Source: an optimization exercise on an open RTL-to-GDS flow (aim: small area). Production flows keep margins and buffers that such runs may drop. Only simulation tests tie the RTL to the original design; equivalence was not proved. Some runs may be left out. An edit can pass the tests and still lose a function that they never use.

File: flow/config.mk
export PLATFORM = sky130hd
export DESIGN_NAME = game_core
export DESIGN_NICKNAME = game_core
export VERILOG_FILES = /design/flow/design.v
export SDC_FILE = /design/flow/constraint.sdc
export NUM_CORES = 4
export LEC_CHECK = 0
export CAP_MARGIN = 20
export CORE_MARGIN = 2
export CORE_UTILIZATION = 40
export SLEW_MARGIN = 20
File: flow/constraint.sdc
create_clock -name core_clock -period 12.0 [get_ports {clk}]
set_input_delay 2.4000 -clock core_clock [delete_from_list [all_inputs] [get_ports {clk}]]
set_output_delay 2.4000 -clock core_clock [all_outputs]
set_load 0.01 [all_outputs]
File: flow/design.v
module mbullet #(parameter int DIR = 0)    
(
    input  logic       clk, rst, hard, fe,
    input  logic [9:0] px, py,             
    input  logic [9:0] cx, cy,             
    output logic [9:0] bx, by,
    output logic       hit
);
    logic st, mv;                          
    logic [9:0] xin, yin;
    logic miss, inbox;
    always_comb begin
        xin = bx;
        yin = by;
        if (fe && mv) begin
            case (DIR)
                0: xin = bx - 10'd4;
                1: xin = bx + 10'd4;
                2: yin = by - 10'd4;
                default: yin = by + 10'd4;
            endcase
        end
    end
    wire [10:0] hx = {1'b0, xin} - {1'b0, cx};
    wire [10:0] hy = {1'b0, yin} - {1'b0, cy};
    assign miss  = (yin <= 10'd40) || (yin >= 10'd434 && yin <= 10'd1018) ||
                   (xin <= 10'd40) || (xin >= 10'd594 && xin <= 10'd1018);
    assign inbox = !hx[10] && hx[9:0] <= 10'd40 && cx <= 10'd983 &&
                   !hy[10] && hy[9:0] <= 10'd40 && cy <= 10'd983;
    assign hit   = !st && !miss && inbox;
    always_ff @(posedge clk) begin
        if (hard) begin
            bx <= 10'd340;
            by <= 10'd260;
            mv <= 1'b0;
        end else if (rst || (fe && st) || (!st && (miss || inbox))) begin
            bx <= px + 10'd20;
            by <= py + 10'd20;
            mv <= 1'b0;
        end else begin
            bx <= xin;
            by <= yin;
            mv <= mv | fe;
        end
        if (rst)
            st <= 1'b1;
        else if (st)
            st <= 1'b0;
        else
            st <= miss || inbox;
    end
endmodule
module game_core(
    input  logic        clk,
    input  logic        reset,           
    input  logic        frame_clk,       
    input  logic [15:0] keycode,
    input  logic [9:0]  DrawX, DrawY,    
    output logic [2:0]  Health,
    output logic        active_key,
    output logic        dungeon_frame1, dungeon_frame2, dungeon_frame3,
    output logic        initial_frame, final_frame, game_over,
    output logic [9:0]  Monster_X, Monster_Y, Monster_X_2, Monster_Y_2,
    output logic [9:0]  monster_bullet_X_L, monster_bullet_Y_L,
                        monster_bullet_X_R, monster_bullet_Y_R,
                        monster_bullet_X_U, monster_bullet_Y_U,
                        monster_bullet_X_D, monster_bullet_Y_D,
    output logic [9:0]  bullet_X, bullet_Y,
    output logic [9:0]  char_frame_X, char_frame_Y,
    output logic        character_frame,
    output logic        is_character, is_monster1, is_monster2, is_monster3,
    output logic        is_bullet, is_bullet_l, is_bullet_r, is_bullet_u, is_bullet_d,
    output logic        is_heart, is_key,
    output logic [18:0] char_ra, background_ra, monster1_ra, monster2_ra, monster3_ra,
    output logic [18:0] bullet_ra, bullet_l_ra, bullet_r_ra, bullet_u_ra, bullet_d_ra,
    output logic [18:0] heart_ra, key_ra
);
    logic fdly, fe;
    always_ff @(posedge clk) begin
        fdly <= frame_clk;
        fe   <= frame_clk & ~fdly;
    end
    localparam logic [2:0] S_START = 3'd0, S_L1 = 3'd1, S_W1 = 3'd2, S_W2 = 3'd3,
                           S_L2 = 3'd4, S_L3 = 3'd5, S_END = 3'd6, S_GO = 3'd7;
    logic [2:0] st, st_n;
    logic F1, F2, F3, Fkey, N2, N3, akey;
    logic F1_n, F2_n, F3_n, Fkey_n, N2_n, N3_n, akey_n;
    logic soft_reset;
    logic [2:0] health;
    logic [9:0] cx, cy;                   
    logic eng_finish, eng_hit;
    logic [1:0] last;                     
    wire inL1 = st == S_L1;
    wire inL2 = st == S_L2;
    wire inL3 = st == S_L3;
    wire act  = (inL1 & ~F1) | (inL2 & ~F2) | (inL3 & ~F3);
    wire [1:0] lvl = inL1 ? 2'd1 : inL2 ? 2'd2 : 2'd3;
    wire fin  = eng_finish & (act | (last == lvl));
    wire die  = health == 3'd0;
    wire k28 = keycode == 16'h0028;
    wire k29 = keycode == 16'h0029;
    wire k44 = keycode == 16'd44;
    wire cx_300_330 = cx >= 10'd300 && cx <= 10'd330;
    wire cy_210_230 = cy >= 10'd210 && cy <= 10'd230;
    always_comb begin
        st_n = st;
        F1_n = F1; F2_n = F2; F3_n = F3;
        Fkey_n = Fkey; N2_n = N2; N3_n = N3; akey_n = akey;
        soft_reset = 1'b0;
        case (st)
            S_START:
                if (k28) begin
                    st_n = S_L1;
                    soft_reset = 1'b1;
                    Fkey_n = 1'b0;
                    akey_n = 1'b0;
                end
            S_L1:
                if (fin)
                    F1_n = 1'b1;
                else if ((F1 && cx >= 10'd540 && cy >= 10'd220 && cy <= 10'd260) || k44) begin
                    N2_n = 1'b1;
                    st_n = S_W1;
                end else if (F1 && cx_300_330 && cy <= 10'd60) begin
                    N3_n = 1'b1;
                    st_n = S_W1;
                end else if (die)
                    st_n = S_GO;
            S_W1: begin
                st_n = S_W2;
                soft_reset = 1'b1;
            end
            S_W2: begin
                soft_reset = 1'b1;
                if (N2) begin
                    st_n = S_L2;
                    N2_n = 1'b0;
                end else if (N3) begin
                    st_n = S_L3;
                    N3_n = 1'b0;
                end else
                    st_n = S_L1;
            end
            S_L2:
                if (fin && !F2) begin
                    akey_n = 1'b1;
                    F2_n = 1'b1;
                end else if (akey && cx_300_330 && cy_210_230) begin
                    akey_n = 1'b0;
                    Fkey_n = 1'b1;
                end else if (F2 && Fkey && cy_210_230 && cx <= 10'd60)
                    st_n = S_W1;
                else if (die)
                    st_n = S_GO;
            S_L3:
                if (fin)
                    F3_n = 1'b1;
                else if (F3 && cx_300_330 && cy >= 10'd380)
                    st_n = S_W1;
                else if (die)
                    st_n = S_GO;
                else if (F3 && Fkey && cx_300_330 && cy_210_230)
                    st_n = S_END;
            default: begin        
                soft_reset = 1'b1;
                if (k29) begin
                    F1_n = 1'b0; F2_n = 1'b0; F3_n = 1'b0;
                    st_n = S_START;
                end
            end
        endcase
    end
    always_ff @(posedge clk) begin
        if (reset) begin
            st <= S_START;
            F1 <= 1'b0; F2 <= 1'b0; F3 <= 1'b0;
            Fkey <= 1'b0; N2 <= 1'b0; N3 <= 1'b0; akey <= 1'b0;
        end else begin
            st <= st_n;
            F1 <= F1_n; F2 <= F2_n; F3 <= F3_n;
            Fkey <= Fkey_n; N2 <= N2_n; N3 <= N3_n; akey <= akey_n;
        end
    end
    always_ff @(posedge clk) begin
        if (reset)
            health <= 3'b111;
        else if (act) begin
            if (eng_hit)
                health <= health - 3'd1;
        end else if (!(inL1 | inL2 | inL3 | st == S_W1 | st == S_W2))
            health <= 3'b111;
    end
    always_ff @(posedge clk)
        if (act)
            last <= lvl;
    logic nact;
    logic [1:0] nlvl;
    always_comb begin
        nact = 1'b0;
        nlvl = 2'd1;
        if (st == S_START)
            nact = k28 & ~F1;
        else if (st == S_W2) begin
            if (N2) begin
                nlvl = 2'd2;
                nact = ~F2;
            end else if (N3) begin
                nlvl = 2'd3;
                nact = ~F3;
            end else
                nact = ~F1;
        end
    end
    wire hard = nact & ~reset & (last != nlvl);
    wire erst = ~act;
    assign Health = health;
    assign active_key = akey;
    assign dungeon_frame1 = inL1;
    assign dungeon_frame2 = inL2;
    assign dungeon_frame3 = inL3;
    assign initial_frame = st == S_START;
    assign final_frame = st == S_END;
    assign game_over = st == S_GO;
    logic [1:0] cxm, cym;      
    logic [1:0] cxm_n, cym_n;
    logic cpic, cpic_n;
    wire [7:0] klo = keycode[7:0];
    wire [7:0] khi = keycode[15:8];
    wire cy_top = cy <= 10'd40;
    wire cy_bot = cy >= 10'd389 && cy <= 10'd973;
    wire cx_rgt = cx >= 10'd557 && cx <= 10'd981;
    wire cx_lft = cx <= 10'd40;
    wire [9:0] cxd = cxm[0] ? 10'h3fe : 10'd2;
    wire [9:0] cyd = cym[0] ? 10'h3fe : 10'd2;
    wire [9:0] cx_in = (fe && cxm[1]) ? cx + cxd : cx;
    wire [9:0] cy_in = (fe && cym[1]) ? cy + cyd : cy;
    always_comb begin
        cxm_n = (keycode == 16'd0) ? 2'b00 : cxm;
        cym_n = (keycode == 16'd0) ? 2'b00 : cym;
        cpic_n = cpic;
        if (fe) begin
            case (keycode)
                16'h001a: begin cym_n = 2'b11; cxm_n = 2'b00; end
                16'h0004: begin cxm_n = 2'b11; cym_n = 2'b00; cpic_n = 1'b1; end
                16'h0016: begin cym_n = 2'b10; cxm_n = 2'b00; end
                16'h0007: begin cxm_n = 2'b10; cym_n = 2'b00; cpic_n = 1'b0; end
                16'h1a04, 16'h041a: begin cxm_n = 2'b11; cym_n = 2'b11; cpic_n = 1'b1; end
                16'h1a07, 16'h071a: begin cxm_n = 2'b10; cym_n = 2'b11; cpic_n = 1'b0; end
                16'h0416, 16'h1604: begin cxm_n = 2'b11; cym_n = 2'b10; cpic_n = 1'b1; end
                16'h1607, 16'h0716: begin cxm_n = 2'b10; cym_n = 2'b10; cpic_n = 1'b0; end
                default: ;
            endcase
            if (cy_bot && (klo == 8'h16 || khi == 8'h16))
                cym_n = 2'b00;
            else if (cy_top && (klo == 8'h1a || khi == 8'h1a))
                cym_n = 2'b00;
            if (cx_rgt && klo == 8'h07) begin
                cxm_n = 2'b00;
                if (cy_top || cy_bot)
                    cym_n = 2'b00;
            end else if (cx_lft && klo == 8'h04) begin
                cxm_n = 2'b00;
                if (cy_top || cy_bot)
                    cym_n = 2'b00;
            end
        end
    end
    always_ff @(posedge clk) begin
        if (reset || soft_reset) begin
            cx <= 10'd50;
            cy <= 10'd50;
            cxm <= 2'b00;
            cym <= 2'b00;
            cpic <= 1'b0;
        end else begin
            cx <= cx_in;
            cy <= cy_in;
            cxm <= cxm_n;
            cym <= cym_n;
            cpic <= cpic_n;
        end
    end
    assign char_frame_X = cx;
    assign char_frame_Y = cy;
    assign character_frame = cpic;
    logic [1:0] h1;
    logic [9:0] p1x, p1y;
    logic [7:0] c1;
    logic [1:0] d1;            
    logic [1:0] m1;            
    logic [1:0] m1_n;
    logic pb_hit1, pb_hit2;    
    wire [9:0] q1x = hard ? 10'd320 : p1x;
    wire [9:0] q1y = hard ? 10'd240 : p1y;
    always_comb begin
        m1_n = (c1 < 8'd120) ? m1 : 2'd0;
        if (fe) begin
            if (d1 == 2'b00)
                m1_n = (p1y <= 10'd40) ? 2'd0 : 2'd3;
            else if (d1 == 2'b01)
                m1_n = 2'd1;
            else
                m1_n = (p1x >= 10'd579 && p1x <= 10'd1003) ? 2'd0 : 2'd2;
        end
    end
    always_ff @(posedge clk) begin
        if (hard) begin
            h1 <= 2'd3;
            p1x <= 10'd320;
            p1y <= 10'd240;
            m1 <= 2'd0;
            c1 <= 8'd0;
        end else begin
            if (pb_hit1)
                h1 <= h1 - 2'd1;
            else if (erst)
                h1 <= 2'd3;
            if (h1 == 2'd0) begin
                p1x <= 10'd0;
                p1y <= 10'd0;
            end else if (erst) begin
                p1x <= 10'd320;
                p1y <= 10'd240;
            end else if (fe) begin
                case (m1)
                    2'd1: p1x <= p1x - 10'd1;
                    2'd2: p1x <= p1x + 10'd1;
                    2'd3: p1y <= p1y - 10'd1;
                    default: ;
                endcase
            end
            m1 <= erst ? 2'd0 : m1_n;
            if (c1 > 8'd240 || erst)
                c1 <= 8'd0;
            else if (fe)
                c1 <= c1 + 8'd1;
        end
        if (q1x > cx)
            d1 <= 2'b01;
        else if (q1y > cy)
            d1 <= 2'b00;
        else
            d1 <= 2'b11;
    end
    logic [1:0] h2;
    logic [9:0] p2x, p2y;
    logic [7:0] c2;
    logic [1:0] d2;            
    logic [2:0] m2;            
    logic [2:0] m2_n;
    wire [9:0] q2x = hard ? 10'd200 : p2x;
    wire [9:0] q2y = hard ? 10'd300 : p2y;
    wire [10:0] ex = {1'b0, q2x} - {1'b0, cx};
    wire [10:0] ey = {1'b0, q2y} - {1'b0, cy};
    wire [9:0] ax = ex[10] ? (10'd0 - ex[9:0]) : ex[9:0];
    wire [9:0] ay = ey[10] ? (10'd0 - ey[9:0]) : ey[9:0];
    wire [1:0] d2_n = (ax >= ay) ? (ex[10] ? 2'b11 : 2'b01) : (ey[10] ? 2'b10 : 2'b00);
    always_comb begin
        m2_n = (c2 > 8'd80) ? m2 : 3'd0;
        if (fe) begin
            case (d2)
                2'b00: m2_n = (p2y <= 10'd40) ? 3'd0 : 3'b100;
                2'b01: m2_n = 3'b101;
                2'b10: m2_n = (p2y >= 10'd419 && p2y <= 10'd1003) ? 3'd0 : 3'b110;
                default: m2_n = (p2x >= 10'd579 && p2x <= 10'd1003) ? 3'd0 : 3'b111;
            endcase
        end
    end
    always_ff @(posedge clk) begin
        if (hard) begin
            h2 <= 2'd3;
            p2x <= 10'd200;
            p2y <= 10'd300;
            m2 <= 3'd0;
            c2 <= 8'd0;
        end else begin
            if (pb_hit2)
                h2 <= h2 - 2'd1;
            else if (erst)
                h2 <= 2'd3;
            if (h2 == 2'd0) begin
                p2x <= 10'd0;
                p2y <= 10'd0;
            end else if (erst) begin
                p2x <= 10'd200;
                p2y <= 10'd300;
            end else if (fe && m2[2]) begin
                case (m2[1:0])
                    2'b00: p2y <= p2y - 10'd3;
                    2'b01: p2x <= p2x - 10'd3;
                    2'b10: p2y <= p2y + 10'd3;
                    default: p2x <= p2x + 10'd3;
                endcase
            end
            m2 <= erst ? 3'd0 : m2_n;
            if (c2 > 8'd160 || erst)
                c2 <= 8'd0;
            else if (fe)
                c2 <= c2 + 8'd1;
        end
        d2 <= d2_n;
    end
    wire [10:0] tx = {1'b0, cx} - {1'b0, p2x};
    wire [10:0] ty = {1'b0, cy} - {1'b0, p2y};
    wire m2_touch = !tx[10] && tx[9:0] <= 10'd20 && p2x <= 10'd1003 &&
                    !ty[10] && ty[9:0] <= 10'd20 && p2y <= 10'd1003;
    logic [9:0] blx, bly, brx, bry, bux, buy, bdx, bdy;
    logic bl_hit, br_hit, bu_hit, bd_hit;
    mbullet #(.DIR(0)) mb_l(.clk(clk), .rst(erst), .hard(hard), .fe(fe), .px(p1x), .py(p1y),
                            .cx(cx), .cy(cy), .bx(blx), .by(bly), .hit(bl_hit));
    mbullet #(.DIR(1)) mb_r(.clk(clk), .rst(erst), .hard(hard), .fe(fe), .px(p1x), .py(p1y),
                            .cx(cx), .cy(cy), .bx(brx), .by(bry), .hit(br_hit));
    mbullet #(.DIR(2)) mb_u(.clk(clk), .rst(erst), .hard(hard), .fe(fe), .px(p1x), .py(p1y),
                            .cx(cx), .cy(cy), .bx(bux), .by(buy), .hit(bu_hit));
    mbullet #(.DIR(3)) mb_d(.clk(clk), .rst(erst), .hard(hard), .fe(fe), .px(p1x), .py(p1y),
                            .cx(cx), .cy(cy), .bx(bdx), .by(bdy), .hit(bd_hit));
    logic pst;                 
    logic [1:0] pdir;          
    logic pmv;
    logic [9:0] pbx, pby;
    logic [9:0] pxin, pyin;
    always_comb begin
        pxin = pbx;
        pyin = pby;
        if (fe && pmv && !pst) begin
            case (pdir)
                2'd0: pyin = pby - 10'd4;
                2'd1: pxin = pbx + 10'd4;
                2'd2: pyin = pby + 10'd4;
                default: pxin = pbx - 10'd4;
            endcase
        end
    end
    wire pmiss = (pyin <= 10'd40) || (pyin >= 10'd434 && pyin <= 10'd1018) ||
                 (pxin <= 10'd40) || (pxin >= 10'd594 && pxin <= 10'd1018);
    wire [10:0] g1x = {1'b0, pxin} - {1'b0, p1x};
    wire [10:0] g1y = {1'b0, pyin} - {1'b0, p1y};
    wire [10:0] g2x = {1'b0, pxin} - {1'b0, p2x};
    wire [10:0] g2y = {1'b0, pyin} - {1'b0, p2y};
    wire pbox1 = !g1x[10] && g1x[9:0] <= 10'd40 && p1x <= 10'd983 &&
                 !g1y[10] && g1y[9:0] <= 10'd40 && p1y <= 10'd983;
    wire pbox2 = !g2x[10] && g2x[9:0] <= 10'd40 && p2x <= 10'd983 &&
                 !g2y[10] && g2y[9:0] <= 10'd40 && p2y <= 10'd983;
    assign pb_hit1 = !pst && !pmiss && pbox1;
    assign pb_hit2 = !pst && !pmiss && !pbox1 && pbox2;
    wire pend = !pst && (pmiss || pbox1 || pbox2);
    always_ff @(posedge clk) begin
        if (erst || (fe && pst) || pend) begin
            pbx <= cx + 10'd20;
            pby <= cy + 10'd20;
            pmv <= 1'b0;
        end else begin
            pbx <= pxin;
            pby <= pyin;
            pmv <= pmv | fe;
        end
        if (erst)
            pst <= 1'b1;
        else if (pst) begin
            if (klo == 8'h52) begin
                pst <= 1'b0; pdir <= 2'd0;
            end else if (klo == 8'h51) begin
                pst <= 1'b0; pdir <= 2'd2;
            end else if (klo == 8'h50) begin
                pst <= 1'b0; pdir <= 2'd3;
            end else if (klo == 8'h4f) begin
                pst <= 1'b0; pdir <= 2'd1;
            end
        end else if (pend)
            pst <= 1'b1;
    end
    assign eng_finish = p1x == 10'd0 && p1y == 10'd0 && p2x == 10'd0 && p2y == 10'd0;
    assign eng_hit = bl_hit | br_hit | bu_hit | bd_hit | m2_touch;
    assign Monster_X = act ? p1x : 10'd0;
    assign Monster_Y = act ? p1y : 10'd0;
    assign Monster_X_2 = act ? p2x : 10'd0;
    assign Monster_Y_2 = act ? p2y : 10'd0;
    assign monster_bullet_X_L = act ? blx : 10'd0;
    assign monster_bullet_Y_L = act ? bly : 10'd0;
    assign monster_bullet_X_R = act ? brx : 10'd0;
    assign monster_bullet_Y_R = act ? bry : 10'd0;
    assign monster_bullet_X_U = act ? bux : 10'd0;
    assign monster_bullet_Y_U = act ? buy : 10'd0;
    assign monster_bullet_X_D = act ? bdx : 10'd0;
    assign monster_bullet_Y_D = act ? bdy : 10'd0;
    assign bullet_X = act ? pbx : 10'd0;
    assign bullet_Y = act ? pby : 10'd0;
    wire anydf = inL1 | inL2 | inL3;
    wire [10:0] chx = {1'b0, DrawX} - {1'b0, cx};
    wire [10:0] chy = {1'b0, DrawY} - {1'b0, cy};
    wire cbox = !chx[10] && chx[9:0] < 10'd42 && !chy[10] && chy[9:0] < 10'd50;
    assign is_character = cbox && !(initial_frame || final_frame || game_over);
    wire [9:0] charX = chx[9:0] - ((fe && cxm[1]) ? cxd : 10'd0);
    wire [9:0] charY = chy[9:0] - ((fe && cym[1]) ? cyd : 10'd0);
    assign char_ra = is_character ? (19'(charY) * 19'd42 + 19'(charX)) : 19'd0;
    wire [10:0] s1x = {1'b0, DrawX} - {1'b0, Monster_X};
    wire [10:0] s1y = {1'b0, DrawY} - {1'b0, Monster_Y};
    wire mbox1 = Monster_X != 10'd0 && !s1x[10] && s1x[9:0] < 10'd42 && Monster_X <= 10'd981 &&
                 !s1y[10] && s1y[9:0] < 10'd50 && Monster_Y <= 10'd973;
    assign is_monster1 = mbox1 && dungeon_frame1;
    assign is_monster2 = mbox1 && !dungeon_frame1 && (dungeon_frame2 || dungeon_frame3);
    wire [18:0] m1ra = 19'(s1y[5:0]) * 19'd42 + 19'(s1x[5:0]);
    assign monster1_ra = is_monster1 ? m1ra : 19'd0;
    assign monster2_ra = is_monster2 ? m1ra : 19'd0;
    wire [10:0] s2x = {1'b0, DrawX} - {1'b0, Monster_X_2};
    wire [10:0] s2y = {1'b0, DrawY} - {1'b0, Monster_Y_2};
    wire mbox2 = Monster_X_2 != 10'd0 && !s2x[10] && s2x[9:0] < 10'd42 && Monster_X_2 <= 10'd981 &&
                 !s2y[10] && s2y[9:0] < 10'd50 && Monster_Y_2 <= 10'd973;
    assign is_monster3 = mbox2 && anydf;
    assign monster3_ra = is_monster3 ? (19'(s2y[5:0]) * 19'd42 + 19'(s2x[5:0])) : 19'd0;
    function automatic logic [5:0] bbox(input logic [9:0] dx, input logic [9:0] dy,
                                        input logic [9:0] bx, input logic [9:0] by);
        logic [10:0] sx, sy;
        sx = {1'b0, dx} - {1'b0, bx};
        sy = {1'b0, dy} - {1'b0, by};
        bbox[0] = !sx[10] && sx[9:0] < 10'd5 && bx <= 10'd1018 &&
                  !sy[10] && sy[9:0] < 10'd5 && by <= 10'd1018;
        bbox[5:1] = 5'(sy[2:0]) * 5'd5 + 5'(sx[2:0]);
    endfunction
    wire [5:0] bl = bbox(DrawX, DrawY, monster_bullet_X_L, monster_bullet_Y_L);
    wire [5:0] br = bbox(DrawX, DrawY, monster_bullet_X_R, monster_bullet_Y_R);
    wire [5:0] bu = bbox(DrawX, DrawY, monster_bullet_X_U, monster_bullet_Y_U);
    wire [5:0] bd = bbox(DrawX, DrawY, monster_bullet_X_D, monster_bullet_Y_D);
    wire [5:0] bp = bbox(DrawX, DrawY, bullet_X, bullet_Y);
    assign is_bullet_l = bl[0] && monster_bullet_X_L > 10'd20 && monster_bullet_Y_L > 10'd20;
    assign is_bullet_r = br[0] && monster_bullet_X_R > 10'd20 && monster_bullet_Y_R > 10'd20;
    assign is_bullet_u = bu[0] && monster_bullet_X_U > 10'd20 && monster_bullet_Y_U > 10'd20;
    assign is_bullet_d = bd[0] && monster_bullet_X_D > 10'd20 && monster_bullet_Y_D > 10'd20;
    assign is_bullet   = bp[0] && bullet_X != 10'd0 && bullet_Y != 10'd0;
    assign bullet_l_ra = is_bullet_l ? 19'(bl[5:1]) : 19'd0;
    assign bullet_r_ra = is_bullet_r ? 19'(br[5:1]) : 19'd0;
    assign bullet_u_ra = is_bullet_u ? 19'(bu[5:1]) : 19'd0;
    assign bullet_d_ra = is_bullet_d ? 19'(bd[5:1]) : 19'd0;
    assign bullet_ra   = is_bullet   ? 19'(bp[5:1]) : 19'd0;
    wire [7:0] hmax = {health, 4'b0} + {health, 2'b0};
    assign is_heart = DrawX < {2'b0, hmax} && DrawY < 10'd20 && anydf;
    assign heart_ra = is_heart ? (19'(DrawY[4:0]) * 19'd140 + 19'(DrawX[7:0])) : 19'd0;
    assign is_key = akey && DrawX >= 10'd300 && DrawX < 10'd360 && DrawY >= 10'd210 && DrawY < 10'd245;
    wire [5:0] kx = DrawX[5:0] - 6'd44;       
    wire [5:0] ky = DrawY[5:0] - 6'd18;       
    assign key_ra = is_key ? (19'(ky) * 19'd60 + 19'(kx)) : 19'd0;
    assign background_ra = 19'(DrawY[9:1]) * 19'd320 + 19'(DrawX[9:1]);
endmodule
File: flow/run.sh
#!/bin/bash
# synth_recipe.tcl (not shown) runs the flow's synth.tcl, then flattens the netlist and writes it again
# the make line also repeats each setting of config.mk as NAME=value (left out here)
make -C /OpenROAD-flow-scripts/flow DESIGN_CONFIG=/design/flow/config.mk WORK_HOME=/design/flow/orfs CLKGATE_MAP_FILE= SYNTH_SCRIPT=/design/flow/synth_recipe.tcl finish
==> run_1/class_map.png <==
Scale: 1.5 px per um. Fill, decap, tap and diode cells in grey.
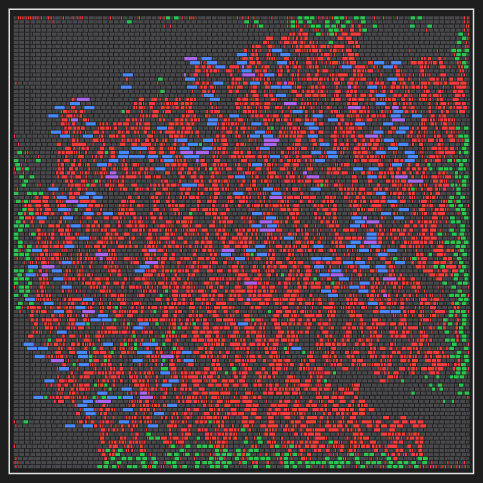
Key: purple = clock drivers and dummy loads [cells 55, share of their area 2.5%]; red = remaining logic cells [cells 4599, share of their area 77%]; green = remaining buffers and delay cells [cells 417, share of their area 9.6%]; blue = sequential cells [cells 219, share of their area 11%]

==> run_1/critical_path.png <==
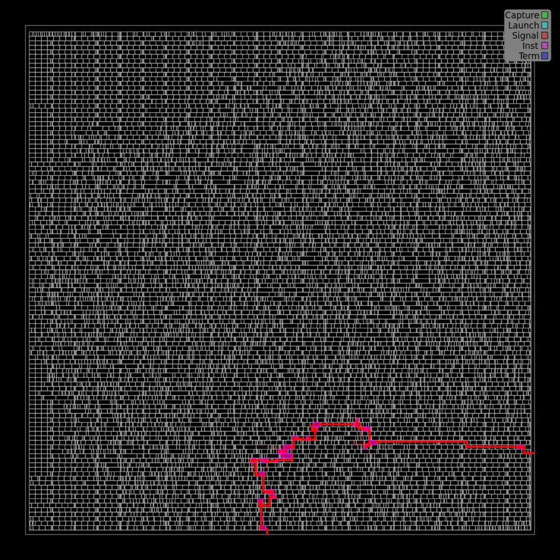
post-layout util: 46.4%
Final Non-Filler Cells: 6537
final setup margin: 0.721 ns

==> results.yml, run 1 <==
setup_path:
  cp_max_fo: 3
  slowest_stage: "clkdlybuf4s50_1"
  cp.depth: 26
  crit_path_end: "char_ra[15]"
  rr_endpoint: "d2[1]$_DFF_P_"
  arrival_ns: 8.88
  slowest_delay_ns: 0.55
  worst-path-buf-inv: 5
  cpLargestDelayFamily: "compound AO/OA/AOI/OAI gates"
  crit_type: "primary input to primary output"
  cp-startpoint: "DrawY[3]"
  worstSetupStartpointType: "primary input"
  worstReg2RegStart: "st[0]$_SDFFE_PP0P_"
  ff2ff_setup_slack_ns: 5.30
  cp-end-kind: "primary output"
  cpMostUsedCell: "ha_1"
  worst-r2r-cell-count: 27
  required_ns: 9.60
min_path:
  whs_endpoint: "fe$_DFF_P_"
  worstHoldStart: "fdly$_DFF_P_"
  worstHoldPathCells: 1
  hp-class: "flop to flop"
clock_network:
  cts_setup_buffers: 0
  cts_tree: "yes"
  cts_buffer_depth: 3
  clk_transition_reported_paths_ns: 0.06
  h-tree-depth: 1
  cts_root_buf: "clkbuf_16"
  ctsResizeCount: 0
  cts_hold_buf: 0
  numCtsBuffers: 30
  clock_latency_ns: 0.62
  clock_sinks: 219
global_routing:
  grt_pass1_wl_um: 215000
  grt_overflow: 0
  grt_max_degree: 65
  grt_pass1_vias: 34438
  antenna_found_initial: 11
  track_usage_pct: 29.7
placement:
  globalplace.congestion: 0.952
  dp_hpwl_um: 113000
  place_inst: 6476
  port_buffers: 342
  placed_area_sq_um: 41600
  post-place-ws_ns: 0.827
logic_synthesis:
  yosys_register_bits: 219
  synth-main-ff-cell: "dfxtp_1"
  synth_top_cell_area_share_pct: 21.1
  synthSimpleGateAreaFrac_pct: 20.7
  synthCells: 4965
  synth_edf_count: 6
  syn_avg_cell_area_sq_um: 7.47
  synthAdderAreaFrac_pct: 24.5
  synth-compound-area-share_pct: 21.4
  synth_xor_area_share_pct: 8.62
  synthMuxAreaShare_pct: 3.41
  synthTopCellsByCount: "ha_1 (627), inv_1 (536), nor2_1 (426)"
  ys_async_sr_fraction_pct: 0
  synth.cell_area_sq_um: 37100
  yosysTopAreaCell: "ha_1"
  synth_top_cells_by_area: "ha_1 (21%), dfxtp_1 (11%), xnor2_1 (5.7%)"
  ys_seq_area_share_pct: 12.0
  synth_cell_types: 106
  synthMostInstantiatedCell: "ha_1"
  synth_top_family_by_area: "adder cells"
  synth_warnings: 5
drt:
  vias_per_cell: 5.74
  dr.pass1.iters: 5
  drc: 0
  antenna_left: 0
  routed_wl_um: 146000
  detail_route.iter0.violations: 3379
  routedWlPerCell_um: 22.3
  vias: 37521
finish:
  final_area_sq_um: 42600
  drive_gt1_share_pct: 4.03
  layout.nets: 5995
  syn2layout_area_growth_pct: 14.9
  nFillCells: 9295
  final_cell_mix: "ha_1 (627), inv_1 (536), nor2_1 (426)"
  final_common_cell: "ha_1"
sta:
  fin_skew_ns: 0.0174
  worst_pin_slew_ns: 1.22
  period_share_pct: 94.0
  max_freq_ghz: 0.0887
  period_needed_ns: 11.28
  relSlewSlack_pct: 18.3
  whs_ns: 0.382
  tns_ns: 0
  setup_viol: 0
  slew_viol_final: 0
  final-hold-violation-count: 0
  rsz0062_at_grt: "no"
floorplan:
  die_area_sq_um: 95200
  ioPinCount: 449
  initial_core_util_pct: 40.4
  floorplan.rows: 111
  dieWidth_um: 309
  core-area_sq_um: 91800
  die_y_um: 309
flow_run:
  maxCapViolCount: 0
outcome:
  status: "complete, no violations"
==> run_1/m2.png <==
Scale: 2 px per um.
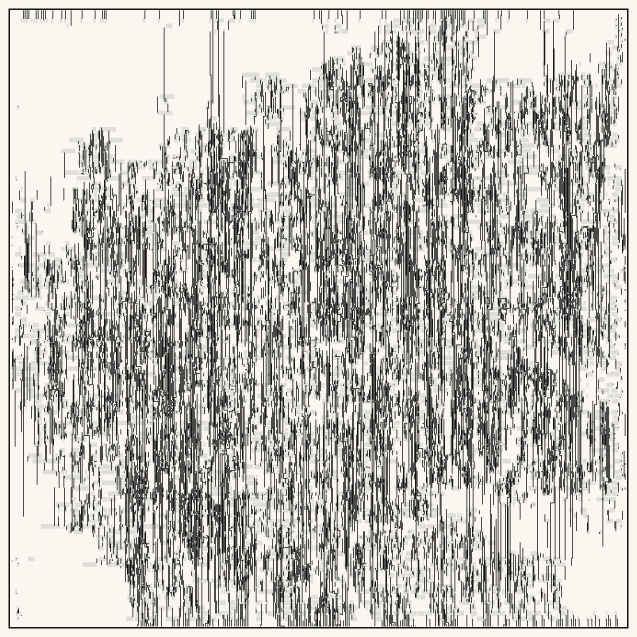
The layer holds 42% of the routed length. 5010 nets have wire on it. The layer carries 61.9 mm of wire.

run 1: sequential cells by signal, summed over array words and instances, names as in the netlist, 8 cells and up:
signal / cells
mb_u.bx: 10
p1y: 10
cy: 9
c2: 8
mb_d.bx: 10
p1x: 10
cx: 9
mb_l.by: 10
mb_d.by: 10
mb_u.by: 10
pby: 9
p2x: 10
c1: 8
mb_r.by: 10
pbx: 9
p2y: 10
mb_r.bx: 10
mb_l.bx: 10
run 1: final cells by class:
| class | count | area (sq um) | area share [%] |
|---|---|---|---|
| well taps | 1243 | 1560 | 3.65 |
| inverters | 542 | 2040 | 4.78 |
| flip-flops and latches | 219 | 4450 | 10.4 |
| multi-input cells | 4057 | 29600 | 69.4 |
| clock buffers | 41 | 842 | 1.98 |
| clock inverters | 14 | 180 | 0.423 |
| repair buffers | 417 | 3960 | 9.29 |
| diodes | 4 | 10.0 | 0.0235 |
run 1: layer usage:
layer / GRT usage, % / part of all wire, %
met2: 45.6 / 42
met3: 4.37 / 9.1
met5: 0 / 0.032
met4: 11.8 / 4.3
met1: 41.5 / 44
==> inputs of run 2 (changes only) <==
--- a/flow/design.v
+++ b/flow/design.v
@@ -8,2 +8,25 @@
 );
+    function automatic logic [10:0] sub10(input logic [9:0] a, input logic [9:0] b);
+        logic c;
+        c = 1'b1;
+        for (int i = 0; i < 10; i++) begin
+            sub10[i] = a[i] ^ ~b[i] ^ c;
+            c = (a[i] & ~b[i]) | (a[i] & c) | (~b[i] & c);
+        end
+        sub10[10] = ~c;
+    endfunction
+    function automatic logic ge10(input logic [9:0] a, input logic [9:0] b);
+        logic g;
+        g = 1'b1;
+        for (int i = 0; i < 10; i++)
+            g = (a[i] & ~b[i]) | (a[i] & g) | (~b[i] & g);
+        ge10 = g;
+    endfunction
+    function automatic logic ge8(input logic [7:0] a, input logic [7:0] b);
+        logic g;
+        g = 1'b1;
+        for (int i = 0; i < 8; i++)
+            g = (a[i] & ~b[i]) | (a[i] & g) | (~b[i] & g);
+        ge8 = g;
+    endfunction
     logic st, mv;                          
@@ -23,8 +46,8 @@
     end
-    wire [10:0] hx = {1'b0, xin} - {1'b0, cx};
-    wire [10:0] hy = {1'b0, yin} - {1'b0, cy};
-    assign miss  = (yin <= 10'd40) || (yin >= 10'd434 && yin <= 10'd1018) ||
-                   (xin <= 10'd40) || (xin >= 10'd594 && xin <= 10'd1018);
-    assign inbox = !hx[10] && hx[9:0] <= 10'd40 && cx <= 10'd983 &&
-                   !hy[10] && hy[9:0] <= 10'd40 && cy <= 10'd983;
+    wire [10:0] hx = sub10(xin, cx);
+    wire [10:0] hy = sub10(yin, cy);
+    assign miss  = (ge10(10'd40, yin)) || (ge10(yin, 10'd434) && ge10(10'd1018, yin)) ||
+                   (ge10(10'd40, xin)) || (ge10(xin, 10'd594) && ge10(10'd1018, xin));
+    assign inbox = !hx[10] && ge10(10'd40, hx[9:0]) && ge10(10'd983, cx) &&
+                   !hy[10] && ge10(10'd40, hy[9:0]) && cy <= 10'd983;
     assign hit   = !st && !miss && inbox;
@@ -77,2 +100,25 @@
 );
+    function automatic logic [10:0] sub10(input logic [9:0] a, input logic [9:0] b);
+        logic c;
+        c = 1'b1;
+        for (int i = 0; i < 10; i++) begin
+            sub10[i] = a[i] ^ ~b[i] ^ c;
+            c = (a[i] & ~b[i]) | (a[i] & c) | (~b[i] & c);
+        end
+        sub10[10] = ~c;
+    endfunction
+    function automatic logic ge10(input logic [9:0] a, input logic [9:0] b);
+        logic g;
+        g = 1'b1;
+        for (int i = 0; i < 10; i++)
+            g = (a[i] & ~b[i]) | (a[i] & g) | (~b[i] & g);
+        ge10 = g;
+    endfunction
+    function automatic logic ge8(input logic [7:0] a, input logic [7:0] b);
+        logic g;
+        g = 1'b1;
+        for (int i = 0; i < 8; i++)
+            g = (a[i] & ~b[i]) | (a[i] & g) | (~b[i] & g);
+        ge8 = g;
+    endfunction
     logic fdly, fe;
@@ -102,4 +148,4 @@
     wire k44 = keycode == 16'd44;
-    wire cx_300_330 = cx >= 10'd300 && cx <= 10'd330;
-    wire cy_210_230 = cy >= 10'd210 && cy <= 10'd230;
+    wire cx_300_330 = ge10(cx, 10'd300) && cx <= 10'd330;
+    wire cy_210_230 = ge10(cy, 10'd210) && cy <= 10'd230;
     always_comb begin
@@ -120,6 +166,6 @@
                     F1_n = 1'b1;
-                else if ((F1 && cx >= 10'd540 && cy >= 10'd220 && cy <= 10'd260) || k44) begin
+                else if ((F1 && ge10(cx, 10'd540) && ge10(cy, 10'd220) && ge10(10'd260, cy)) || k44) begin
                     N2_n = 1'b1;
                     st_n = S_W1;
-                end else if (F1 && cx_300_330 && cy <= 10'd60) begin
+                end else if (F1 && cx_300_330 && ge10(10'd60, cy)) begin
                     N3_n = 1'b1;
@@ -150,3 +196,3 @@
                     Fkey_n = 1'b1;
-                end else if (F2 && Fkey && cy_210_230 && cx <= 10'd60)
+                end else if (F2 && Fkey && cy_210_230 && ge10(10'd60, cx))
                     st_n = S_W1;
@@ -157,3 +203,3 @@
                     F3_n = 1'b1;
-                else if (F3 && cx_300_330 && cy >= 10'd380)
+                else if (F3 && cx_300_330 && ge10(cy, 10'd380))
                     st_n = S_W1;
@@ -229,4 +275,4 @@
     wire cy_top = cy <= 10'd40;
-    wire cy_bot = cy >= 10'd389 && cy <= 10'd973;
-    wire cx_rgt = cx >= 10'd557 && cx <= 10'd981;
+    wire cy_bot = ge10(cy, 10'd389) && cy <= 10'd973;
+    wire cx_rgt = ge10(cx, 10'd557) && cx <= 10'd981;
     wire cx_lft = cx <= 10'd40;
@@ -295,6 +341,6 @@
     always_comb begin
-        m1_n = (c1 < 8'd120) ? m1 : 2'd0;
+        m1_n = (!ge8(c1, 8'd120)) ? m1 : 2'd0;
         if (fe) begin
             if (d1 == 2'b00)
-                m1_n = (p1y <= 10'd40) ? 2'd0 : 2'd3;
+                m1_n = (ge10(10'd40, p1y)) ? 2'd0 : 2'd3;
             else if (d1 == 2'b01)
@@ -302,3 +348,3 @@
             else
-                m1_n = (p1x >= 10'd579 && p1x <= 10'd1003) ? 2'd0 : 2'd2;
+                m1_n = (ge10(p1x, 10'd579) && ge10(10'd1003, p1x)) ? 2'd0 : 2'd2;
         end
@@ -332,3 +378,3 @@
             m1 <= erst ? 2'd0 : m1_n;
-            if (c1 > 8'd240 || erst)
+            if (!ge8(8'd240, c1) || erst)
                 c1 <= 8'd0;
@@ -337,5 +383,5 @@
         end
-        if (q1x > cx)
+        if (!ge10(cx, q1x))
             d1 <= 2'b01;
-        else if (q1y > cy)
+        else if (!ge10(cy, q1y))
             d1 <= 2'b00;
@@ -352,15 +398,15 @@
     wire [9:0] q2y = hard ? 10'd300 : p2y;
-    wire [10:0] ex = {1'b0, q2x} - {1'b0, cx};
-    wire [10:0] ey = {1'b0, q2y} - {1'b0, cy};
+    wire [10:0] ex = sub10(q2x, cx);
+    wire [10:0] ey = sub10(q2y, cy);
     wire [9:0] ax = ex[10] ? (10'd0 - ex[9:0]) : ex[9:0];
     wire [9:0] ay = ey[10] ? (10'd0 - ey[9:0]) : ey[9:0];
-    wire [1:0] d2_n = (ax >= ay) ? (ex[10] ? 2'b11 : 2'b01) : (ey[10] ? 2'b10 : 2'b00);
+    wire [1:0] d2_n = ge10(ax, ay) ? (ex[10] ? 2'b11 : 2'b01) : (ey[10] ? 2'b10 : 2'b00);
     always_comb begin
-        m2_n = (c2 > 8'd80) ? m2 : 3'd0;
+        m2_n = (!ge8(8'd80, c2)) ? m2 : 3'd0;
         if (fe) begin
             case (d2)
-                2'b00: m2_n = (p2y <= 10'd40) ? 3'd0 : 3'b100;
+                2'b00: m2_n = (ge10(10'd40, p2y)) ? 3'd0 : 3'b100;
                 2'b01: m2_n = 3'b101;
-                2'b10: m2_n = (p2y >= 10'd419 && p2y <= 10'd1003) ? 3'd0 : 3'b110;
-                default: m2_n = (p2x >= 10'd579 && p2x <= 10'd1003) ? 3'd0 : 3'b111;
+                2'b10: m2_n = (ge10(p2y, 10'd419) && ge10(10'd1003, p2y)) ? 3'd0 : 3'b110;
+                default: m2_n = (ge10(p2x, 10'd579) && ge10(10'd1003, p2x)) ? 3'd0 : 3'b111;
             endcase
@@ -395,3 +441,3 @@
             m2 <= erst ? 3'd0 : m2_n;
-            if (c2 > 8'd160 || erst)
+            if (!ge8(8'd160, c2) || erst)
                 c2 <= 8'd0;
@@ -402,6 +448,6 @@
     end
-    wire [10:0] tx = {1'b0, cx} - {1'b0, p2x};
-    wire [10:0] ty = {1'b0, cy} - {1'b0, p2y};
-    wire m2_touch = !tx[10] && tx[9:0] <= 10'd20 && p2x <= 10'd1003 &&
-                    !ty[10] && ty[9:0] <= 10'd20 && p2y <= 10'd1003;
+    wire [10:0] tx = sub10(cx, p2x);
+    wire [10:0] ty = sub10(cy, p2y);
+    wire m2_touch = !tx[10] && ge10(10'd20, tx[9:0]) && ge10(10'd1003, p2x) &&
+                    !ty[10] && ge10(10'd20, ty[9:0]) && p2y <= 10'd1003;
     logic [9:0] blx, bly, brx, bry, bux, buy, bdx, bdy;
@@ -433,12 +479,12 @@
     end
-    wire pmiss = (pyin <= 10'd40) || (pyin >= 10'd434 && pyin <= 10'd1018) ||
-                 (pxin <= 10'd40) || (pxin >= 10'd594 && pxin <= 10'd1018);
-    wire [10:0] g1x = {1'b0, pxin} - {1'b0, p1x};
-    wire [10:0] g1y = {1'b0, pyin} - {1'b0, p1y};
-    wire [10:0] g2x = {1'b0, pxin} - {1'b0, p2x};
-    wire [10:0] g2y = {1'b0, pyin} - {1'b0, p2y};
-    wire pbox1 = !g1x[10] && g1x[9:0] <= 10'd40 && p1x <= 10'd983 &&
-                 !g1y[10] && g1y[9:0] <= 10'd40 && p1y <= 10'd983;
-    wire pbox2 = !g2x[10] && g2x[9:0] <= 10'd40 && p2x <= 10'd983 &&
-                 !g2y[10] && g2y[9:0] <= 10'd40 && p2y <= 10'd983;
+    wire pmiss = (ge10(10'd40, pyin)) || (ge10(pyin, 10'd434) && ge10(10'd1018, pyin)) ||
+                 (ge10(10'd40, pxin)) || (ge10(pxin, 10'd594) && ge10(10'd1018, pxin));
+    wire [10:0] g1x = sub10(pxin, p1x);
+    wire [10:0] g1y = sub10(pyin, p1y);
+    wire [10:0] g2x = sub10(pxin, p2x);
+    wire [10:0] g2y = sub10(pyin, p2y);
+    wire pbox1 = !g1x[10] && ge10(10'd40, g1x[9:0]) && ge10(10'd983, p1x) &&
+                 !g1y[10] && ge10(10'd40, g1y[9:0]) && p1y <= 10'd983;
+    wire pbox2 = !g2x[10] && ge10(10'd40, g2x[9:0]) && ge10(10'd983, p2x) &&
+                 !g2y[10] && ge10(10'd40, g2y[9:0]) && p2y <= 10'd983;
     assign pb_hit1 = !pst && !pmiss && pbox1;
@@ -488,5 +534,5 @@
     wire anydf = inL1 | inL2 | inL3;
-    wire [10:0] chx = {1'b0, DrawX} - {1'b0, cx};
-    wire [10:0] chy = {1'b0, DrawY} - {1'b0, cy};
-    wire cbox = !chx[10] && chx[9:0] < 10'd42 && !chy[10] && chy[9:0] < 10'd50;
+    wire [10:0] chx = sub10(DrawX, cx);
+    wire [10:0] chy = sub10(DrawY, cy);
+    wire cbox = !chx[10] && !ge10(chx[9:0], 10'd42) && !chy[10] && chy[9:0] < 10'd50;
     assign is_character = cbox && !(initial_frame || final_frame || game_over);
@@ -495,6 +541,6 @@
     assign char_ra = is_character ? (19'(charY) * 19'd42 + 19'(charX)) : 19'd0;
-    wire [10:0] s1x = {1'b0, DrawX} - {1'b0, Monster_X};
-    wire [10:0] s1y = {1'b0, DrawY} - {1'b0, Monster_Y};
-    wire mbox1 = Monster_X != 10'd0 && !s1x[10] && s1x[9:0] < 10'd42 && Monster_X <= 10'd981 &&
-                 !s1y[10] && s1y[9:0] < 10'd50 && Monster_Y <= 10'd973;
+    wire [10:0] s1x = sub10(DrawX, Monster_X);
+    wire [10:0] s1y = sub10(DrawY, Monster_Y);
+    wire mbox1 = Monster_X != 10'd0 && !s1x[10] && !ge10(s1x[9:0], 10'd42) && ge10(10'd981, Monster_X) &&
+                 !s1y[10] && !ge10(s1y[9:0], 10'd50) && Monster_Y <= 10'd973;
     assign is_monster1 = mbox1 && dungeon_frame1;
@@ -504,6 +550,6 @@
     assign monster2_ra = is_monster2 ? m1ra : 19'd0;
-    wire [10:0] s2x = {1'b0, DrawX} - {1'b0, Monster_X_2};
-    wire [10:0] s2y = {1'b0, DrawY} - {1'b0, Monster_Y_2};
-    wire mbox2 = Monster_X_2 != 10'd0 && !s2x[10] && s2x[9:0] < 10'd42 && Monster_X_2 <= 10'd981 &&
-                 !s2y[10] && s2y[9:0] < 10'd50 && Monster_Y_2 <= 10'd973;
+    wire [10:0] s2x = sub10(DrawX, Monster_X_2);
+    wire [10:0] s2y = sub10(DrawY, Monster_Y_2);
+    wire mbox2 = Monster_X_2 != 10'd0 && !s2x[10] && !ge10(s2x[9:0], 10'd42) && ge10(10'd981, Monster_X_2) &&
+                 !s2y[10] && !ge10(s2y[9:0], 10'd50) && Monster_Y_2 <= 10'd973;
     assign is_monster3 = mbox2 && anydf;
@@ -513,6 +559,6 @@
         logic [10:0] sx, sy;
-        sx = {1'b0, dx} - {1'b0, bx};
-        sy = {1'b0, dy} - {1'b0, by};
-        bbox[0] = !sx[10] && sx[9:0] < 10'd5 && bx <= 10'd1018 &&
-                  !sy[10] && sy[9:0] < 10'd5 && by <= 10'd1018;
+        sx = sub10(dx, bx);
+        sy = sub10(dy, by);
+        bbox[0] = !sx[10] && !ge10(sx[9:0], 10'd5) && ge10(10'd1018, bx) &&
+                  !sy[10] && !ge10(sy[9:0], 10'd5) && by <= 10'd1018;
         bbox[5:1] = 5'(sy[2:0]) * 5'd5 + 5'(sx[2:0]);
@@ -524,6 +570,6 @@
     wire [5:0] bp = bbox(DrawX, DrawY, bullet_X, bullet_Y);
-    assign is_bullet_l = bl[0] && monster_bullet_X_L > 10'd20 && monster_bullet_Y_L > 10'd20;
-    assign is_bullet_r = br[0] && monster_bullet_X_R > 10'd20 && monster_bullet_Y_R > 10'd20;
-    assign is_bullet_u = bu[0] && monster_bullet_X_U > 10'd20 && monster_bullet_Y_U > 10'd20;
-    assign is_bullet_d = bd[0] && monster_bullet_X_D > 10'd20 && monster_bullet_Y_D > 10'd20;
+    assign is_bullet_l = bl[0] && !ge10(10'd20, monster_bullet_X_L) && monster_bullet_Y_L > 10'd20;
+    assign is_bullet_r = br[0] && !ge10(10'd20, monster_bullet_X_R) && monster_bullet_Y_R > 10'd20;
+    assign is_bullet_u = bu[0] && !ge10(10'd20, monster_bullet_X_U) && monster_bullet_Y_U > 10'd20;
+    assign is_bullet_d = bd[0] && !ge10(10'd20, monster_bullet_X_D) && monster_bullet_Y_D > 10'd20;
     assign is_bullet   = bp[0] && bullet_X != 10'd0 && bullet_Y != 10'd0;
@@ -535,5 +581,5 @@
     wire [7:0] hmax = {health, 4'b0} + {health, 2'b0};
-    assign is_heart = DrawX < {2'b0, hmax} && DrawY < 10'd20 && anydf;
+    assign is_heart = !ge10(DrawX, {2'b0, hmax}) && !ge10(DrawY, 10'd20) && anydf;
     assign heart_ra = is_heart ? (19'(DrawY[4:0]) * 19'd140 + 19'(DrawX[7:0])) : 19'd0;
-    assign is_key = akey && DrawX >= 10'd300 && DrawX < 10'd360 && DrawY >= 10'd210 && DrawY < 10'd245;
+    assign is_key = akey && ge10(DrawX, 10'd300) && !ge10(DrawX, 10'd360) && ge10(DrawY, 10'd210) && DrawY < 10'd245;
     wire [5:0] kx = DrawX[5:0] - 6'd44;       
==> results.yml, run 2 <==
drt:
  vias: 28513
  dr.pass1.iters: 5
  dr_wl_met2_um: 52500
  drc: 0
  routedWlPerCell_um: 23.0
  routed_wl_um: 119000
  wl_met3_um: 11900
  vias_per_cell: 5.50
  top_layer: "met4"
  antenna_left: 0
  detail_route.iter0.violations: 2652
  wl_met1_um: 50300
logic_synthesis:
  synth.cell_area_sq_um: 31000
  synthTopCellsByCount: "nor2_1 (456), inv_1 (435), ha_1 (325)"
  synth_cell_types: 85
  synthMostInstantiatedCell: "nor2_1"
  synth-main-ff-cell: "dfxtp_1"
  ys_seq_area_share_pct: 14.3
  yosysTopAreaCell: "fa_1"
  synth_edf_count: 6
  synth_top_cell_area_share_pct: 19.6
  synth_top_cells_by_area: "fa_1 (20%), dfxtp_1 (14%), ha_1 (13%)"
  ys_async_sr_fraction_pct: 0
  synthCells: 3773
  syn_avg_cell_area_sq_um: 8.22
  yosys_register_bits: 219
  synth_warnings: 5
setup_path:
  cpLargestDelayFamily: "adder cells"
  ff2ff_setup_slack_ns: 4.13
  crit_type: "primary input to primary output"
  worstReg2RegStart: "p1y[0]$_SDFFE_PP0P_"
  cp.depth: 23
  arrival_ns: 9.12
  required_ns: 9.60
  cp-end-kind: "primary output"
  cp_max_fo: 3
  worstSetupStartpointType: "primary input"
  crit_path_cell_trace: "clkdlybuf4s50_1, fa_2, fa_2, fa_1, fa_2, fa_2, fa_1, fa_2, fa_2, xnor2_2, xnor2_2, ha_1, ha_1, ha_1, ha_2, inv_1, nand2_1, a2111o_1, o211ai_1, nand4_1, nand3b_1, nor4_1, dlygate4sd2_1"
  worst-r2r-cell-count: 25
  worst-path-buf-inv: 3
  crit_path_end: "char_ra[16]"
  cpMostUsedCell: "fa_2"
  cp-startpoint: "DrawY[2]"
  slowest_stage: "fa_2"
  slowest_delay_ns: 0.59
  rr_endpoint: "pbx[3]$_DFF_P_"
clock_network:
  clock_sinks: 219
  cts_setup_buffers: 0
  cts_root_buf: "clkbuf_16"
  clock_latency_ns: 0.61
  cts_hold_buf: 0
  h-tree-depth: 1
  numCtsBuffers: 28
  cts_tree: "yes"
  ctsResizeCount: 7
  cts_buffer_depth: 3
  clk_transition_reported_paths_ns: 0.06
finish:
  clockBufferCount: 38
  seq_cells: 219
  utilization_pct: 47.5
  layout.nets: 4790
  buf_share_pct: 11.5
  inverters: 441
  seq_share_pct: 12.1
  nFillCells: 7666
  final_area_sq_um: 36600
  multiInputGateArea_sq_um: 24000
  register_area_sq_um: 4450
  final_cell_mix: "nor2_1 (455), inv_1 (434), clkdlybuf4s50_1 (337)"
  clk_share_pct: 2.63
  antenna_cells: 2
  drive_gt1_share_pct: 4.83
  final_common_cell: "nor2_1"
  multi_input_area_share_pct: 65.7
  syn2layout_area_growth_pct: 18.0
  dominant_cells: "multi-input combinational cells"
  buffers: 444
  multi_input_gates: 2988
global_routing:
  grt_use_met1_pct: 40.0
  grt_overflow: 0
  antenna_found_initial: 2
  grt_max_degree: 73
  track_usage_pct: 29.4
  grt_use_met3_pct: 6.86
  met2_usage_pct: 45.7
  grt_pass1_wl_um: 174000
  grt_busiest_layer: "met2"
  grt_pass1_vias: 26560
floorplan:
  floorplan.rows: 102
  core-area_sq_um: 77100
  n_tap_cell: 1040
  die_area_sq_um: 79700
  ioPinCount: 449
  dieWidth_um: 282
  die_y_um: 282
  initial_core_util_pct: 40.2
placement:
  globalplace.congestion: 0.987
  port_buffers: 342
  dp_hpwl_um: 95800
  place_inst: 5130
  placed_area_sq_um: 35600
  post-place-ws_ns: -0.349
flow_run:
  maxCapViolCount: 0
sta:
  setup_viol: 0
  rsz0062_at_grt: "no"
  period_share_pct: 96.0
  whs_ns: 0.378
  worst_pin_slew_ns: 1.29
  tns_ns: 0
  fin_skew_ns: 0.0422
  period_needed_ns: 11.52
  final-hold-violation-count: 0
  relSlewSlack_pct: 13.2
  max_freq_ghz: 0.0868
  slew_viol_final: 0
min_path:
  hp-class: "flop to flop"
  worstHoldStart: "fdly$_DFF_P_"
outcome:
  status: "complete, no violations"
-- run 2: changes by cell type after synthesis, sizes merged, moves of 50 or more --
cell   delta
ha      -302
fa      +242
nand2   -143
a21oi   -118
o21ai   -104
inv     -103
a21o     -65
xnor2    -65
nor3     -61
nor2b    -50
-- run 2: kinds of logic (layout without fill, tap and decap cells) --
family | count (synthesis) | after routing | synth area share, %
AOI/OAI and AO/OA | 681 | 681 | 13.9
xor gates and xnor gates | 253 | 253 | 7.15
adders and majority gates | 642 | 642 | 33.2
buffers and inverters | 671 | 936 | 9.59
DFF | 219 | 219 | 14.3
muxes | 86 | 86 | 2.82
other | 1 | 108 | 0.0121
and+or+nand+nor | 1220 | 1220 | 19.1
-- run 2: worst min path at each step --
| stage | slack [ns] | cells after the start | endpoint |
|---|---|---|---|
| 3_3_place_gp | 0.36 | 1 | fe$_DFF_P_ |
| 4_1_cts | 0.39 | 1 | fe$_DFF_P_ |
| 5_1_grt | 0.42 | 1 | fe$_DFF_P_ |
| 6_report | 0.38 | 1 | fe$_DFF_P_ |
| 3_5_place_dp | 0.37 | 1 | fe$_DFF_P_ |
| 2_1_floorplan | 0.37 | 1 | fe$_DFF_P_ |
==> run_2/clock_wires.png <==
Scale: 1.5 px per um.
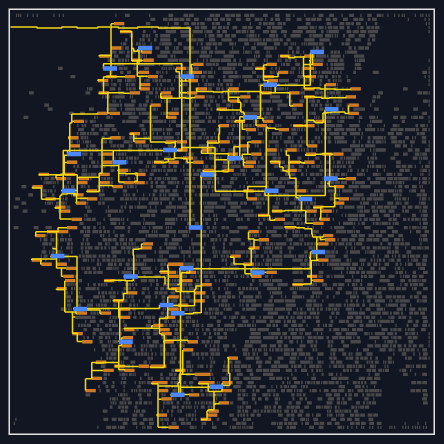
Key: orange = flip-flops [count 219]; blue = clock-net drivers [count 28]; yellow = clock wires [length 3880 um]
There are 29 routed clock nets.

==> run_2/critical_path.png <==
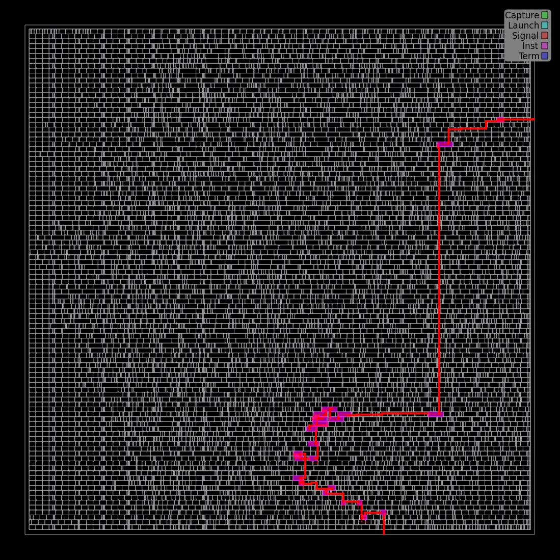
Final Non-Filler Cells: 5185
final setup margin: 0.480 ns

==> run_2/class_map.png <==
Scale: 1.5 px per um. Fill, decap, tap and diode cells in grey.
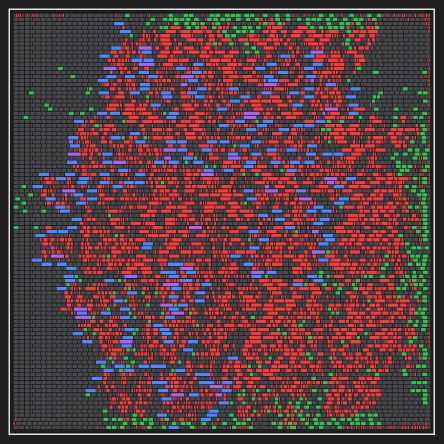
Key: purple = clock drivers and dummy loads [cells 51, share of their area 2.7%]; blue = sequential cells [cells 219, share of their area 13%]; green = remaining buffers and delay cells [cells 444, share of their area 12%]; red = remaining logic cells [cells 3429, share of their area 73%]

--- run 3 (changed files replaced; the others as in run 2) ---
==> flow/design.v <==
module mbullet #(parameter int DIR = 0)    
(
    input  logic       clk, rst, hard, fe,
    input  logic [9:0] px20, py20,         
    input  logic [9:0] cx, cy,             
    input  logic [9:0] cx40, cy40,         
    input  logic       cxok, cyok,         
    output logic [9:0] bx, by,
    output logic       hit
);
    function automatic logic ge10(input logic [9:0] a, input logic [9:0] b);
        logic g;
        g = 1'b1;
        for (int i = 0; i < 10; i++)
            g = (a[i] & ~b[i]) | (a[i] & g) | (~b[i] & g);
        ge10 = g;
    endfunction
    function automatic logic [9:0] add10(input logic [9:0] a, input logic [9:0] b);
        logic c;
        c = 1'b0;
        for (int i = 0; i < 10; i++) begin
            add10[i] = a[i] ^ b[i] ^ c;
            c = (a[i] & b[i]) | (a[i] & c) | (b[i] & c);
        end
    endfunction
    logic st, mv;                          
    logic [9:0] xin, yin;
    logic miss, inbox;
    wire m = fe & mv;
    always_comb begin
        xin = bx;
        yin = by;
        case (DIR)
            0: xin = add10(bx, {{8{m}}, 2'b00});
            1: xin = add10(bx, {7'd0, m, 2'b00});
            2: yin = add10(by, {{8{m}}, 2'b00});
            default: yin = add10(by, {7'd0, m, 2'b00});
        endcase
    end
    assign miss  = ge10(10'd40, yin) || (ge10(yin, 10'd434) && ge10(10'd1018, yin)) ||
                   ge10(10'd40, xin) || (ge10(xin, 10'd594) && ge10(10'd1018, xin));
    assign inbox = ge10(xin, cx) && ge10(cx40, xin) && cxok &&
                   ge10(yin, cy) && ge10(cy40, yin) && cyok;
    assign hit   = !st && !miss && inbox;
    always_ff @(posedge clk) begin
        if (hard) begin
            bx <= 10'd340;
            by <= 10'd260;
            mv <= 1'b0;
        end else if (rst || (fe && st) || (!st && (miss || inbox))) begin
            bx <= px20;
            by <= py20;
            mv <= 1'b0;
        end else begin
            bx <= xin;
            by <= yin;
            mv <= mv | fe;
        end
        if (rst)
            st <= 1'b1;
        else if (st)
            st <= 1'b0;
        else
            st <= miss || inbox;
    end
endmodule
module game_core(
    input  logic        clk,
    input  logic        reset,           
    input  logic        frame_clk,       
    input  logic [15:0] keycode,
    input  logic [9:0]  DrawX, DrawY,    
    output logic [2:0]  Health,
    output logic        active_key,
    output logic        dungeon_frame1, dungeon_frame2, dungeon_frame3,
    output logic        initial_frame, final_frame, game_over,
    output logic [9:0]  Monster_X, Monster_Y, Monster_X_2, Monster_Y_2,
    output logic [9:0]  monster_bullet_X_L, monster_bullet_Y_L,
                        monster_bullet_X_R, monster_bullet_Y_R,
                        monster_bullet_X_U, monster_bullet_Y_U,
                        monster_bullet_X_D, monster_bullet_Y_D,
    output logic [9:0]  bullet_X, bullet_Y,
    output logic [9:0]  char_frame_X, char_frame_Y,
    output logic        character_frame,
    output logic        is_character, is_monster1, is_monster2, is_monster3,
    output logic        is_bullet, is_bullet_l, is_bullet_r, is_bullet_u, is_bullet_d,
    output logic        is_heart, is_key,
    output logic [18:0] char_ra, background_ra, monster1_ra, monster2_ra, monster3_ra,
    output logic [18:0] bullet_ra, bullet_l_ra, bullet_r_ra, bullet_u_ra, bullet_d_ra,
    output logic [18:0] heart_ra, key_ra
);
    function automatic logic [10:0] sub10(input logic [9:0] a, input logic [9:0] b);
        logic c;
        c = 1'b1;
        for (int i = 0; i < 10; i++) begin
            sub10[i] = a[i] ^ ~b[i] ^ c;
            c = (a[i] & ~b[i]) | (a[i] & c) | (~b[i] & c);
        end
        sub10[10] = ~c;
    endfunction
    function automatic logic ge10(input logic [9:0] a, input logic [9:0] b);
        logic g;
        g = 1'b1;
        for (int i = 0; i < 10; i++)
            g = (a[i] & ~b[i]) | (a[i] & g) | (~b[i] & g);
        ge10 = g;
    endfunction
    function automatic logic ge8(input logic [7:0] a, input logic [7:0] b);
        logic g;
        g = 1'b1;
        for (int i = 0; i < 8; i++)
            g = (a[i] & ~b[i]) | (a[i] & g) | (~b[i] & g);
        ge8 = g;
    endfunction
    function automatic logic [9:0] add10(input logic [9:0] a, input logic [9:0] b);
        logic c;
        c = 1'b0;
        for (int i = 0; i < 10; i++) begin
            add10[i] = a[i] ^ b[i] ^ c;
            c = (a[i] & b[i]) | (a[i] & c) | (b[i] & c);
        end
    endfunction
    function automatic logic [15:0] add16(input logic [15:0] a, input logic [15:0] b,
                                          input logic cin);
        logic c;
        c = cin;
        for (int i = 0; i < 16; i++) begin
            add16[i] = a[i] ^ b[i] ^ c;
            c = (a[i] & b[i]) | (a[i] & c) | (b[i] & c);
        end
    endfunction
    function automatic logic [11:0] mul42(input logic [5:0] y, input logic [5:0] x);
        logic [15:0] y5, s;
        y5 = add16({8'd0, y, 2'b00}, {10'd0, y}, 1'b0);                    
        s  = add16({5'd0, y, 5'd0}, {10'd0, x}, 1'b0);                     
        s  = add16(s, {y5[14:0], 1'b0}, 1'b0);                             
        mul42 = s[11:0];
    endfunction
    logic fdly, fe;
    always_ff @(posedge clk) begin
        fdly <= frame_clk;
        fe   <= frame_clk & ~fdly;
    end
    localparam logic [2:0] S_START = 3'd0, S_L1 = 3'd1, S_W1 = 3'd2, S_W2 = 3'd3,
                           S_L2 = 3'd4, S_L3 = 3'd5, S_END = 3'd6, S_GO = 3'd7;
    logic [2:0] st, st_n;
    logic F1, F2, F3, Fkey, N2, N3, akey;
    logic F1_n, F2_n, F3_n, Fkey_n, N2_n, N3_n, akey_n;
    logic soft_reset;
    logic [2:0] health;
    logic [9:0] cx, cy;                   
    logic eng_finish, eng_hit;
    logic [1:0] last;                     
    wire inL1 = st == S_L1;
    wire inL2 = st == S_L2;
    wire inL3 = st == S_L3;
    wire act  = (inL1 & ~F1) | (inL2 & ~F2) | (inL3 & ~F3);
    wire [1:0] lvl = inL1 ? 2'd1 : inL2 ? 2'd2 : 2'd3;
    wire fin  = eng_finish & (act | (last == lvl));
    wire die  = health == 3'd0;
    wire k28 = keycode == 16'h0028;
    wire k29 = keycode == 16'h0029;
    wire k44 = keycode == 16'd44;
    wire cx_300_330 = ge10(cx, 10'd300) && ge10(10'd330, cx);
    wire cy_210_230 = ge10(cy, 10'd210) && ge10(10'd230, cy);
    always_comb begin
        st_n = st;
        F1_n = F1; F2_n = F2; F3_n = F3;
        Fkey_n = Fkey; N2_n = N2; N3_n = N3; akey_n = akey;
        soft_reset = 1'b0;
        case (st)
            S_START:
                if (k28) begin
                    st_n = S_L1;
                    soft_reset = 1'b1;
                    Fkey_n = 1'b0;
                    akey_n = 1'b0;
                end
            S_L1:
                if (fin)
                    F1_n = 1'b1;
                else if ((F1 && ge10(cx, 10'd540) && ge10(cy, 10'd220) && ge10(10'd260, cy)) || k44) begin
                    N2_n = 1'b1;
                    st_n = S_W1;
                end else if (F1 && cx_300_330 && ge10(10'd60, cy)) begin
                    N3_n = 1'b1;
                    st_n = S_W1;
                end else if (die)
                    st_n = S_GO;
            S_W1: begin
                st_n = S_W2;
                soft_reset = 1'b1;
            end
            S_W2: begin
                soft_reset = 1'b1;
                if (N2) begin
                    st_n = S_L2;
                    N2_n = 1'b0;
                end else if (N3) begin
                    st_n = S_L3;
                    N3_n = 1'b0;
                end else
                    st_n = S_L1;
            end
            S_L2:
                if (fin && !F2) begin
                    akey_n = 1'b1;
                    F2_n = 1'b1;
                end else if (akey && cx_300_330 && cy_210_230) begin
                    akey_n = 1'b0;
                    Fkey_n = 1'b1;
                end else if (F2 && Fkey && cy_210_230 && ge10(10'd60, cx))
                    st_n = S_W1;
                else if (die)
                    st_n = S_GO;
            S_L3:
                if (fin)
                    F3_n = 1'b1;
                else if (F3 && cx_300_330 && ge10(cy, 10'd380))
                    st_n = S_W1;
                else if (die)
                    st_n = S_GO;
                else if (F3 && Fkey && cx_300_330 && cy_210_230)
                    st_n = S_END;
            default: begin        
                soft_reset = 1'b1;
                if (k29) begin
                    F1_n = 1'b0; F2_n = 1'b0; F3_n = 1'b0;
                    st_n = S_START;
                end
            end
        endcase
    end
    always_ff @(posedge clk) begin
        if (reset) begin
            st <= S_START;
            F1 <= 1'b0; F2 <= 1'b0; F3 <= 1'b0;
            Fkey <= 1'b0; N2 <= 1'b0; N3 <= 1'b0; akey <= 1'b0;
        end else begin
            st <= st_n;
            F1 <= F1_n; F2 <= F2_n; F3 <= F3_n;
            Fkey <= Fkey_n; N2 <= N2_n; N3 <= N3_n; akey <= akey_n;
        end
    end
    always_ff @(posedge clk) begin
        if (reset)
            health <= 3'b111;
        else if (act) begin
            if (eng_hit)
                health <= health - 3'd1;
        end else if (!(inL1 | inL2 | inL3 | st == S_W1 | st == S_W2))
            health <= 3'b111;
    end
    always_ff @(posedge clk)
        if (act)
            last <= lvl;
    logic nact;
    logic [1:0] nlvl;
    always_comb begin
        nact = 1'b0;
        nlvl = 2'd1;
        if (st == S_START)
            nact = k28 & ~F1;
        else if (st == S_W2) begin
            if (N2) begin
                nlvl = 2'd2;
                nact = ~F2;
            end else if (N3) begin
                nlvl = 2'd3;
                nact = ~F3;
            end else
                nact = ~F1;
        end
    end
    wire hard = nact & ~reset & (last != nlvl);
    wire erst = ~act;
    assign Health = health;
    assign active_key = akey;
    assign dungeon_frame1 = inL1;
    assign dungeon_frame2 = inL2;
    assign dungeon_frame3 = inL3;
    assign initial_frame = st == S_START;
    assign final_frame = st == S_END;
    assign game_over = st == S_GO;
    logic [1:0] cxm, cym;      
    logic [1:0] cxm_n, cym_n;
    logic cpic, cpic_n;
    wire [7:0] klo = keycode[7:0];
    wire [7:0] khi = keycode[15:8];
    wire cy_top = ge10(10'd40, cy);
    wire cy_bot = ge10(cy, 10'd389) && ge10(10'd973, cy);
    wire cx_rgt = ge10(cx, 10'd557) && ge10(10'd981, cx);
    wire cx_lft = ge10(10'd40, cx);
    wire xmv = fe & cxm[1];
    wire ymv = fe & cym[1];
    wire [9:0] cx_in = add10(cx, {{8{xmv & cxm[0]}}, xmv, 1'b0});
    wire [9:0] cy_in = add10(cy, {{8{ymv & cym[0]}}, ymv, 1'b0});
    always_comb begin
        cxm_n = (keycode == 16'd0) ? 2'b00 : cxm;
        cym_n = (keycode == 16'd0) ? 2'b00 : cym;
        cpic_n = cpic;
        if (fe) begin
            case (keycode)
                16'h001a: begin cym_n = 2'b11; cxm_n = 2'b00; end
                16'h0004: begin cxm_n = 2'b11; cym_n = 2'b00; cpic_n = 1'b1; end
                16'h0016: begin cym_n = 2'b10; cxm_n = 2'b00; end
                16'h0007: begin cxm_n = 2'b10; cym_n = 2'b00; cpic_n = 1'b0; end
                16'h1a04, 16'h041a: begin cxm_n = 2'b11; cym_n = 2'b11; cpic_n = 1'b1; end
                16'h1a07, 16'h071a: begin cxm_n = 2'b10; cym_n = 2'b11; cpic_n = 1'b0; end
                16'h0416, 16'h1604: begin cxm_n = 2'b11; cym_n = 2'b10; cpic_n = 1'b1; end
                16'h1607, 16'h0716: begin cxm_n = 2'b10; cym_n = 2'b10; cpic_n = 1'b0; end
                default: ;
            endcase
            if (cy_bot && (klo == 8'h16 || khi == 8'h16))
                cym_n = 2'b00;
            else if (cy_top && (klo == 8'h1a || khi == 8'h1a))
                cym_n = 2'b00;
            if (cx_rgt && klo == 8'h07) begin
                cxm_n = 2'b00;
                if (cy_top || cy_bot)
                    cym_n = 2'b00;
            end else if (cx_lft && klo == 8'h04) begin
                cxm_n = 2'b00;
                if (cy_top || cy_bot)
                    cym_n = 2'b00;
            end
        end
    end
    always_ff @(posedge clk) begin
        if (reset || soft_reset) begin
            cx <= 10'd50;
            cy <= 10'd50;
            cxm <= 2'b00;
            cym <= 2'b00;
            cpic <= 1'b0;
        end else begin
            cx <= cx_in;
            cy <= cy_in;
            cxm <= cxm_n;
            cym <= cym_n;
            cpic <= cpic_n;
        end
    end
    assign char_frame_X = cx;
    assign char_frame_Y = cy;
    assign character_frame = cpic;
    logic [1:0] h1;
    logic [9:0] p1x, p1y;
    logic [7:0] c1;
    logic [1:0] d1;            
    logic [1:0] m1;            
    logic [1:0] m1_n;
    logic pb_hit1, pb_hit2;    
    wire [9:0] q1x = hard ? 10'd320 : p1x;
    wire [9:0] q1y = hard ? 10'd240 : p1y;
    always_comb begin
        m1_n = ge8(c1, 8'd120) ? 2'd0 : m1;
        if (fe) begin
            if (d1 == 2'b00)
                m1_n = ge10(10'd40, p1y) ? 2'd0 : 2'd3;
            else if (d1 == 2'b01)
                m1_n = 2'd1;
            else
                m1_n = (ge10(p1x, 10'd579) && ge10(10'd1003, p1x)) ? 2'd0 : 2'd2;
        end
    end
    wire m1l = fe & (m1 == 2'd1);
    wire m1r = fe & (m1 == 2'd2);
    wire m1u = fe & (m1 == 2'd3);
    wire [9:0] p1x_mv = add10(p1x, {{9{m1l}}, m1l | m1r});
    wire [9:0] p1y_mv = add10(p1y, {10{m1u}});
    wire [7:0] c1_inc = 8'(add10({2'b0, c1}, {9'd0, fe}));
    always_ff @(posedge clk) begin
        if (hard) begin
            h1 <= 2'd3;
            p1x <= 10'd320;
            p1y <= 10'd240;
            m1 <= 2'd0;
            c1 <= 8'd0;
        end else begin
            if (pb_hit1)
                h1 <= h1 - 2'd1;
            else if (erst)
                h1 <= 2'd3;
            if (h1 == 2'd0) begin
                p1x <= 10'd0;
                p1y <= 10'd0;
            end else if (erst) begin
                p1x <= 10'd320;
                p1y <= 10'd240;
            end else begin
                p1x <= p1x_mv;
                p1y <= p1y_mv;
            end
            m1 <= erst ? 2'd0 : m1_n;
            if (!ge8(8'd240, c1) || erst)
                c1 <= 8'd0;
            else
                c1 <= c1_inc;
        end
        if (!ge10(cx, q1x))
            d1 <= 2'b01;
        else if (!ge10(cy, q1y))
            d1 <= 2'b00;
        else
            d1 <= 2'b11;
    end
    logic [1:0] h2;
    logic [9:0] p2x, p2y;
    logic [7:0] c2;
    logic [1:0] d2;            
    logic [2:0] m2;            
    logic [2:0] m2_n;
    wire [9:0] q2x = hard ? 10'd200 : p2x;
    wire [9:0] q2y = hard ? 10'd300 : p2y;
    wire [10:0] ex = sub10(q2x, cx);
    wire [10:0] ey = sub10(q2y, cy);
    wire sx = ex[10];
    wire sy = ey[10];
    wire [15:0] es = add16({{5{sx}}, ex}, {{5{sy}}, ey} ^ {16{sx ~^ sy}}, sx ~^ sy);
    wire ahor = sx ? (es[15] | (es == 16'd0)) : !es[15];
    wire [1:0] d2_n = ahor ? (sx ? 2'b11 : 2'b01) : (sy ? 2'b10 : 2'b00);
    always_comb begin
        m2_n = ge8(8'd80, c2) ? 3'd0 : m2;
        if (fe) begin
            case (d2)
                2'b00: m2_n = ge10(10'd40, p2y) ? 3'd0 : 3'b100;
                2'b01: m2_n = 3'b101;
                2'b10: m2_n = (ge10(p2y, 10'd419) && ge10(10'd1003, p2y)) ? 3'd0 : 3'b110;
                default: m2_n = (ge10(p2x, 10'd579) && ge10(10'd1003, p2x)) ? 3'd0 : 3'b111;
            endcase
        end
    end
    wire m2u = fe & (m2 == 3'b100);
    wire m2l = fe & (m2 == 3'b101);
    wire m2d = fe & (m2 == 3'b110);
    wire m2r = fe & (m2 == 3'b111);
    wire [9:0] p2x_mv = add10(p2x, {{8{m2l}}, m2r, m2l | m2r});
    wire [9:0] p2y_mv = add10(p2y, {{8{m2u}}, m2d, m2u | m2d});
    wire [7:0] c2_inc = 8'(add10({2'b0, c2}, {9'd0, fe}));
    always_ff @(posedge clk) begin
        if (hard) begin
            h2 <= 2'd3;
            p2x <= 10'd200;
            p2y <= 10'd300;
            m2 <= 3'd0;
            c2 <= 8'd0;
        end else begin
            if (pb_hit2)
                h2 <= h2 - 2'd1;
            else if (erst)
                h2 <= 2'd3;
            if (h2 == 2'd0) begin
                p2x <= 10'd0;
                p2y <= 10'd0;
            end else if (erst) begin
                p2x <= 10'd200;
                p2y <= 10'd300;
            end else begin
                p2x <= p2x_mv;
                p2y <= p2y_mv;
            end
            m2 <= erst ? 3'd0 : m2_n;
            if (!ge8(8'd160, c2) || erst)
                c2 <= 8'd0;
            else
                c2 <= c2_inc;
        end
        d2 <= d2_n;
    end
    wire [10:0] tx = sub10(cx, p2x);
    wire [10:0] ty = sub10(cy, p2y);
    wire m2_touch = !tx[10] && ge10(10'd20, tx[9:0]) && ge10(10'd1003, p2x) &&
                    !ty[10] && ge10(10'd20, ty[9:0]) && ge10(10'd1003, p2y);
    wire [9:0] p1x20 = add10(p1x, 10'd20);
    wire [9:0] p1y20 = add10(p1y, 10'd20);
    wire [9:0] cx40 = add10(cx, 10'd40);
    wire [9:0] cy40 = add10(cy, 10'd40);
    wire cxok = ge10(10'd983, cx);
    wire cyok = ge10(10'd983, cy);
    logic [9:0] blx, bly, brx, bry, bux, buy, bdx, bdy;
    logic bl_hit, br_hit, bu_hit, bd_hit;
    mbullet #(.DIR(0)) mb_l(.clk(clk), .rst(erst), .hard(hard), .fe(fe), .px20(p1x20), .py20(p1y20),
                            .cx(cx), .cy(cy), .cx40(cx40), .cy40(cy40), .cxok(cxok), .cyok(cyok),
                            .bx(blx), .by(bly), .hit(bl_hit));
    mbullet #(.DIR(1)) mb_r(.clk(clk), .rst(erst), .hard(hard), .fe(fe), .px20(p1x20), .py20(p1y20),
                            .cx(cx), .cy(cy), .cx40(cx40), .cy40(cy40), .cxok(cxok), .cyok(cyok),
                            .bx(brx), .by(bry), .hit(br_hit));
    mbullet #(.DIR(2)) mb_u(.clk(clk), .rst(erst), .hard(hard), .fe(fe), .px20(p1x20), .py20(p1y20),
                            .cx(cx), .cy(cy), .cx40(cx40), .cy40(cy40), .cxok(cxok), .cyok(cyok),
                            .bx(bux), .by(buy), .hit(bu_hit));
    mbullet #(.DIR(3)) mb_d(.clk(clk), .rst(erst), .hard(hard), .fe(fe), .px20(p1x20), .py20(p1y20),
                            .cx(cx), .cy(cy), .cx40(cx40), .cy40(cy40), .cxok(cxok), .cyok(cyok),
                            .bx(bdx), .by(bdy), .hit(bd_hit));
    logic pst;                 
    logic [1:0] pdir;          
    logic pmv;
    logic [9:0] pbx, pby;
    wire pm = fe & pmv & ~pst;
    wire pmu = pm & (pdir == 2'd0);
    wire pmr = pm & (pdir == 2'd1);
    wire pmd = pm & (pdir == 2'd2);
    wire pml = pm & (pdir == 2'd3);
    wire [9:0] pxin = add10(pbx, {{7{pml}}, pml | pmr, 2'b00});
    wire [9:0] pyin = add10(pby, {{7{pmu}}, pmu | pmd, 2'b00});
    wire pmiss = ge10(10'd40, pyin) || (ge10(pyin, 10'd434) && ge10(10'd1018, pyin)) ||
                 ge10(10'd40, pxin) || (ge10(pxin, 10'd594) && ge10(10'd1018, pxin));
    wire [10:0] g1x = sub10(pxin, p1x);
    wire [10:0] g1y = sub10(pyin, p1y);
    wire [10:0] g2x = sub10(pxin, p2x);
    wire [10:0] g2y = sub10(pyin, p2y);
    wire pbox1 = !g1x[10] && ge10(10'd40, g1x[9:0]) && ge10(10'd983, p1x) &&
                 !g1y[10] && ge10(10'd40, g1y[9:0]) && ge10(10'd983, p1y);
    wire pbox2 = !g2x[10] && ge10(10'd40, g2x[9:0]) && ge10(10'd983, p2x) &&
                 !g2y[10] && ge10(10'd40, g2y[9:0]) && ge10(10'd983, p2y);
    assign pb_hit1 = !pst && !pmiss && pbox1;
    assign pb_hit2 = !pst && !pmiss && !pbox1 && pbox2;
    wire pend = !pst && (pmiss || pbox1 || pbox2);
    always_ff @(posedge clk) begin
        if (erst || (fe && pst) || pend) begin
            pbx <= add10(cx, 10'd20);
            pby <= add10(cy, 10'd20);
            pmv <= 1'b0;
        end else begin
            pbx <= pxin;
            pby <= pyin;
            pmv <= pmv | fe;
        end
        if (erst)
            pst <= 1'b1;
        else if (pst) begin
            if (klo == 8'h52) begin
                pst <= 1'b0; pdir <= 2'd0;
            end else if (klo == 8'h51) begin
                pst <= 1'b0; pdir <= 2'd2;
            end else if (klo == 8'h50) begin
                pst <= 1'b0; pdir <= 2'd3;
            end else if (klo == 8'h4f) begin
                pst <= 1'b0; pdir <= 2'd1;
            end
        end else if (pend)
            pst <= 1'b1;
    end
    assign eng_finish = p1x == 10'd0 && p1y == 10'd0 && p2x == 10'd0 && p2y == 10'd0;
    assign eng_hit = bl_hit | br_hit | bu_hit | bd_hit | m2_touch;
    assign Monster_X = act ? p1x : 10'd0;
    assign Monster_Y = act ? p1y : 10'd0;
    assign Monster_X_2 = act ? p2x : 10'd0;
    assign Monster_Y_2 = act ? p2y : 10'd0;
    assign monster_bullet_X_L = act ? blx : 10'd0;
    assign monster_bullet_Y_L = act ? bly : 10'd0;
    assign monster_bullet_X_R = act ? brx : 10'd0;
    assign monster_bullet_Y_R = act ? bry : 10'd0;
    assign monster_bullet_X_U = act ? bux : 10'd0;
    assign monster_bullet_Y_U = act ? buy : 10'd0;
    assign monster_bullet_X_D = act ? bdx : 10'd0;
    assign monster_bullet_Y_D = act ? bdy : 10'd0;
    assign bullet_X = act ? pbx : 10'd0;
    assign bullet_Y = act ? pby : 10'd0;
    wire anydf = inL1 | inL2 | inL3;
    wire [10:0] chx = sub10(DrawX, cx);
    wire [10:0] chy = sub10(DrawY, cy);
    wire cbox = !chx[10] && !ge10(chx[9:0], 10'd42) && !chy[10] && !ge10(chy[9:0], 10'd50);
    assign is_character = cbox && !(initial_frame || final_frame || game_over);
    wire xpos = xmv & ~cxm[0];
    wire ypos = ymv & ~cym[0];
    wire [5:0] lx = 6'(add10({4'd0, chx[5:0]}, {4'd0, {4{xpos}}, xmv, 1'b0}));
    wire [5:0] ly = 6'(add10({4'd0, chy[5:0]}, {4'd0, {4{ypos}}, ymv, 1'b0}));
    wire wx = xpos & (chx[5:1] == 5'd0);
    wire wy = ypos & (chy[5:1] == 5'd0);
    wire [11:0] cra = mul42(ly, lx);
    wire [9:0] kcr = wy ? (wx ? 10'd645 : 10'd630) : (wx ? 10'd15 : 10'd0);
    wire [9:0] cra_hi = add10({4'd0, cra[11:6]}, kcr);
    assign char_ra = is_character ? {3'd0, cra_hi, cra[5:0]} : 19'd0;
    wire [10:0] s1x = sub10(DrawX, Monster_X);
    wire [10:0] s1y = sub10(DrawY, Monster_Y);
    wire mbox1 = Monster_X != 10'd0 && !s1x[10] && !ge10(s1x[9:0], 10'd42) && ge10(10'd981, Monster_X) &&
                 !s1y[10] && !ge10(s1y[9:0], 10'd50) && ge10(10'd973, Monster_Y);
    assign is_monster1 = mbox1 && dungeon_frame1;
    assign is_monster2 = mbox1 && !dungeon_frame1 && (dungeon_frame2 || dungeon_frame3);
    wire [11:0] m1ra = mul42(s1y[5:0], s1x[5:0]);
    assign monster1_ra = is_monster1 ? {7'd0, m1ra} : 19'd0;
    assign monster2_ra = is_monster2 ? {7'd0, m1ra} : 19'd0;
    wire [10:0] s2x = sub10(DrawX, Monster_X_2);
    wire [10:0] s2y = sub10(DrawY, Monster_Y_2);
    wire mbox2 = Monster_X_2 != 10'd0 && !s2x[10] && !ge10(s2x[9:0], 10'd42) && ge10(10'd981, Monster_X_2) &&
                 !s2y[10] && !ge10(s2y[9:0], 10'd50) && ge10(10'd973, Monster_Y_2);
    assign is_monster3 = mbox2 && anydf;
    wire [11:0] m3ra = mul42(s2y[5:0], s2x[5:0]);
    assign monster3_ra = is_monster3 ? {7'd0, m3ra} : 19'd0;
    function automatic logic [5:0] bbox(input logic [9:0] dx, input logic [9:0] dy,
                                        input logic [9:0] bx, input logic [9:0] by);
        logic [10:0] sx, sy;
        logic [15:0] t;
        sx = sub10(dx, bx);
        sy = sub10(dy, by);
        bbox[0] = !sx[10] && sx[9:3] == 7'd0 && !ge10({7'd0, sx[2:0]}, 10'd5) && ge10(10'd1018, bx) &&
                  !sy[10] && sy[9:3] == 7'd0 && !ge10({7'd0, sy[2:0]}, 10'd5) && ge10(10'd1018, by);
        t = add16({11'd0, sy[2:0], 2'b00}, {13'd0, sy[2:0]}, 1'b0);
        t = add16(t, {13'd0, sx[2:0]}, 1'b0);
        bbox[5:1] = t[4:0];
    endfunction
    wire [5:0] bl = bbox(DrawX, DrawY, monster_bullet_X_L, monster_bullet_Y_L);
    wire [5:0] br = bbox(DrawX, DrawY, monster_bullet_X_R, monster_bullet_Y_R);
    wire [5:0] bu = bbox(DrawX, DrawY, monster_bullet_X_U, monster_bullet_Y_U);
    wire [5:0] bd = bbox(DrawX, DrawY, monster_bullet_X_D, monster_bullet_Y_D);
    wire [5:0] bp = bbox(DrawX, DrawY, bullet_X, bullet_Y);
    assign is_bullet_l = bl[0] && !ge10(10'd20, monster_bullet_X_L) && !ge10(10'd20, monster_bullet_Y_L);
    assign is_bullet_r = br[0] && !ge10(10'd20, monster_bullet_X_R) && !ge10(10'd20, monster_bullet_Y_R);
    assign is_bullet_u = bu[0] && !ge10(10'd20, monster_bullet_X_U) && !ge10(10'd20, monster_bullet_Y_U);
    assign is_bullet_d = bd[0] && !ge10(10'd20, monster_bullet_X_D) && !ge10(10'd20, monster_bullet_Y_D);
    assign is_bullet   = bp[0] && bullet_X != 10'd0 && bullet_Y != 10'd0;
    assign bullet_l_ra = is_bullet_l ? 19'(bl[5:1]) : 19'd0;
    assign bullet_r_ra = is_bullet_r ? 19'(br[5:1]) : 19'd0;
    assign bullet_u_ra = is_bullet_u ? 19'(bu[5:1]) : 19'd0;
    assign bullet_d_ra = is_bullet_d ? 19'(bd[5:1]) : 19'd0;
    assign bullet_ra   = is_bullet   ? 19'(bp[5:1]) : 19'd0;
    wire [15:0] hmax = add16({9'd0, health, 4'b0}, {11'd0, health, 2'b0}, 1'b0);
    assign is_heart = !ge10(DrawX, hmax[9:0]) && !ge10(DrawY, 10'd20) && anydf;
    wire [15:0] h3 = add16({10'd0, DrawY[4:0], 1'b0}, {11'd0, DrawY[4:0]}, 1'b0);
    wire [15:0] hx4 = add16({h3[13:0], 2'b00}, {8'd0, DrawX[7:0]}, 1'b0);
    wire [15:0] hra = add16(hx4, {4'd0, DrawY[4:0], 7'd0}, 1'b0);
    assign heart_ra = is_heart ? {7'd0, hra[11:0]} : 19'd0;
    assign is_key = akey && ge10(DrawX, 10'd300) && !ge10(DrawX, 10'd360) &&
                    ge10(DrawY, 10'd210) && !ge10(DrawY, 10'd245);
    wire [5:0] kx = 6'(add10({4'd0, DrawX[5:0]}, 10'd20));    
    wire [5:0] ky = 6'(add10({4'd0, DrawY[5:0]}, 10'd46));    
    wire [15:0] kra = add16({4'd0, ky, kx}, ~{8'd0, ky, 2'b00}, 1'b1);
    assign key_ra = is_key ? {7'd0, kra[11:0]} : 19'd0;
    wire [15:0] bg5 = add16({5'd0, DrawY[9:1], 2'b00}, {7'd0, DrawY[9:1]}, 1'b0);
    wire [15:0] bgh = add16(bg5, {13'd0, DrawX[9:7]}, 1'b0);
    assign background_ra = {bgh[12:0], DrawX[6:1]};
endmodule
==> flow/config.mk <==
export PLATFORM = sky130hd
export DESIGN_NAME = game_core
export DESIGN_NICKNAME = game_core
export VERILOG_FILES = /design/flow/design.v
export SDC_FILE = /design/flow/constraint.sdc
export NUM_CORES = 4
export LEC_CHECK = 0
export CAP_MARGIN = 20
export CORE_MARGIN = 2
export CORE_UTILIZATION = 40
export CTS_BUF_LIST = sky130_fd_sc_hd__clkbuf_2 sky130_fd_sc_hd__clkbuf_4
export SLEW_MARGIN = 20
==> results.yml, run 3 <==
floorplan:
  die_y_um: 265
  floorplan.rows: 95
  die_area_sq_um: 70100
  core-area_sq_um: 67300
  dieWidth_um: 265
  ioPinCount: 449
  initial_core_util_pct: 40.5
  n_tap_cell: 873
setup_path:
  crit_path_cell_trace: "dlygate4sd2_1, inv_4, ha_1, inv_1, fa_1, fa_2, fa_1, fa_1, inv_1, fa_1, fa_1, fa_1, inv_1, fa_1, fa_2, fa_1, fa_2, fa_2, fa_1, ha_1, ha_1, and2_1, dlygate4sd2_1"
  worstSetupStartpointType: "primary input"
  cp.depth: 23
  slowest_stage: "fa_1"
  cp-end-kind: "primary output"
  cpLargestDelayFamily: "adder cells"
  worstReg2RegStart: "st[1]$_SDFFE_PP0P_"
  crit_type: "primary input to primary output"
  cp_max_fo: 2
  cpMostUsedCell: "fa_1"
  arrival_ns: 9.37
  cp-startpoint: "DrawY[1]"
  required_ns: 9.60
  ff2ff_setup_slack_ns: 2.25
  crit_path_end: "char_ra[13]"
  worst-path-buf-inv: 6
  rr_endpoint: "d2[0]$_DFF_P_"
  worst-r2r-cell-count: 34
  slowest_delay_ns: 0.58
clock_network:
  clock_latency_ns: 0.90
  cts_buffer_depth: 3
  h-tree-depth: 2
  cts_tree: "yes"
  cts_root_buf: "clkbuf_4"
  clock_sinks: 219
  clk_transition_reported_paths_ns: 0.06
  numCtsBuffers: 60
logic_synthesis:
  yosysTopAreaCell: "fa_1"
  synth_top_cells_by_area: "fa_1 (27%), dfxtp_1 (16%), ha_1 (9.5%)"
  synthAdderAreaFrac_pct: 37.3
  synth_xor_area_share_pct: 2.29
  synth-main-ff-cell: "dfxtp_1"
  synth_top_cell_area_share_pct: 26.6
  syn_avg_cell_area_sq_um: 8.66
  synthTopCellsByCount: "inv_1 (447), fa_1 (362), nor2_1 (294)"
  synth_top_family_by_area: "adder cells"
  yosys_register_bits: 219
  synth_warnings: 5
  synthCells: 3144
  synthMostInstantiatedCell: "inv_1"
  ys_seq_area_share_pct: 16.3
  synth.cell_area_sq_um: 27200
  synth_cell_types: 85
  ys_async_sr_fraction_pct: 0
  synthSimpleGateAreaFrac_pct: 18.9
  synth_edf_count: 6
  synthMuxAreaShare_pct: 2.12
  synth-compound-area-share_pct: 11.8
sta:
  final-hold-violation-count: 0
  worst_pin_slew_ns: 1.07
  max_freq_ghz: 0.0849
  slew_viol_final: 0
  relSlewSlack_pct: 28.8
  setup_viol: 0
  rsz0062_at_grt: "no"
  period_share_pct: 98.1
  whs_ns: 0.382
  fin_skew_ns: 0.0985
drt:
  antenna_left: 0
  vias_per_cell: 5.56
  routedWlPerCell_um: 24.1
  routed_wl_um: 106000
  drc: 0
  detail_route.iter0.violations: 2629
  dr.pass1.iters: 6
  vias: 24610
finish:
  syn2layout_area_growth_pct: 18.5
  final_cell_mix: "inv_1 (442), fa_1 (353), clkdlybuf4s50_1 (331)"
  antenna_cells: 3
  final_area_sq_um: 32300
  layout.nets: 4109
  multi_input_area_share_pct: 62.7
  register_area_sq_um: 4440
  multi_input_gates: 2348
  buf_share_pct: 12.4
  seq_cells: 219
  drive_gt1_share_pct: 6.40
  inverters: 453
  multiInputGateArea_sq_um: 20200
  final_common_cell: "inv_1"
  nFillCells: 6582
  buffers: 420
  dominant_cells: "multi-input combinational cells"
  seq_share_pct: 13.8
  clockBufferCount: 83
  clk_share_pct: 2.40
global_routing:
  grt_overflow: 0
  antenna_found_initial: 2
  grt_pass1_vias: 23576
  grt_max_degree: 61
  track_usage_pct: 30.1
  grt_pass1_wl_um: 157000
placement:
  placed_area_sq_um: 31400
  port_buffers: 336
  place_inst: 4311
  dp_hpwl_um: 86700
  post-place-ws_ns: -0.420
  globalplace.congestion: 0.971
flow_run:
  maxCapViolCount: 0
outcome:
  status: "complete, no violations"
min_path:
  hp-class: "flop to flop"
## run 3: changes by cell type after synthesis, moves of 25 or more
cell,change
fa_1,+58
o21bai_1,-31
a21oi_1,-114
ha_1,-119
and2_1,+51
xor2_1,-47
nor2_1,-162
a21o_1,-39
nand2_1,-41
mux2i_1,-25
xnor2_1,-135
## run 3: worst min path at each step
stage	startpoint	endpoint	slack, ns	cells past startpoint
4_1_cts	fdly$_DFF_P_	fe$_DFF_P_	0.38	1
3_3_place_gp	fdly$_DFF_P_	fe$_DFF_P_	0.37	1
5_1_grt	fdly$_DFF_P_	fe$_DFF_P_	0.40	1
6_report	fdly$_DFF_P_	fe$_DFF_P_	0.38	1
2_1_floorplan	fdly$_DFF_P_	fe$_DFF_P_	0.37	1
3_5_place_dp	fdly$_DFF_P_	fe$_DFF_P_	0.37	1
## run 3: what timing repair did
item                       4_1_cts  5_1_grt
buffers inserted                 0        1
pin swaps                        0        6
hold buffers                     0        0
cloned                           0        0
setup endpoints to repair        4        4
resized for setup                7       11
## run 3: layer usage
metal,GRT usage (%),share of wire (%)
met4,12.7,4.6
met2,46.1,44
met1,40.2,41
met5,0,0
met3,7.74,10
==> run_3/critical_path.png <==
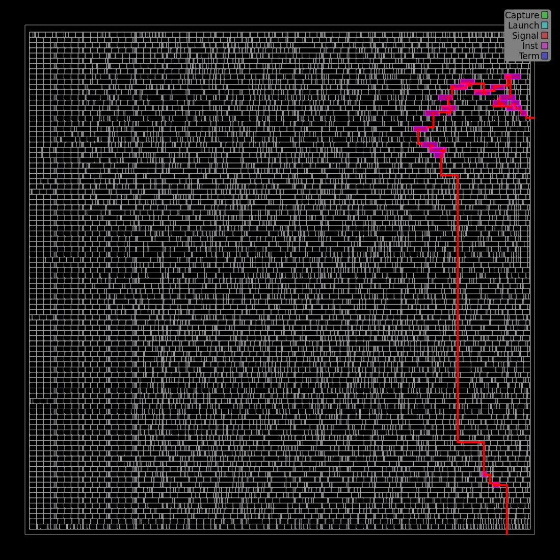
post-layout util: 47.9%
final setup margin: 0.225 ns
Final Non-Filler Cells: 4423
Fin Setup TNS: 0 ns
Final Critical Period: 11.77 ns

==> run_3/clock_wires.png <==
Scale: 1.5 px per um.
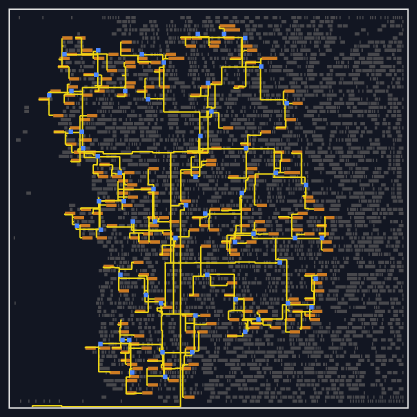
Key: blue = clock-net drivers [count 60]; orange = flip-flops [count 219]; yellow = clock wires [length 4090 um]
There are 61 routed clock nets.

==> run_3/port_trees.png <==
Scale: 2 px per um.
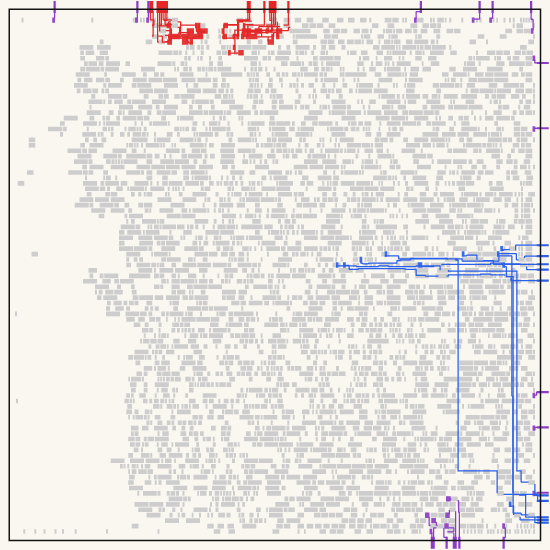
Key: purple = bullet_r_ra [bits 19, direction output, end cells 19, buffers 5, wire 135 um]; red = keycode [bits 16, direction input, end cells 36, buffers 17, wire 489 um]; blue = Monster_X [bits 10, direction output, end cells 10, buffers 10, wire 1020 um]

==> inputs of run 4 (changes only) <==
--- a/flow/config.mk
+++ b/flow/config.mk
@@ -10,3 +10,2 @@
 export CORE_UTILIZATION = 40
-export CTS_BUF_LIST = sky130_fd_sc_hd__clkbuf_2 sky130_fd_sc_hd__clkbuf_4
 export SLEW_MARGIN = 20
==> results.yml, run 4 <==
min_path:
  hp-class: "flop to flop"
  worstHoldStart: "fdly$_DFF_P_"
  whs_endpoint: "fe$_DFF_P_"
sta:
  fin_skew_ns: 0.0279
  fin_ws_ns: 0.221
  relSlewSlack_pct: 23.7
  worst_pin_slew_ns: 1.14
  period_share_pct: 98.2
  period_needed_ns: 11.78
  rsz0062_at_grt: "no"
  final-hold-violation-count: 0
  whs_ns: 0.381
  max_freq_ghz: 0.0849
logic_synthesis:
  synthCells: 3144
  ys_async_sr_fraction_pct: 0
  yosysTopAreaCell: "fa_1"
  synth-main-ff-cell: "dfxtp_1"
  synthTopCellsByCount: "inv_1 (447), fa_1 (362), nor2_1 (294)"
  ys_seq_area_share_pct: 16.3
  synth.cell_area_sq_um: 27200
  synth_warnings: 5
  synth_edf_count: 6
  synth_top_cells_by_area: "fa_1 (27%), dfxtp_1 (16%), ha_1 (9.5%)"
drt:
  antenna_left: 0
  routed_wl_um: 106000
  vias: 24368
  routedWlPerCell_um: 24.3
  detail_route.iter0.violations: 2480
  drc: 0
setup_path:
  cpMostUsedCell: "fa_1"
  cp-startpoint: "DrawY[1]"
  cp.depth: 23
  worstReg2RegStart: "st[1]$_SDFFE_PP0P_"
  slowest_stage: "fa_1"
  crit_path_end: "char_ra[13]"
  required_ns: 9.60
  crit_path_cell_trace: "dlygate4sd2_1, inv_4, ha_1, inv_1, fa_1, fa_2, fa_1, fa_1, inv_1, fa_1, fa_1, fa_1, inv_1, fa_1, fa_2, fa_1, fa_1, fa_2, fa_1, ha_1, ha_1, and2_1, dlygate4sd2_1"
  worst-r2r-cell-count: 34
  arrival_ns: 9.38
  crit_type: "primary input to primary output"
  cpLargestDelayFamily: "adder cells"
  rr_endpoint: "d2[0]$_DFF_P_"
  worstSetupStartpointType: "primary input"
  cp_max_fo: 2
clock_network:
  h-tree-depth: 1
  ctsResizeCount: 7
  clock_latency_ns: 0.58
  clk_transition_reported_paths_ns: 0.06
  cts_hold_buf: 0
  cts_setup_buffers: 0
  cts_root_buf: "clkbuf_16"
global_routing:
  grt_overflow: 0
  track_usage_pct: 29.8
  antenna_found_initial: 0
floorplan:
  die_y_um: 265
  initial_core_util_pct: 40.5
  dieWidth_um: 265
  floorplan.rows: 95
  core-area_sq_um: 67300
finish:
  final_area_sq_um: 32400
  layout.cells.non_filler: 4362
  syn2layout_area_growth_pct: 19.0
  final_cell_mix: "inv_1 (443), fa_1 (353), clkdlybuf4s50_1 (331)"
  antenna_cells: 0
  final_common_cell: "inv_1"
  drive_gt1_share_pct: 5.19
flow_run:
  maxCapViolCount: 0
outcome:
  status: "complete, no violations"
placement:
  placed_area_sq_um: 31400
  globalplace.congestion: 0.971
  post-place-ws_ns: -0.420
-- run 4: cell counts after synthesis --
No cell type changed its count.
-- run 4: cell type report --
type / instances / area [sq um]
tap: 873 / 1090
inverter: 453 / 1700
fill: 6539 / 34900
timing repair buffer: 420 / 4010
clock inverter: 12 / 101
multi-input combinational: 2348 / 20200
sequential: 219 / 4440
clock buffer: 37 / 806
-- run 4: metrics by stage --
step	setup TNS [ns]	util, %
2_1_floorplan	0	-
3_3_place_gp	-1.14	46.7
3_5_place_dp	-1.11	46.7
4_1_cts	-0.00120	48.0
5_1_grt	0	48.1
6_report	0	48.1
-- run 4: cells by family after synthesis --
kind of cell | Yosys count | synth area share (%)
other | 1 | 0.0138
muxes | 57 | 2.12
and+or+nand+nor | 1021 | 18.9
AOI/OAI and AO/OA | 486 | 11.8
DFF | 219 | 16.3
buffers and inverters | 688 | 11.3
xor gates and xnor gates | 71 | 2.29
adders and majority gates | 601 | 37.3
-- run 4: metal layers --
metal / GRT usage (%) / share of wire (%) / up-vias
met3: 8.41 / 11 / 219
met1: 39.7 / 41 / 11944
met4: 11.8 / 4.6 / 0
met2: 45.8 / 44 / 1332
met5: 0 / 0 / -
li1: - / - / 10873
==> run_4/class_map.png <==
Scale: 2 px per um. Fill, decap, tap and diode cells in grey.
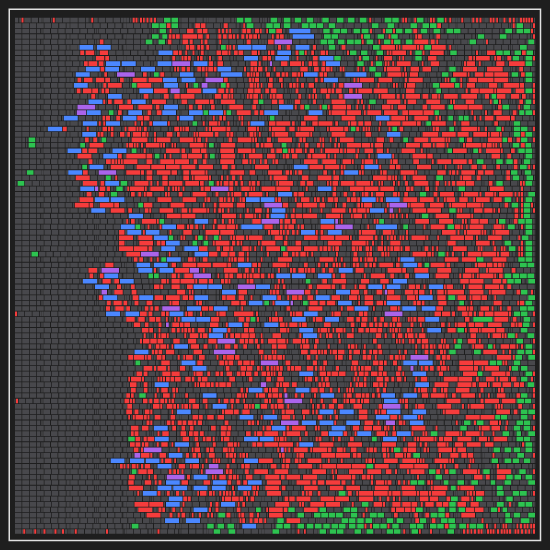
Key: blue = sequential cells [cells 219, share of their area 14%]; green = remaining buffers and delay cells [cells 420, share of their area 13%]; purple = clock drivers and dummy loads [cells 49, share of their area 2.9%]; red = remaining logic cells [cells 2801, share of their area 70%]

==> run_4/m2.png <==
Scale: 2 px per um.
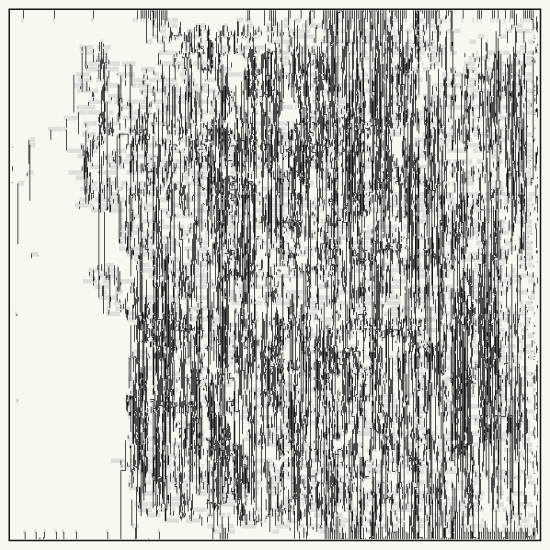
The layer holds 44% of the routed length. The layer carries 46.8 mm of wire.

==> run_4/port_trees.png <==
Scale: 2 px per um.
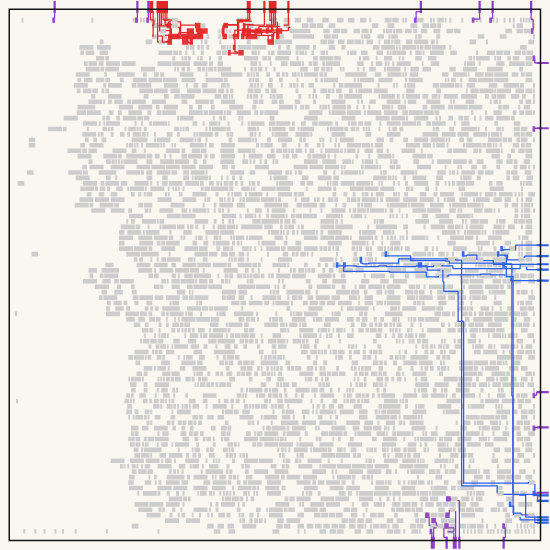
Key: purple = bullet_r_ra [bits 19, direction output, end cells 19, buffers 5, wire 135 um]; blue = Monster_X [bits 10, direction output, end cells 10, buffers 10, wire 1020 um]; red = keycode [bits 16, direction input, end cells 36, buffers 17, wire 490 um]

==> inputs of run 5 (changes only) <==
--- a/flow/design.v
+++ b/flow/design.v
@@ -2,6 +2,6 @@
 (
-    input  logic       clk, rst, hard, fe,
+    input  logic       clk, rst, fe,
+    input  logic       keep,               
     input  logic [9:0] px20, py20,         
     input  logic [9:0] cx, cy,             
-    input  logic [9:0] cx40, cy40,         
     input  logic       cxok, cyok,         
@@ -41,11 +41,18 @@
                    ge10(10'd40, xin) || (ge10(xin, 10'd594) && ge10(10'd1018, xin));
-    assign inbox = ge10(xin, cx) && ge10(cx40, xin) && cxok &&
-                   ge10(yin, cy) && ge10(cy40, yin) && cyok;
+    function automatic logic [10:0] sub10(input logic [9:0] a, input logic [9:0] b);
+        logic c;
+        c = 1'b1;
+        for (int i = 0; i < 10; i++) begin
+            sub10[i] = a[i] ^ ~b[i] ^ c;
+            c = (a[i] & ~b[i]) | (a[i] & c) | (~b[i] & c);
+        end
+        sub10[10] = ~c;
+    endfunction
+    wire [10:0] hx = sub10(xin, cx);
+    wire [10:0] hy = sub10(yin, cy);
+    assign inbox = !hx[10] && ge10(10'd40, hx[9:0]) && cxok &&
+                   !hy[10] && ge10(10'd40, hy[9:0]) && cyok;
     assign hit   = !st && !miss && inbox;
     always_ff @(posedge clk) begin
-        if (hard) begin
-            bx <= 10'd340;
-            by <= 10'd260;
-            mv <= 1'b0;
-        end else if (rst || (fe && st) || (!st && (miss || inbox))) begin
+        if (rst || !keep || (fe && st) || (!st && (miss || inbox))) begin
             bx <= px20;
@@ -276,2 +283,3 @@
     wire erst = ~act;
+    wire keep = ~reset & ((st_n == S_L1 & ~F1_n) | (st_n == S_L2 & ~F2_n) | (st_n == S_L3 & ~F3_n));
     assign Health = health;
@@ -373,10 +381,4 @@
     always_ff @(posedge clk) begin
-        if (hard) begin
-            h1 <= 2'd3;
-            p1x <= 10'd320;
-            p1y <= 10'd240;
-            m1 <= 2'd0;
-            c1 <= 8'd0;
-        end else begin
-            if (pb_hit1)
+        begin
+            if (pb_hit1 && !hard)
                 h1 <= h1 - 2'd1;
@@ -384,3 +386,3 @@
                 h1 <= 2'd3;
-            if (h1 == 2'd0) begin
+            if (h1 == 2'd0 && !hard) begin
                 p1x <= 10'd0;
@@ -441,10 +443,4 @@
     always_ff @(posedge clk) begin
-        if (hard) begin
-            h2 <= 2'd3;
-            p2x <= 10'd200;
-            p2y <= 10'd300;
-            m2 <= 3'd0;
-            c2 <= 8'd0;
-        end else begin
-            if (pb_hit2)
+        begin
+            if (pb_hit2 && !hard)
                 h2 <= h2 - 2'd1;
@@ -452,3 +448,3 @@
                 h2 <= 2'd3;
-            if (h2 == 2'd0) begin
+            if (h2 == 2'd0 && !hard) begin
                 p2x <= 10'd0;
@@ -474,6 +470,4 @@
                     !ty[10] && ge10(10'd20, ty[9:0]) && ge10(10'd1003, p2y);
-    wire [9:0] p1x20 = add10(p1x, 10'd20);
-    wire [9:0] p1y20 = add10(p1y, 10'd20);
-    wire [9:0] cx40 = add10(cx, 10'd40);
-    wire [9:0] cy40 = add10(cy, 10'd40);
+    wire [9:0] p1x20 = keep ? (hard ? 10'd340 : add10(p1x, 10'd20)) : 10'd0;
+    wire [9:0] p1y20 = keep ? (hard ? 10'd260 : add10(p1y, 10'd20)) : 10'd0;
     wire cxok = ge10(10'd983, cx);
@@ -482,13 +476,13 @@
     logic bl_hit, br_hit, bu_hit, bd_hit;
-    mbullet #(.DIR(0)) mb_l(.clk(clk), .rst(erst), .hard(hard), .fe(fe), .px20(p1x20), .py20(p1y20),
-                            .cx(cx), .cy(cy), .cx40(cx40), .cy40(cy40), .cxok(cxok), .cyok(cyok),
+    mbullet #(.DIR(0)) mb_l(.clk(clk), .rst(erst), .fe(fe), .keep(keep), .px20(p1x20), .py20(p1y20),
+                            .cx(cx), .cy(cy), .cxok(cxok), .cyok(cyok),
                             .bx(blx), .by(bly), .hit(bl_hit));
-    mbullet #(.DIR(1)) mb_r(.clk(clk), .rst(erst), .hard(hard), .fe(fe), .px20(p1x20), .py20(p1y20),
-                            .cx(cx), .cy(cy), .cx40(cx40), .cy40(cy40), .cxok(cxok), .cyok(cyok),
+    mbullet #(.DIR(1)) mb_r(.clk(clk), .rst(erst), .fe(fe), .keep(keep), .px20(p1x20), .py20(p1y20),
+                            .cx(cx), .cy(cy), .cxok(cxok), .cyok(cyok),
                             .bx(brx), .by(bry), .hit(br_hit));
-    mbullet #(.DIR(2)) mb_u(.clk(clk), .rst(erst), .hard(hard), .fe(fe), .px20(p1x20), .py20(p1y20),
-                            .cx(cx), .cy(cy), .cx40(cx40), .cy40(cy40), .cxok(cxok), .cyok(cyok),
+    mbullet #(.DIR(2)) mb_u(.clk(clk), .rst(erst), .fe(fe), .keep(keep), .px20(p1x20), .py20(p1y20),
+                            .cx(cx), .cy(cy), .cxok(cxok), .cyok(cyok),
                             .bx(bux), .by(buy), .hit(bu_hit));
-    mbullet #(.DIR(3)) mb_d(.clk(clk), .rst(erst), .hard(hard), .fe(fe), .px20(p1x20), .py20(p1y20),
-                            .cx(cx), .cy(cy), .cx40(cx40), .cy40(cy40), .cxok(cxok), .cyok(cyok),
+    mbullet #(.DIR(3)) mb_d(.clk(clk), .rst(erst), .fe(fe), .keep(keep), .px20(p1x20), .py20(p1y20),
+                            .cx(cx), .cy(cy), .cxok(cxok), .cyok(cyok),
                             .bx(bdx), .by(bdy), .hit(bd_hit));
@@ -549,10 +543,10 @@
     assign Monster_Y_2 = act ? p2y : 10'd0;
-    assign monster_bullet_X_L = act ? blx : 10'd0;
-    assign monster_bullet_Y_L = act ? bly : 10'd0;
-    assign monster_bullet_X_R = act ? brx : 10'd0;
-    assign monster_bullet_Y_R = act ? bry : 10'd0;
-    assign monster_bullet_X_U = act ? bux : 10'd0;
-    assign monster_bullet_Y_U = act ? buy : 10'd0;
-    assign monster_bullet_X_D = act ? bdx : 10'd0;
-    assign monster_bullet_Y_D = act ? bdy : 10'd0;
+    assign monster_bullet_X_L = blx;
+    assign monster_bullet_Y_L = bly;
+    assign monster_bullet_X_R = brx;
+    assign monster_bullet_Y_R = bry;
+    assign monster_bullet_X_U = bux;
+    assign monster_bullet_Y_U = buy;
+    assign monster_bullet_X_D = bdx;
+    assign monster_bullet_Y_D = bdy;
     assign bullet_X = act ? pbx : 10'd0;
==> flow/flow/run.sh (new file) <==
#!/bin/bash
# Standard layout, except that the port buffers are the platform's smallest
# buffer (buf_1) instead of the default pick. Every tool's output is kept in
# a log file in the work folder.
set -euo pipefail
bash standard.sh BUFFER_PORTS_ARGS="-buffer_cell sky130_fd_sc_hd__buf_1" finish > standard_flow.log 2>&1
==> flow/standard.sh (new file) <==
#!/bin/bash
# synth_recipe.tcl (not shown) runs the flow's synth.tcl, then flattens the netlist and writes it again
# the make line also repeats each setting of config.mk as NAME=value (left out here)
make -C /OpenROAD-flow-scripts/flow DESIGN_CONFIG=/design/flow/config.mk WORK_HOME=/design/flow/orfs CLKGATE_MAP_FILE= SYNTH_SCRIPT=/design/flow/synth_recipe.tcl "${@:-finish}"
removed: flow/run.sh
==> results.yml, run 5 <==
logic_synthesis:
  ys_seq_area_share_pct: 18.5
  synth_warnings: 5
  synth-main-ff-cell: "dfxtp_1"
  synth_edf_count: 58
  synthTopCellsByCount: "inv_1 (474), fa_1 (426), ha_1 (201)"
  yosysTopAreaCell: "fa_1"
  synth_top_cells_by_area: "fa_1 (32%), dfxtp_1 (12%), ha_1 (9.4%)"
  synth.cell_area_sq_um: 26800
floorplan:
  core-area_sq_um: 66000
  dieWidth_um: 263
  floorplan.rows: 94
  initial_core_util_pct: 40.6
sta:
  max_freq_ghz: 0.0857
  tns_ns: 0
  worst_pin_slew_ns: 1.15
  rsz0062_at_grt: "no"
  period_share_pct: 97.2
  relSlewSlack_pct: 23.3
  whs_ns: 0.386
  fin_ws_ns: 0.330
  fin_skew_ns: 0.0172
  final-hold-violation-count: 0
finish:
  syn2layout_area_growth_pct: 11.5
  final_common_cell: "inv_1"
  layout.cells.non_filler: 4044
  nFillCells: 6595
  final_area_sq_um: 29900
  antenna_cells: 0
  drive_gt1_share_pct: 5.25
  final_cell_mix: "inv_1 (474), fa_1 (426), buf_1 (334)"
outcome:
  status: "complete, no violations"
setup_path:
  arrival_ns: 9.27
  required_ns: 9.60
  worstSetupStartpointType: "primary input"
  crit_type: "primary input to primary output"
  cp_max_fo: 3
  slowest_stage: "fa_1"
  cpLargestDelayFamily: "adder cells"
drt:
  antenna_left: 0
  routedWlPerCell_um: 25.5
  wl_met3_um: 12900
  routed_wl_um: 103000
  vias_per_cell: 5.51
  detail_route.iter0.violations: 1885
  top_layer: "met5"
  drc: 0
  dr_wl_met2_um: 45200
global_routing:
  grt_overflow: 0
  track_usage_pct: 29.5
  met2_usage_pct: 44.8
  antenna_found_initial: 2
  grt_busiest_layer: "met2"
  grt_pass1_vias: 21720
  grt_use_met1_pct: 37.5
placement:
  post-place-ws_ns: -0.0429
  placed_area_sq_um: 29000
  globalplace.congestion: 1.02
clock_network:
  cts_setup_buffers: 0
  clock_latency_ns: 0.57
  h-tree-depth: 1
flow_run:
  maxCapViolCount: 0
min_path:
  hp-class: "flop to flop"
==> run 5: final cells by class <==
class	instances	area [sq um]	area share (%)
multi-input cells	2023	19300	64.7
flip-flops and latches	219	4960	16.6
repair buffers	415	1860	6.22
inverters	475	1780	5.97
well taps	864	1080	3.62
clock buffers	41	790	2.64
clock inverters	7	65.1	0.218
==> run 5: path summary, 6_finish.rpt <==
path | depth (start not counted) | from | slack [ns] | to
setup / recovery | 27 | DrawY[1] | 0.33 | char_ra[13]
hold reg to reg | 1 | fdly$_DFF_P_ | 0.39 | fe$_DFF_P_
hold / removal | 1 | fdly$_DFF_P_ | 0.39 | fe$_DFF_P_
setup reg to reg | 36 | st[2]$_SDFF_PP0_ | 2.16 | d2[0]$_DFF_P_
==> run 5: kinds of logic (layout without fill, tap and decap cells) <==
group,after synthesis,after routing,synth area share (%)
AO/OA/AOI/OAI,393,393,9.58
other,1,112,0.0140
AND/OR/NAND/NOR,767,767,15.2
adder cells (fa/ha/maj),635,635,41.5
multiplexers,55,55,2.16
flip-flops,219,219,18.5
XOR/XNOR,61,61,1.99
buffers and inverters,662,938,11.0
==> run 5: repair_timing <==
action	4_1_cts	5_1_grt
hold buffers	0	0
setup endpoints to repair	0	2
resized for setup	0	2
==> run_5/critical_path.png <==
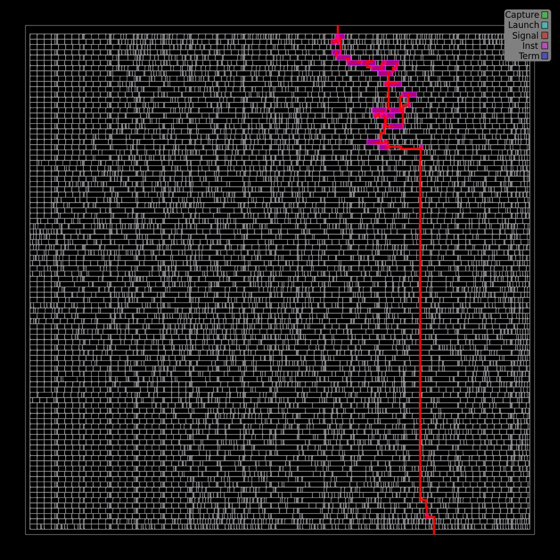
Final Critical Period: 11.67 ns
post-layout util: 45.3%

==> run_5/clock_wires.png <==
Scale: 1.5 px per um.
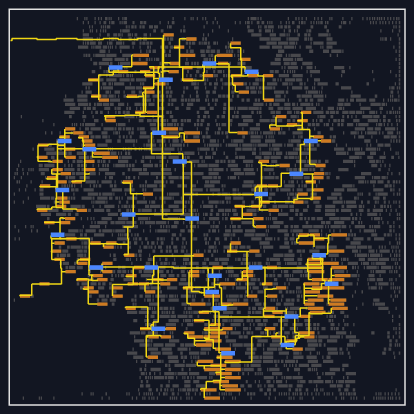
Key: blue = clock-net drivers [count 27]; yellow = clock wires [length 3560 um]; orange = flip-flops [count 219]
Position of the flops: all over the die. There are 28 routed clock nets.

==> run_5/class_map.png <==
Scale: 2 px per um. Fill, decap, tap and diode cells in grey.
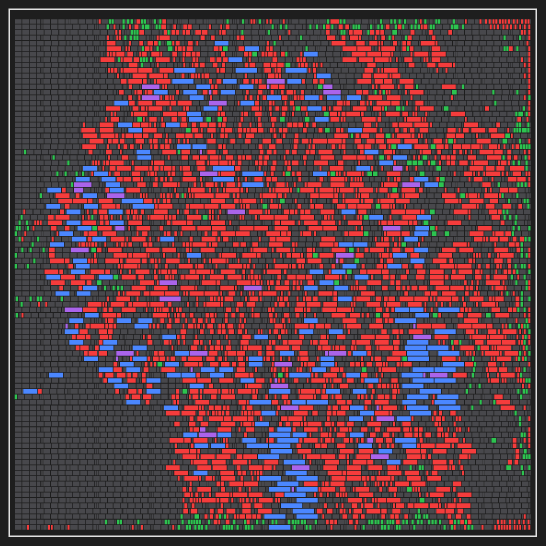
Key: purple = clock drivers and dummy loads [cells 48, share of their area 3.0%]; blue = sequential cells [cells 219, share of their area 17%]; green = remaining buffers and delay cells [cells 415, share of their area 6.5%]; red = remaining logic cells [cells 2498, share of their area 73%]

==> inputs of run 6 (changes only) <==
--- a/flow/config.mk
+++ b/flow/config.mk
@@ -10,2 +10,4 @@
 export CORE_UTILIZATION = 40
+export CTS_BUF_LIST = sky130_fd_sc_hd__clkbuf_2 sky130_fd_sc_hd__clkbuf_4
+export GPL_TIMING_DRIVEN = 0
 export SLEW_MARGIN = 20
==> results.yml, run 6 <==
logic_synthesis:
  synth_edf_count: 58
  synth.cell_area_sq_um: 26800
  ys_seq_area_share_pct: 18.5
  synth_warnings: 5
  synth_top_cells_by_area: "fa_1 (32%), dfxtp_1 (12%), ha_1 (9.4%)"
  synth_top_cell_area_share_pct: 31.8
  synthTopCellsByCount: "inv_1 (474), fa_1 (426), ha_1 (201)"
  yosysTopAreaCell: "fa_1"
sta:
  max_freq_ghz: 0.0852
  final-hold-violation-count: 0
  relSlewSlack_pct: 17.6
  fin_skew_ns: 0.0766
  period_needed_ns: 11.74
  worst_pin_slew_ns: 1.23
  rsz0062_at_grt: "yes"
  period_share_pct: 97.8
setup_path:
  worstSetupStartpointType: "primary input"
  cp-startpoint: "DrawY[0]"
  worst-r2r-cell-count: 39
  required_ns: 9.60
  cp_max_fo: 10
  cp.depth: 21
  crit_type: "primary input to primary output"
  worstReg2RegStart: "st[0]$_SDFF_PP0_"
  cpLargestDelayFamily: "adder cells"
  crit_path_end: "monster1_ra[2]"
  rr_endpoint: "d2[1]$_DFF_P_"
  ff2ff_setup_slack_ns: 1.25
floorplan:
  initial_core_util_pct: 40.6
  core-area_sq_um: 66000
  floorplan.rows: 94
  dieWidth_um: 263
drt:
  dr_wl_met2_um: 46400
  top_layer: "met5"
  routedWlPerCell_um: 24.9
  detail_route.iter0.violations: 2150
  antenna_left: 0
  drc: 0
  vias_per_cell: 5.45
  routed_wl_um: 105000
  wl_met3_um: 12300
clock_network:
  cts_hold_buf: 0
  h-tree-depth: 3
finish:
  final_cell_mix: "inv_1 (463), fa_1 (425), buf_1 (336)"
  drive_gt1_share_pct: 9.31
  final_common_cell: "inv_1"
  syn2layout_area_growth_pct: 14.4
  nFillCells: 6489
global_routing:
  met2_usage_pct: 47.0
  track_usage_pct: 30.3
  antenna_found_initial: 3
  grt_overflow: 0
  grt_busiest_layer: "met2"
  grt_pass1_vias: 22654
min_path:
  worstHoldPathCells: 1
  hp-class: "flop to flop"
  whs_endpoint: "fe$_DFF_P_"
  worstHoldStart: "fdly$_DFF_P_"
placement:
  globalplace.congestion: 1.01
  post-place-ws_ns: -1.40
flow_run:
  maxCapViolCount: 0
outcome:
  status: "complete, no violations"
run 6: cells by family (layout without fill, tap and decap cells):
kind of cell	Yosys count	after routing	synth area share (%)
simple gates	767	767	15.2
buf+inv	662	1119	11.0
fa+ha+maj	635	635	41.5
compound gates	393	393	9.58
flops	219	219	18.5
xor+xnor	61	61	1.99
mux	55	55	2.16
other cells	1	116	0.0140
run 6: final cells by class:
| cell class | instances | area [sq um] | area share [%] |
|---|---|---|---|
| Multi-Input combinational cell | 2023 | 19400 | 63.3 |
| Sequential cell | 219 | 4970 | 16.2 |
| Inverter | 475 | 1790 | 5.86 |
| Timing Repair Buffer | 346 | 1400 | 4.56 |
| Buffer | 185 | 1180 | 3.84 |
| Tap cell | 864 | 1080 | 3.53 |
| Clock buffer | 89 | 668 | 2.18 |
| Clock inverter | 24 | 159 | 0.519 |
| Antenna cell | 4 | 10.0 | 0.0327 |
run 6: timing repair:
action / in CTS / in global routing
endpoints found under the hold margin: 0 / 0
pin swaps: 0 / 1
buffers inserted: 0 / 4
resized for setup: 12 / 16
endpoints found under the setup margin: 29 / 42
==> run_6/m2.png <==
Scale: 2 px per um.
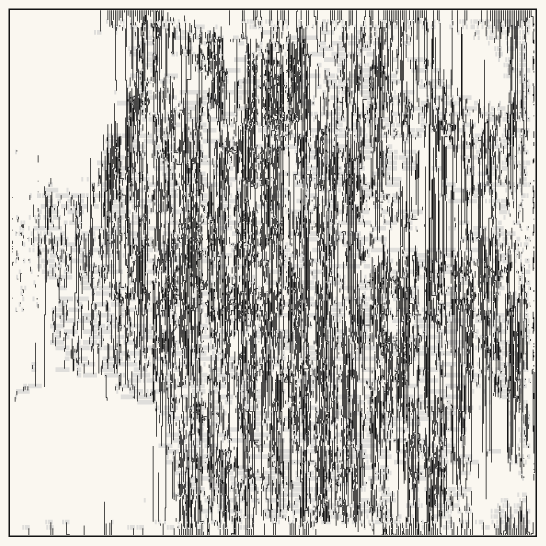
The longest straight run is 137 um. The wires run mostly vertical. The layer carries 46.4 mm of wire. The layer holds 44% of the routed length. 3312 nets have wire on it.

==> run_6/class_map.png <==
Scale: 2 px per um. Fill, decap, tap and diode cells in grey.
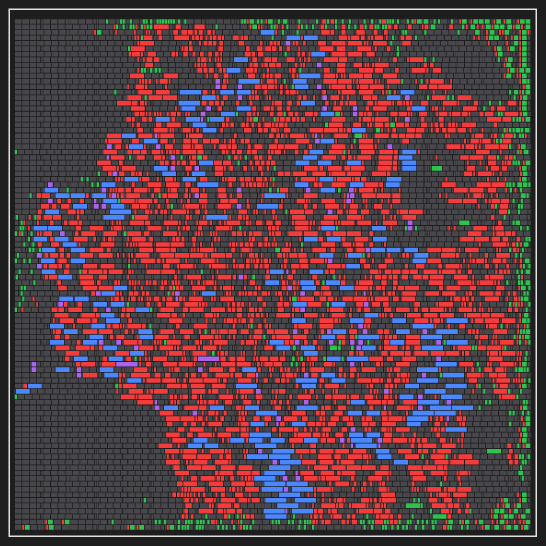
Key: green = remaining buffers and delay cells [cells 531, share of their area 8.7%]; blue = sequential cells [cells 219, share of their area 17%]; red = remaining logic cells [cells 2498, share of their area 72%]; purple = clock drivers and dummy loads [cells 113, share of their area 2.8%]

==> run_6/critical_path.png <==
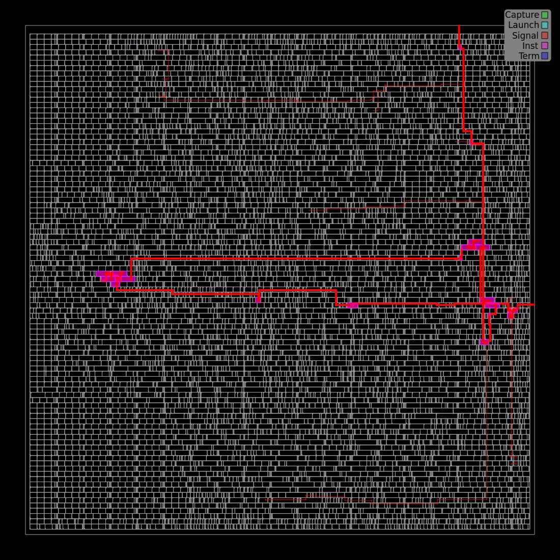
final setup margin: 0.261 ns
post-layout util: 46.4%
Final Non-Filler Cells: 4229

==> inputs of run 7 (changes only) <==
==> flow/run.sh (new file) <==
#!/bin/bash
# synth_recipe.tcl (not shown) runs the flow's synth.tcl, then flattens the netlist and writes it again
# the make line also repeats each setting of config.mk as NAME=value (left out here)
make -C /OpenROAD-flow-scripts/flow DESIGN_CONFIG=/design/flow/config.mk WORK_HOME=/design/flow/orfs CLKGATE_MAP_FILE= SYNTH_SCRIPT=/design/flow/synth_recipe.tcl finish
--- a/flow/config.mk
+++ b/flow/config.mk
@@ -10,4 +10,2 @@
 export CORE_UTILIZATION = 40
-export CTS_BUF_LIST = sky130_fd_sc_hd__clkbuf_2 sky130_fd_sc_hd__clkbuf_4
-export GPL_TIMING_DRIVEN = 0
 export SLEW_MARGIN = 20
removed: flow/flow/run.sh
removed: flow/standard.sh
==> results.yml, run 7 <==
outcome:
  status: "complete, no violations"
global_routing:
  antenna_found_initial: 4
  grt_overflow: 0
  track_usage_pct: 32.0
  met2_usage_pct: 49.5
  grt_pass1_vias: 23193
  grt_busiest_layer: "met2"
floorplan:
  floorplan.rows: 94
  core-area_sq_um: 66000
  die_area_sq_um: 69100
  initial_core_util_pct: 40.6
  dieWidth_um: 263
logic_synthesis:
  synth_top_cells_by_area: "fa_1 (32%), dfxtp_1 (12%), ha_1 (9.4%)"
  synth_top_cell_area_share_pct: 31.8
  synth_edf_count: 58
  synthAdderAreaFrac_pct: 41.5
  synthMuxAreaShare_pct: 2.16
  synthTopCellsByCount: "inv_1 (474), fa_1 (426), ha_1 (201)"
  synth_warnings: 5
  synth_top_family_by_area: "adder cells"
  ys_seq_area_share_pct: 18.5
  synth_xor_area_share_pct: 1.99
  synth-compound-area-share_pct: 9.58
  yosysTopAreaCell: "fa_1"
  synth.cell_area_sq_um: 26800
clock_network:
  cts_buffer_depth: 3
  h-tree-depth: 1
  cts_setup_buffers: 0
  cts_hold_buf: 0
setup_path:
  worstSetupStartpointType: "primary input"
  required_ns: 9.60
  cp_max_fo: 2
  cpLargestDelayFamily: "adder cells"
  crit_type: "primary input to primary output"
drt:
  top_layer: "met5"
  wl_met3_um: 11400
  vias_per_cell: 5.58
  detail_route.iter0.violations: 1985
  drc: 0
  routedWlPerCell_um: 27.3
  dr_wl_met2_um: 49300
  antenna_left: 0
min_path:
  hp-class: "flop to flop"
finish:
  final_common_cell: "inv_1"
  drive_gt1_share_pct: 6.73
  layout.cells.non_filler: 4074
  final_cell_mix: "inv_1 (470), fa_1 (412), clkdlybuf4s50_1 (332)"
  syn2layout_area_growth_pct: 21.1
sta:
  worst_pin_slew_ns: 1.15
  fin_skew_ns: 0.0233
  relSlewSlack_pct: 22.2
  final-hold-violation-count: 0
  period_share_pct: 98.1
run 7: changes by cell type in the layout (fill, tap and decap cells not counted), sizes merged, moves of 3 or more:
cell,delta
bufinv,+6
diode,-3
buf,-377
clkinv,-12
clkinvlp,-3
clkdlybuf4s50,+332
clkbuf,-105
inv,+5
run 7: layout make-up:
type	count	area [sq um]
fill	6138	33600
inverter	475	1780
tap	864	1080
timing repair buffer	438	4150
clock inverter	20	328
clock buffer	34	774
sequential	219	4960
antenna	1	2.50
multi-input combinational	2023	19300
run 7: per-stage QoR:
step,setup WS [ns],utilization [%],hold slack (ns)
4_1_cts,0.00103,49.0,0.408
6_report,0.225,49.1,0.406
3_3_place_gp,-0.350,47.4,0.395
5_1_grt,-0.0118,49.1,0.459
3_5_place_dp,-0.382,47.4,0.397
2_1_floorplan,0.0625,-,0.367
run 7: final timing paths:
path	to	from	slack, ns	cells past startpoint
setup / recovery	char_ra[14]	DrawY[1]	0.23	24
hold / removal	fe$_DFF_P_	fdly$_DFF_P_	0.41	1
setup reg to reg	d2[0]$_DFF_P_	st[2]$_SDFF_PP0_	2.43	37
hold reg to reg	fe$_DFF_P_	fdly$_DFF_P_	0.41	1
==> run_7/critical_path.png <==
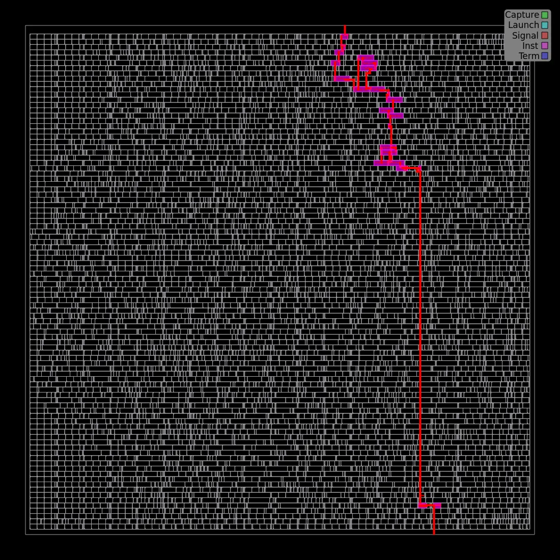
Final Critical Period: 11.77 ns
final setup margin: 0.225 ns
post-layout util: 49.1%

==> run_7/class_map.png <==
Scale: 2 px per um. Fill, decap, tap and diode cells in grey.
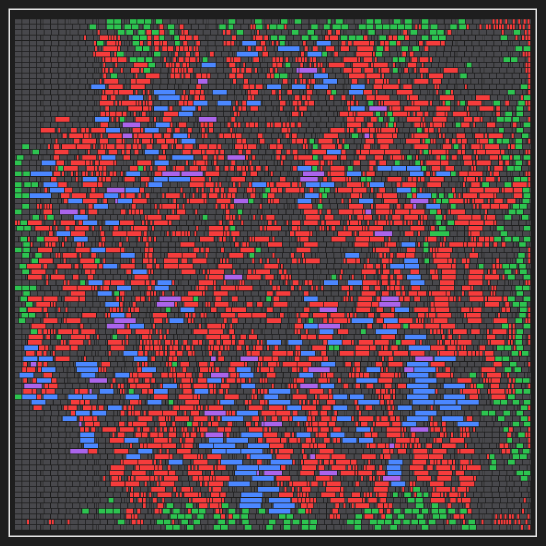
Key: red = remaining logic cells [cells 2498, share of their area 67%]; purple = clock drivers and dummy loads [cells 54, share of their area 3.5%]; green = remaining buffers and delay cells [cells 438, share of their area 13%]; blue = sequential cells [cells 219, share of their area 16%]

==> run_7/m2.png <==
Scale: 2 px per um.
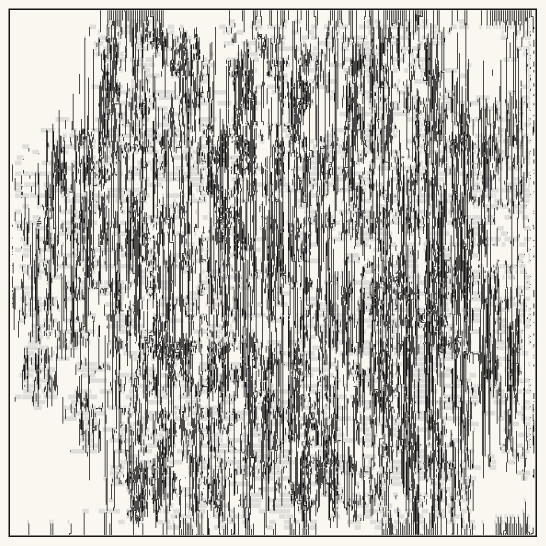
The wires run mostly vertical. The longest straight run is 105 um. The layer carries 49.3 mm of wire.

[static timing again, ports no longer ideal]
The results above use ideal ports. As a check the final layouts listed here were re-extracted and re-timed, cells and wires unchanged.
Step 1 (the two cells are an assumption about what drives the block):
set clk [get_ports {clk}]
set_driving_cell -lib_cell sky130_fd_sc_hd__clkbuf_16 $clk
set_driving_cell -lib_cell sky130_fd_sc_hd__buf_2 [delete_from_list [all_inputs] $clk]
Step 2 also shifts input and output timing later by t, the mid clock arrival at the registers, as if the neighbouring blocks saw the same clock.
Slacks: ideal / step 1 / step 2; pairs: ideal / step 1.
run	t, ns	setup WS [ns]	clock arrival spread, ns	worst register clock-pin slew, ns
run 1	0.675	0.721 / 0.694 / 0.694	0.018 / 0.018	0.07 / 0.07
run 2	0.655	0.480 / 0.451 / 0.451	0.042 / 0.042	0.07 / 0.07
run 3	0.904	0.225 / 0.194 / 0.026	0.098 / 0.098	0.08 / 0.08
run 4	0.629	0.221 / 0.189 / 0.080	0.030 / 0.031	0.07 / 0.07
run 5	0.627	0.330 / 0.304 / 0.129	0.018 / 0.018	0.06 / 0.06
run 6	0.877	0.261 / 0.214 / -0.402	0.076 / 0.077	0.08 / 0.08
run 7	0.661	0.225 / 0.197 / 0.017	0.023 / 0.023	0.07 / 0.07
Met with ideal ports but missed after step 2: setup timing in run 6. The setup slack of run 6, which loses most, moves by -0.047 ns with the drivers and by -0.663 ns with both steps.
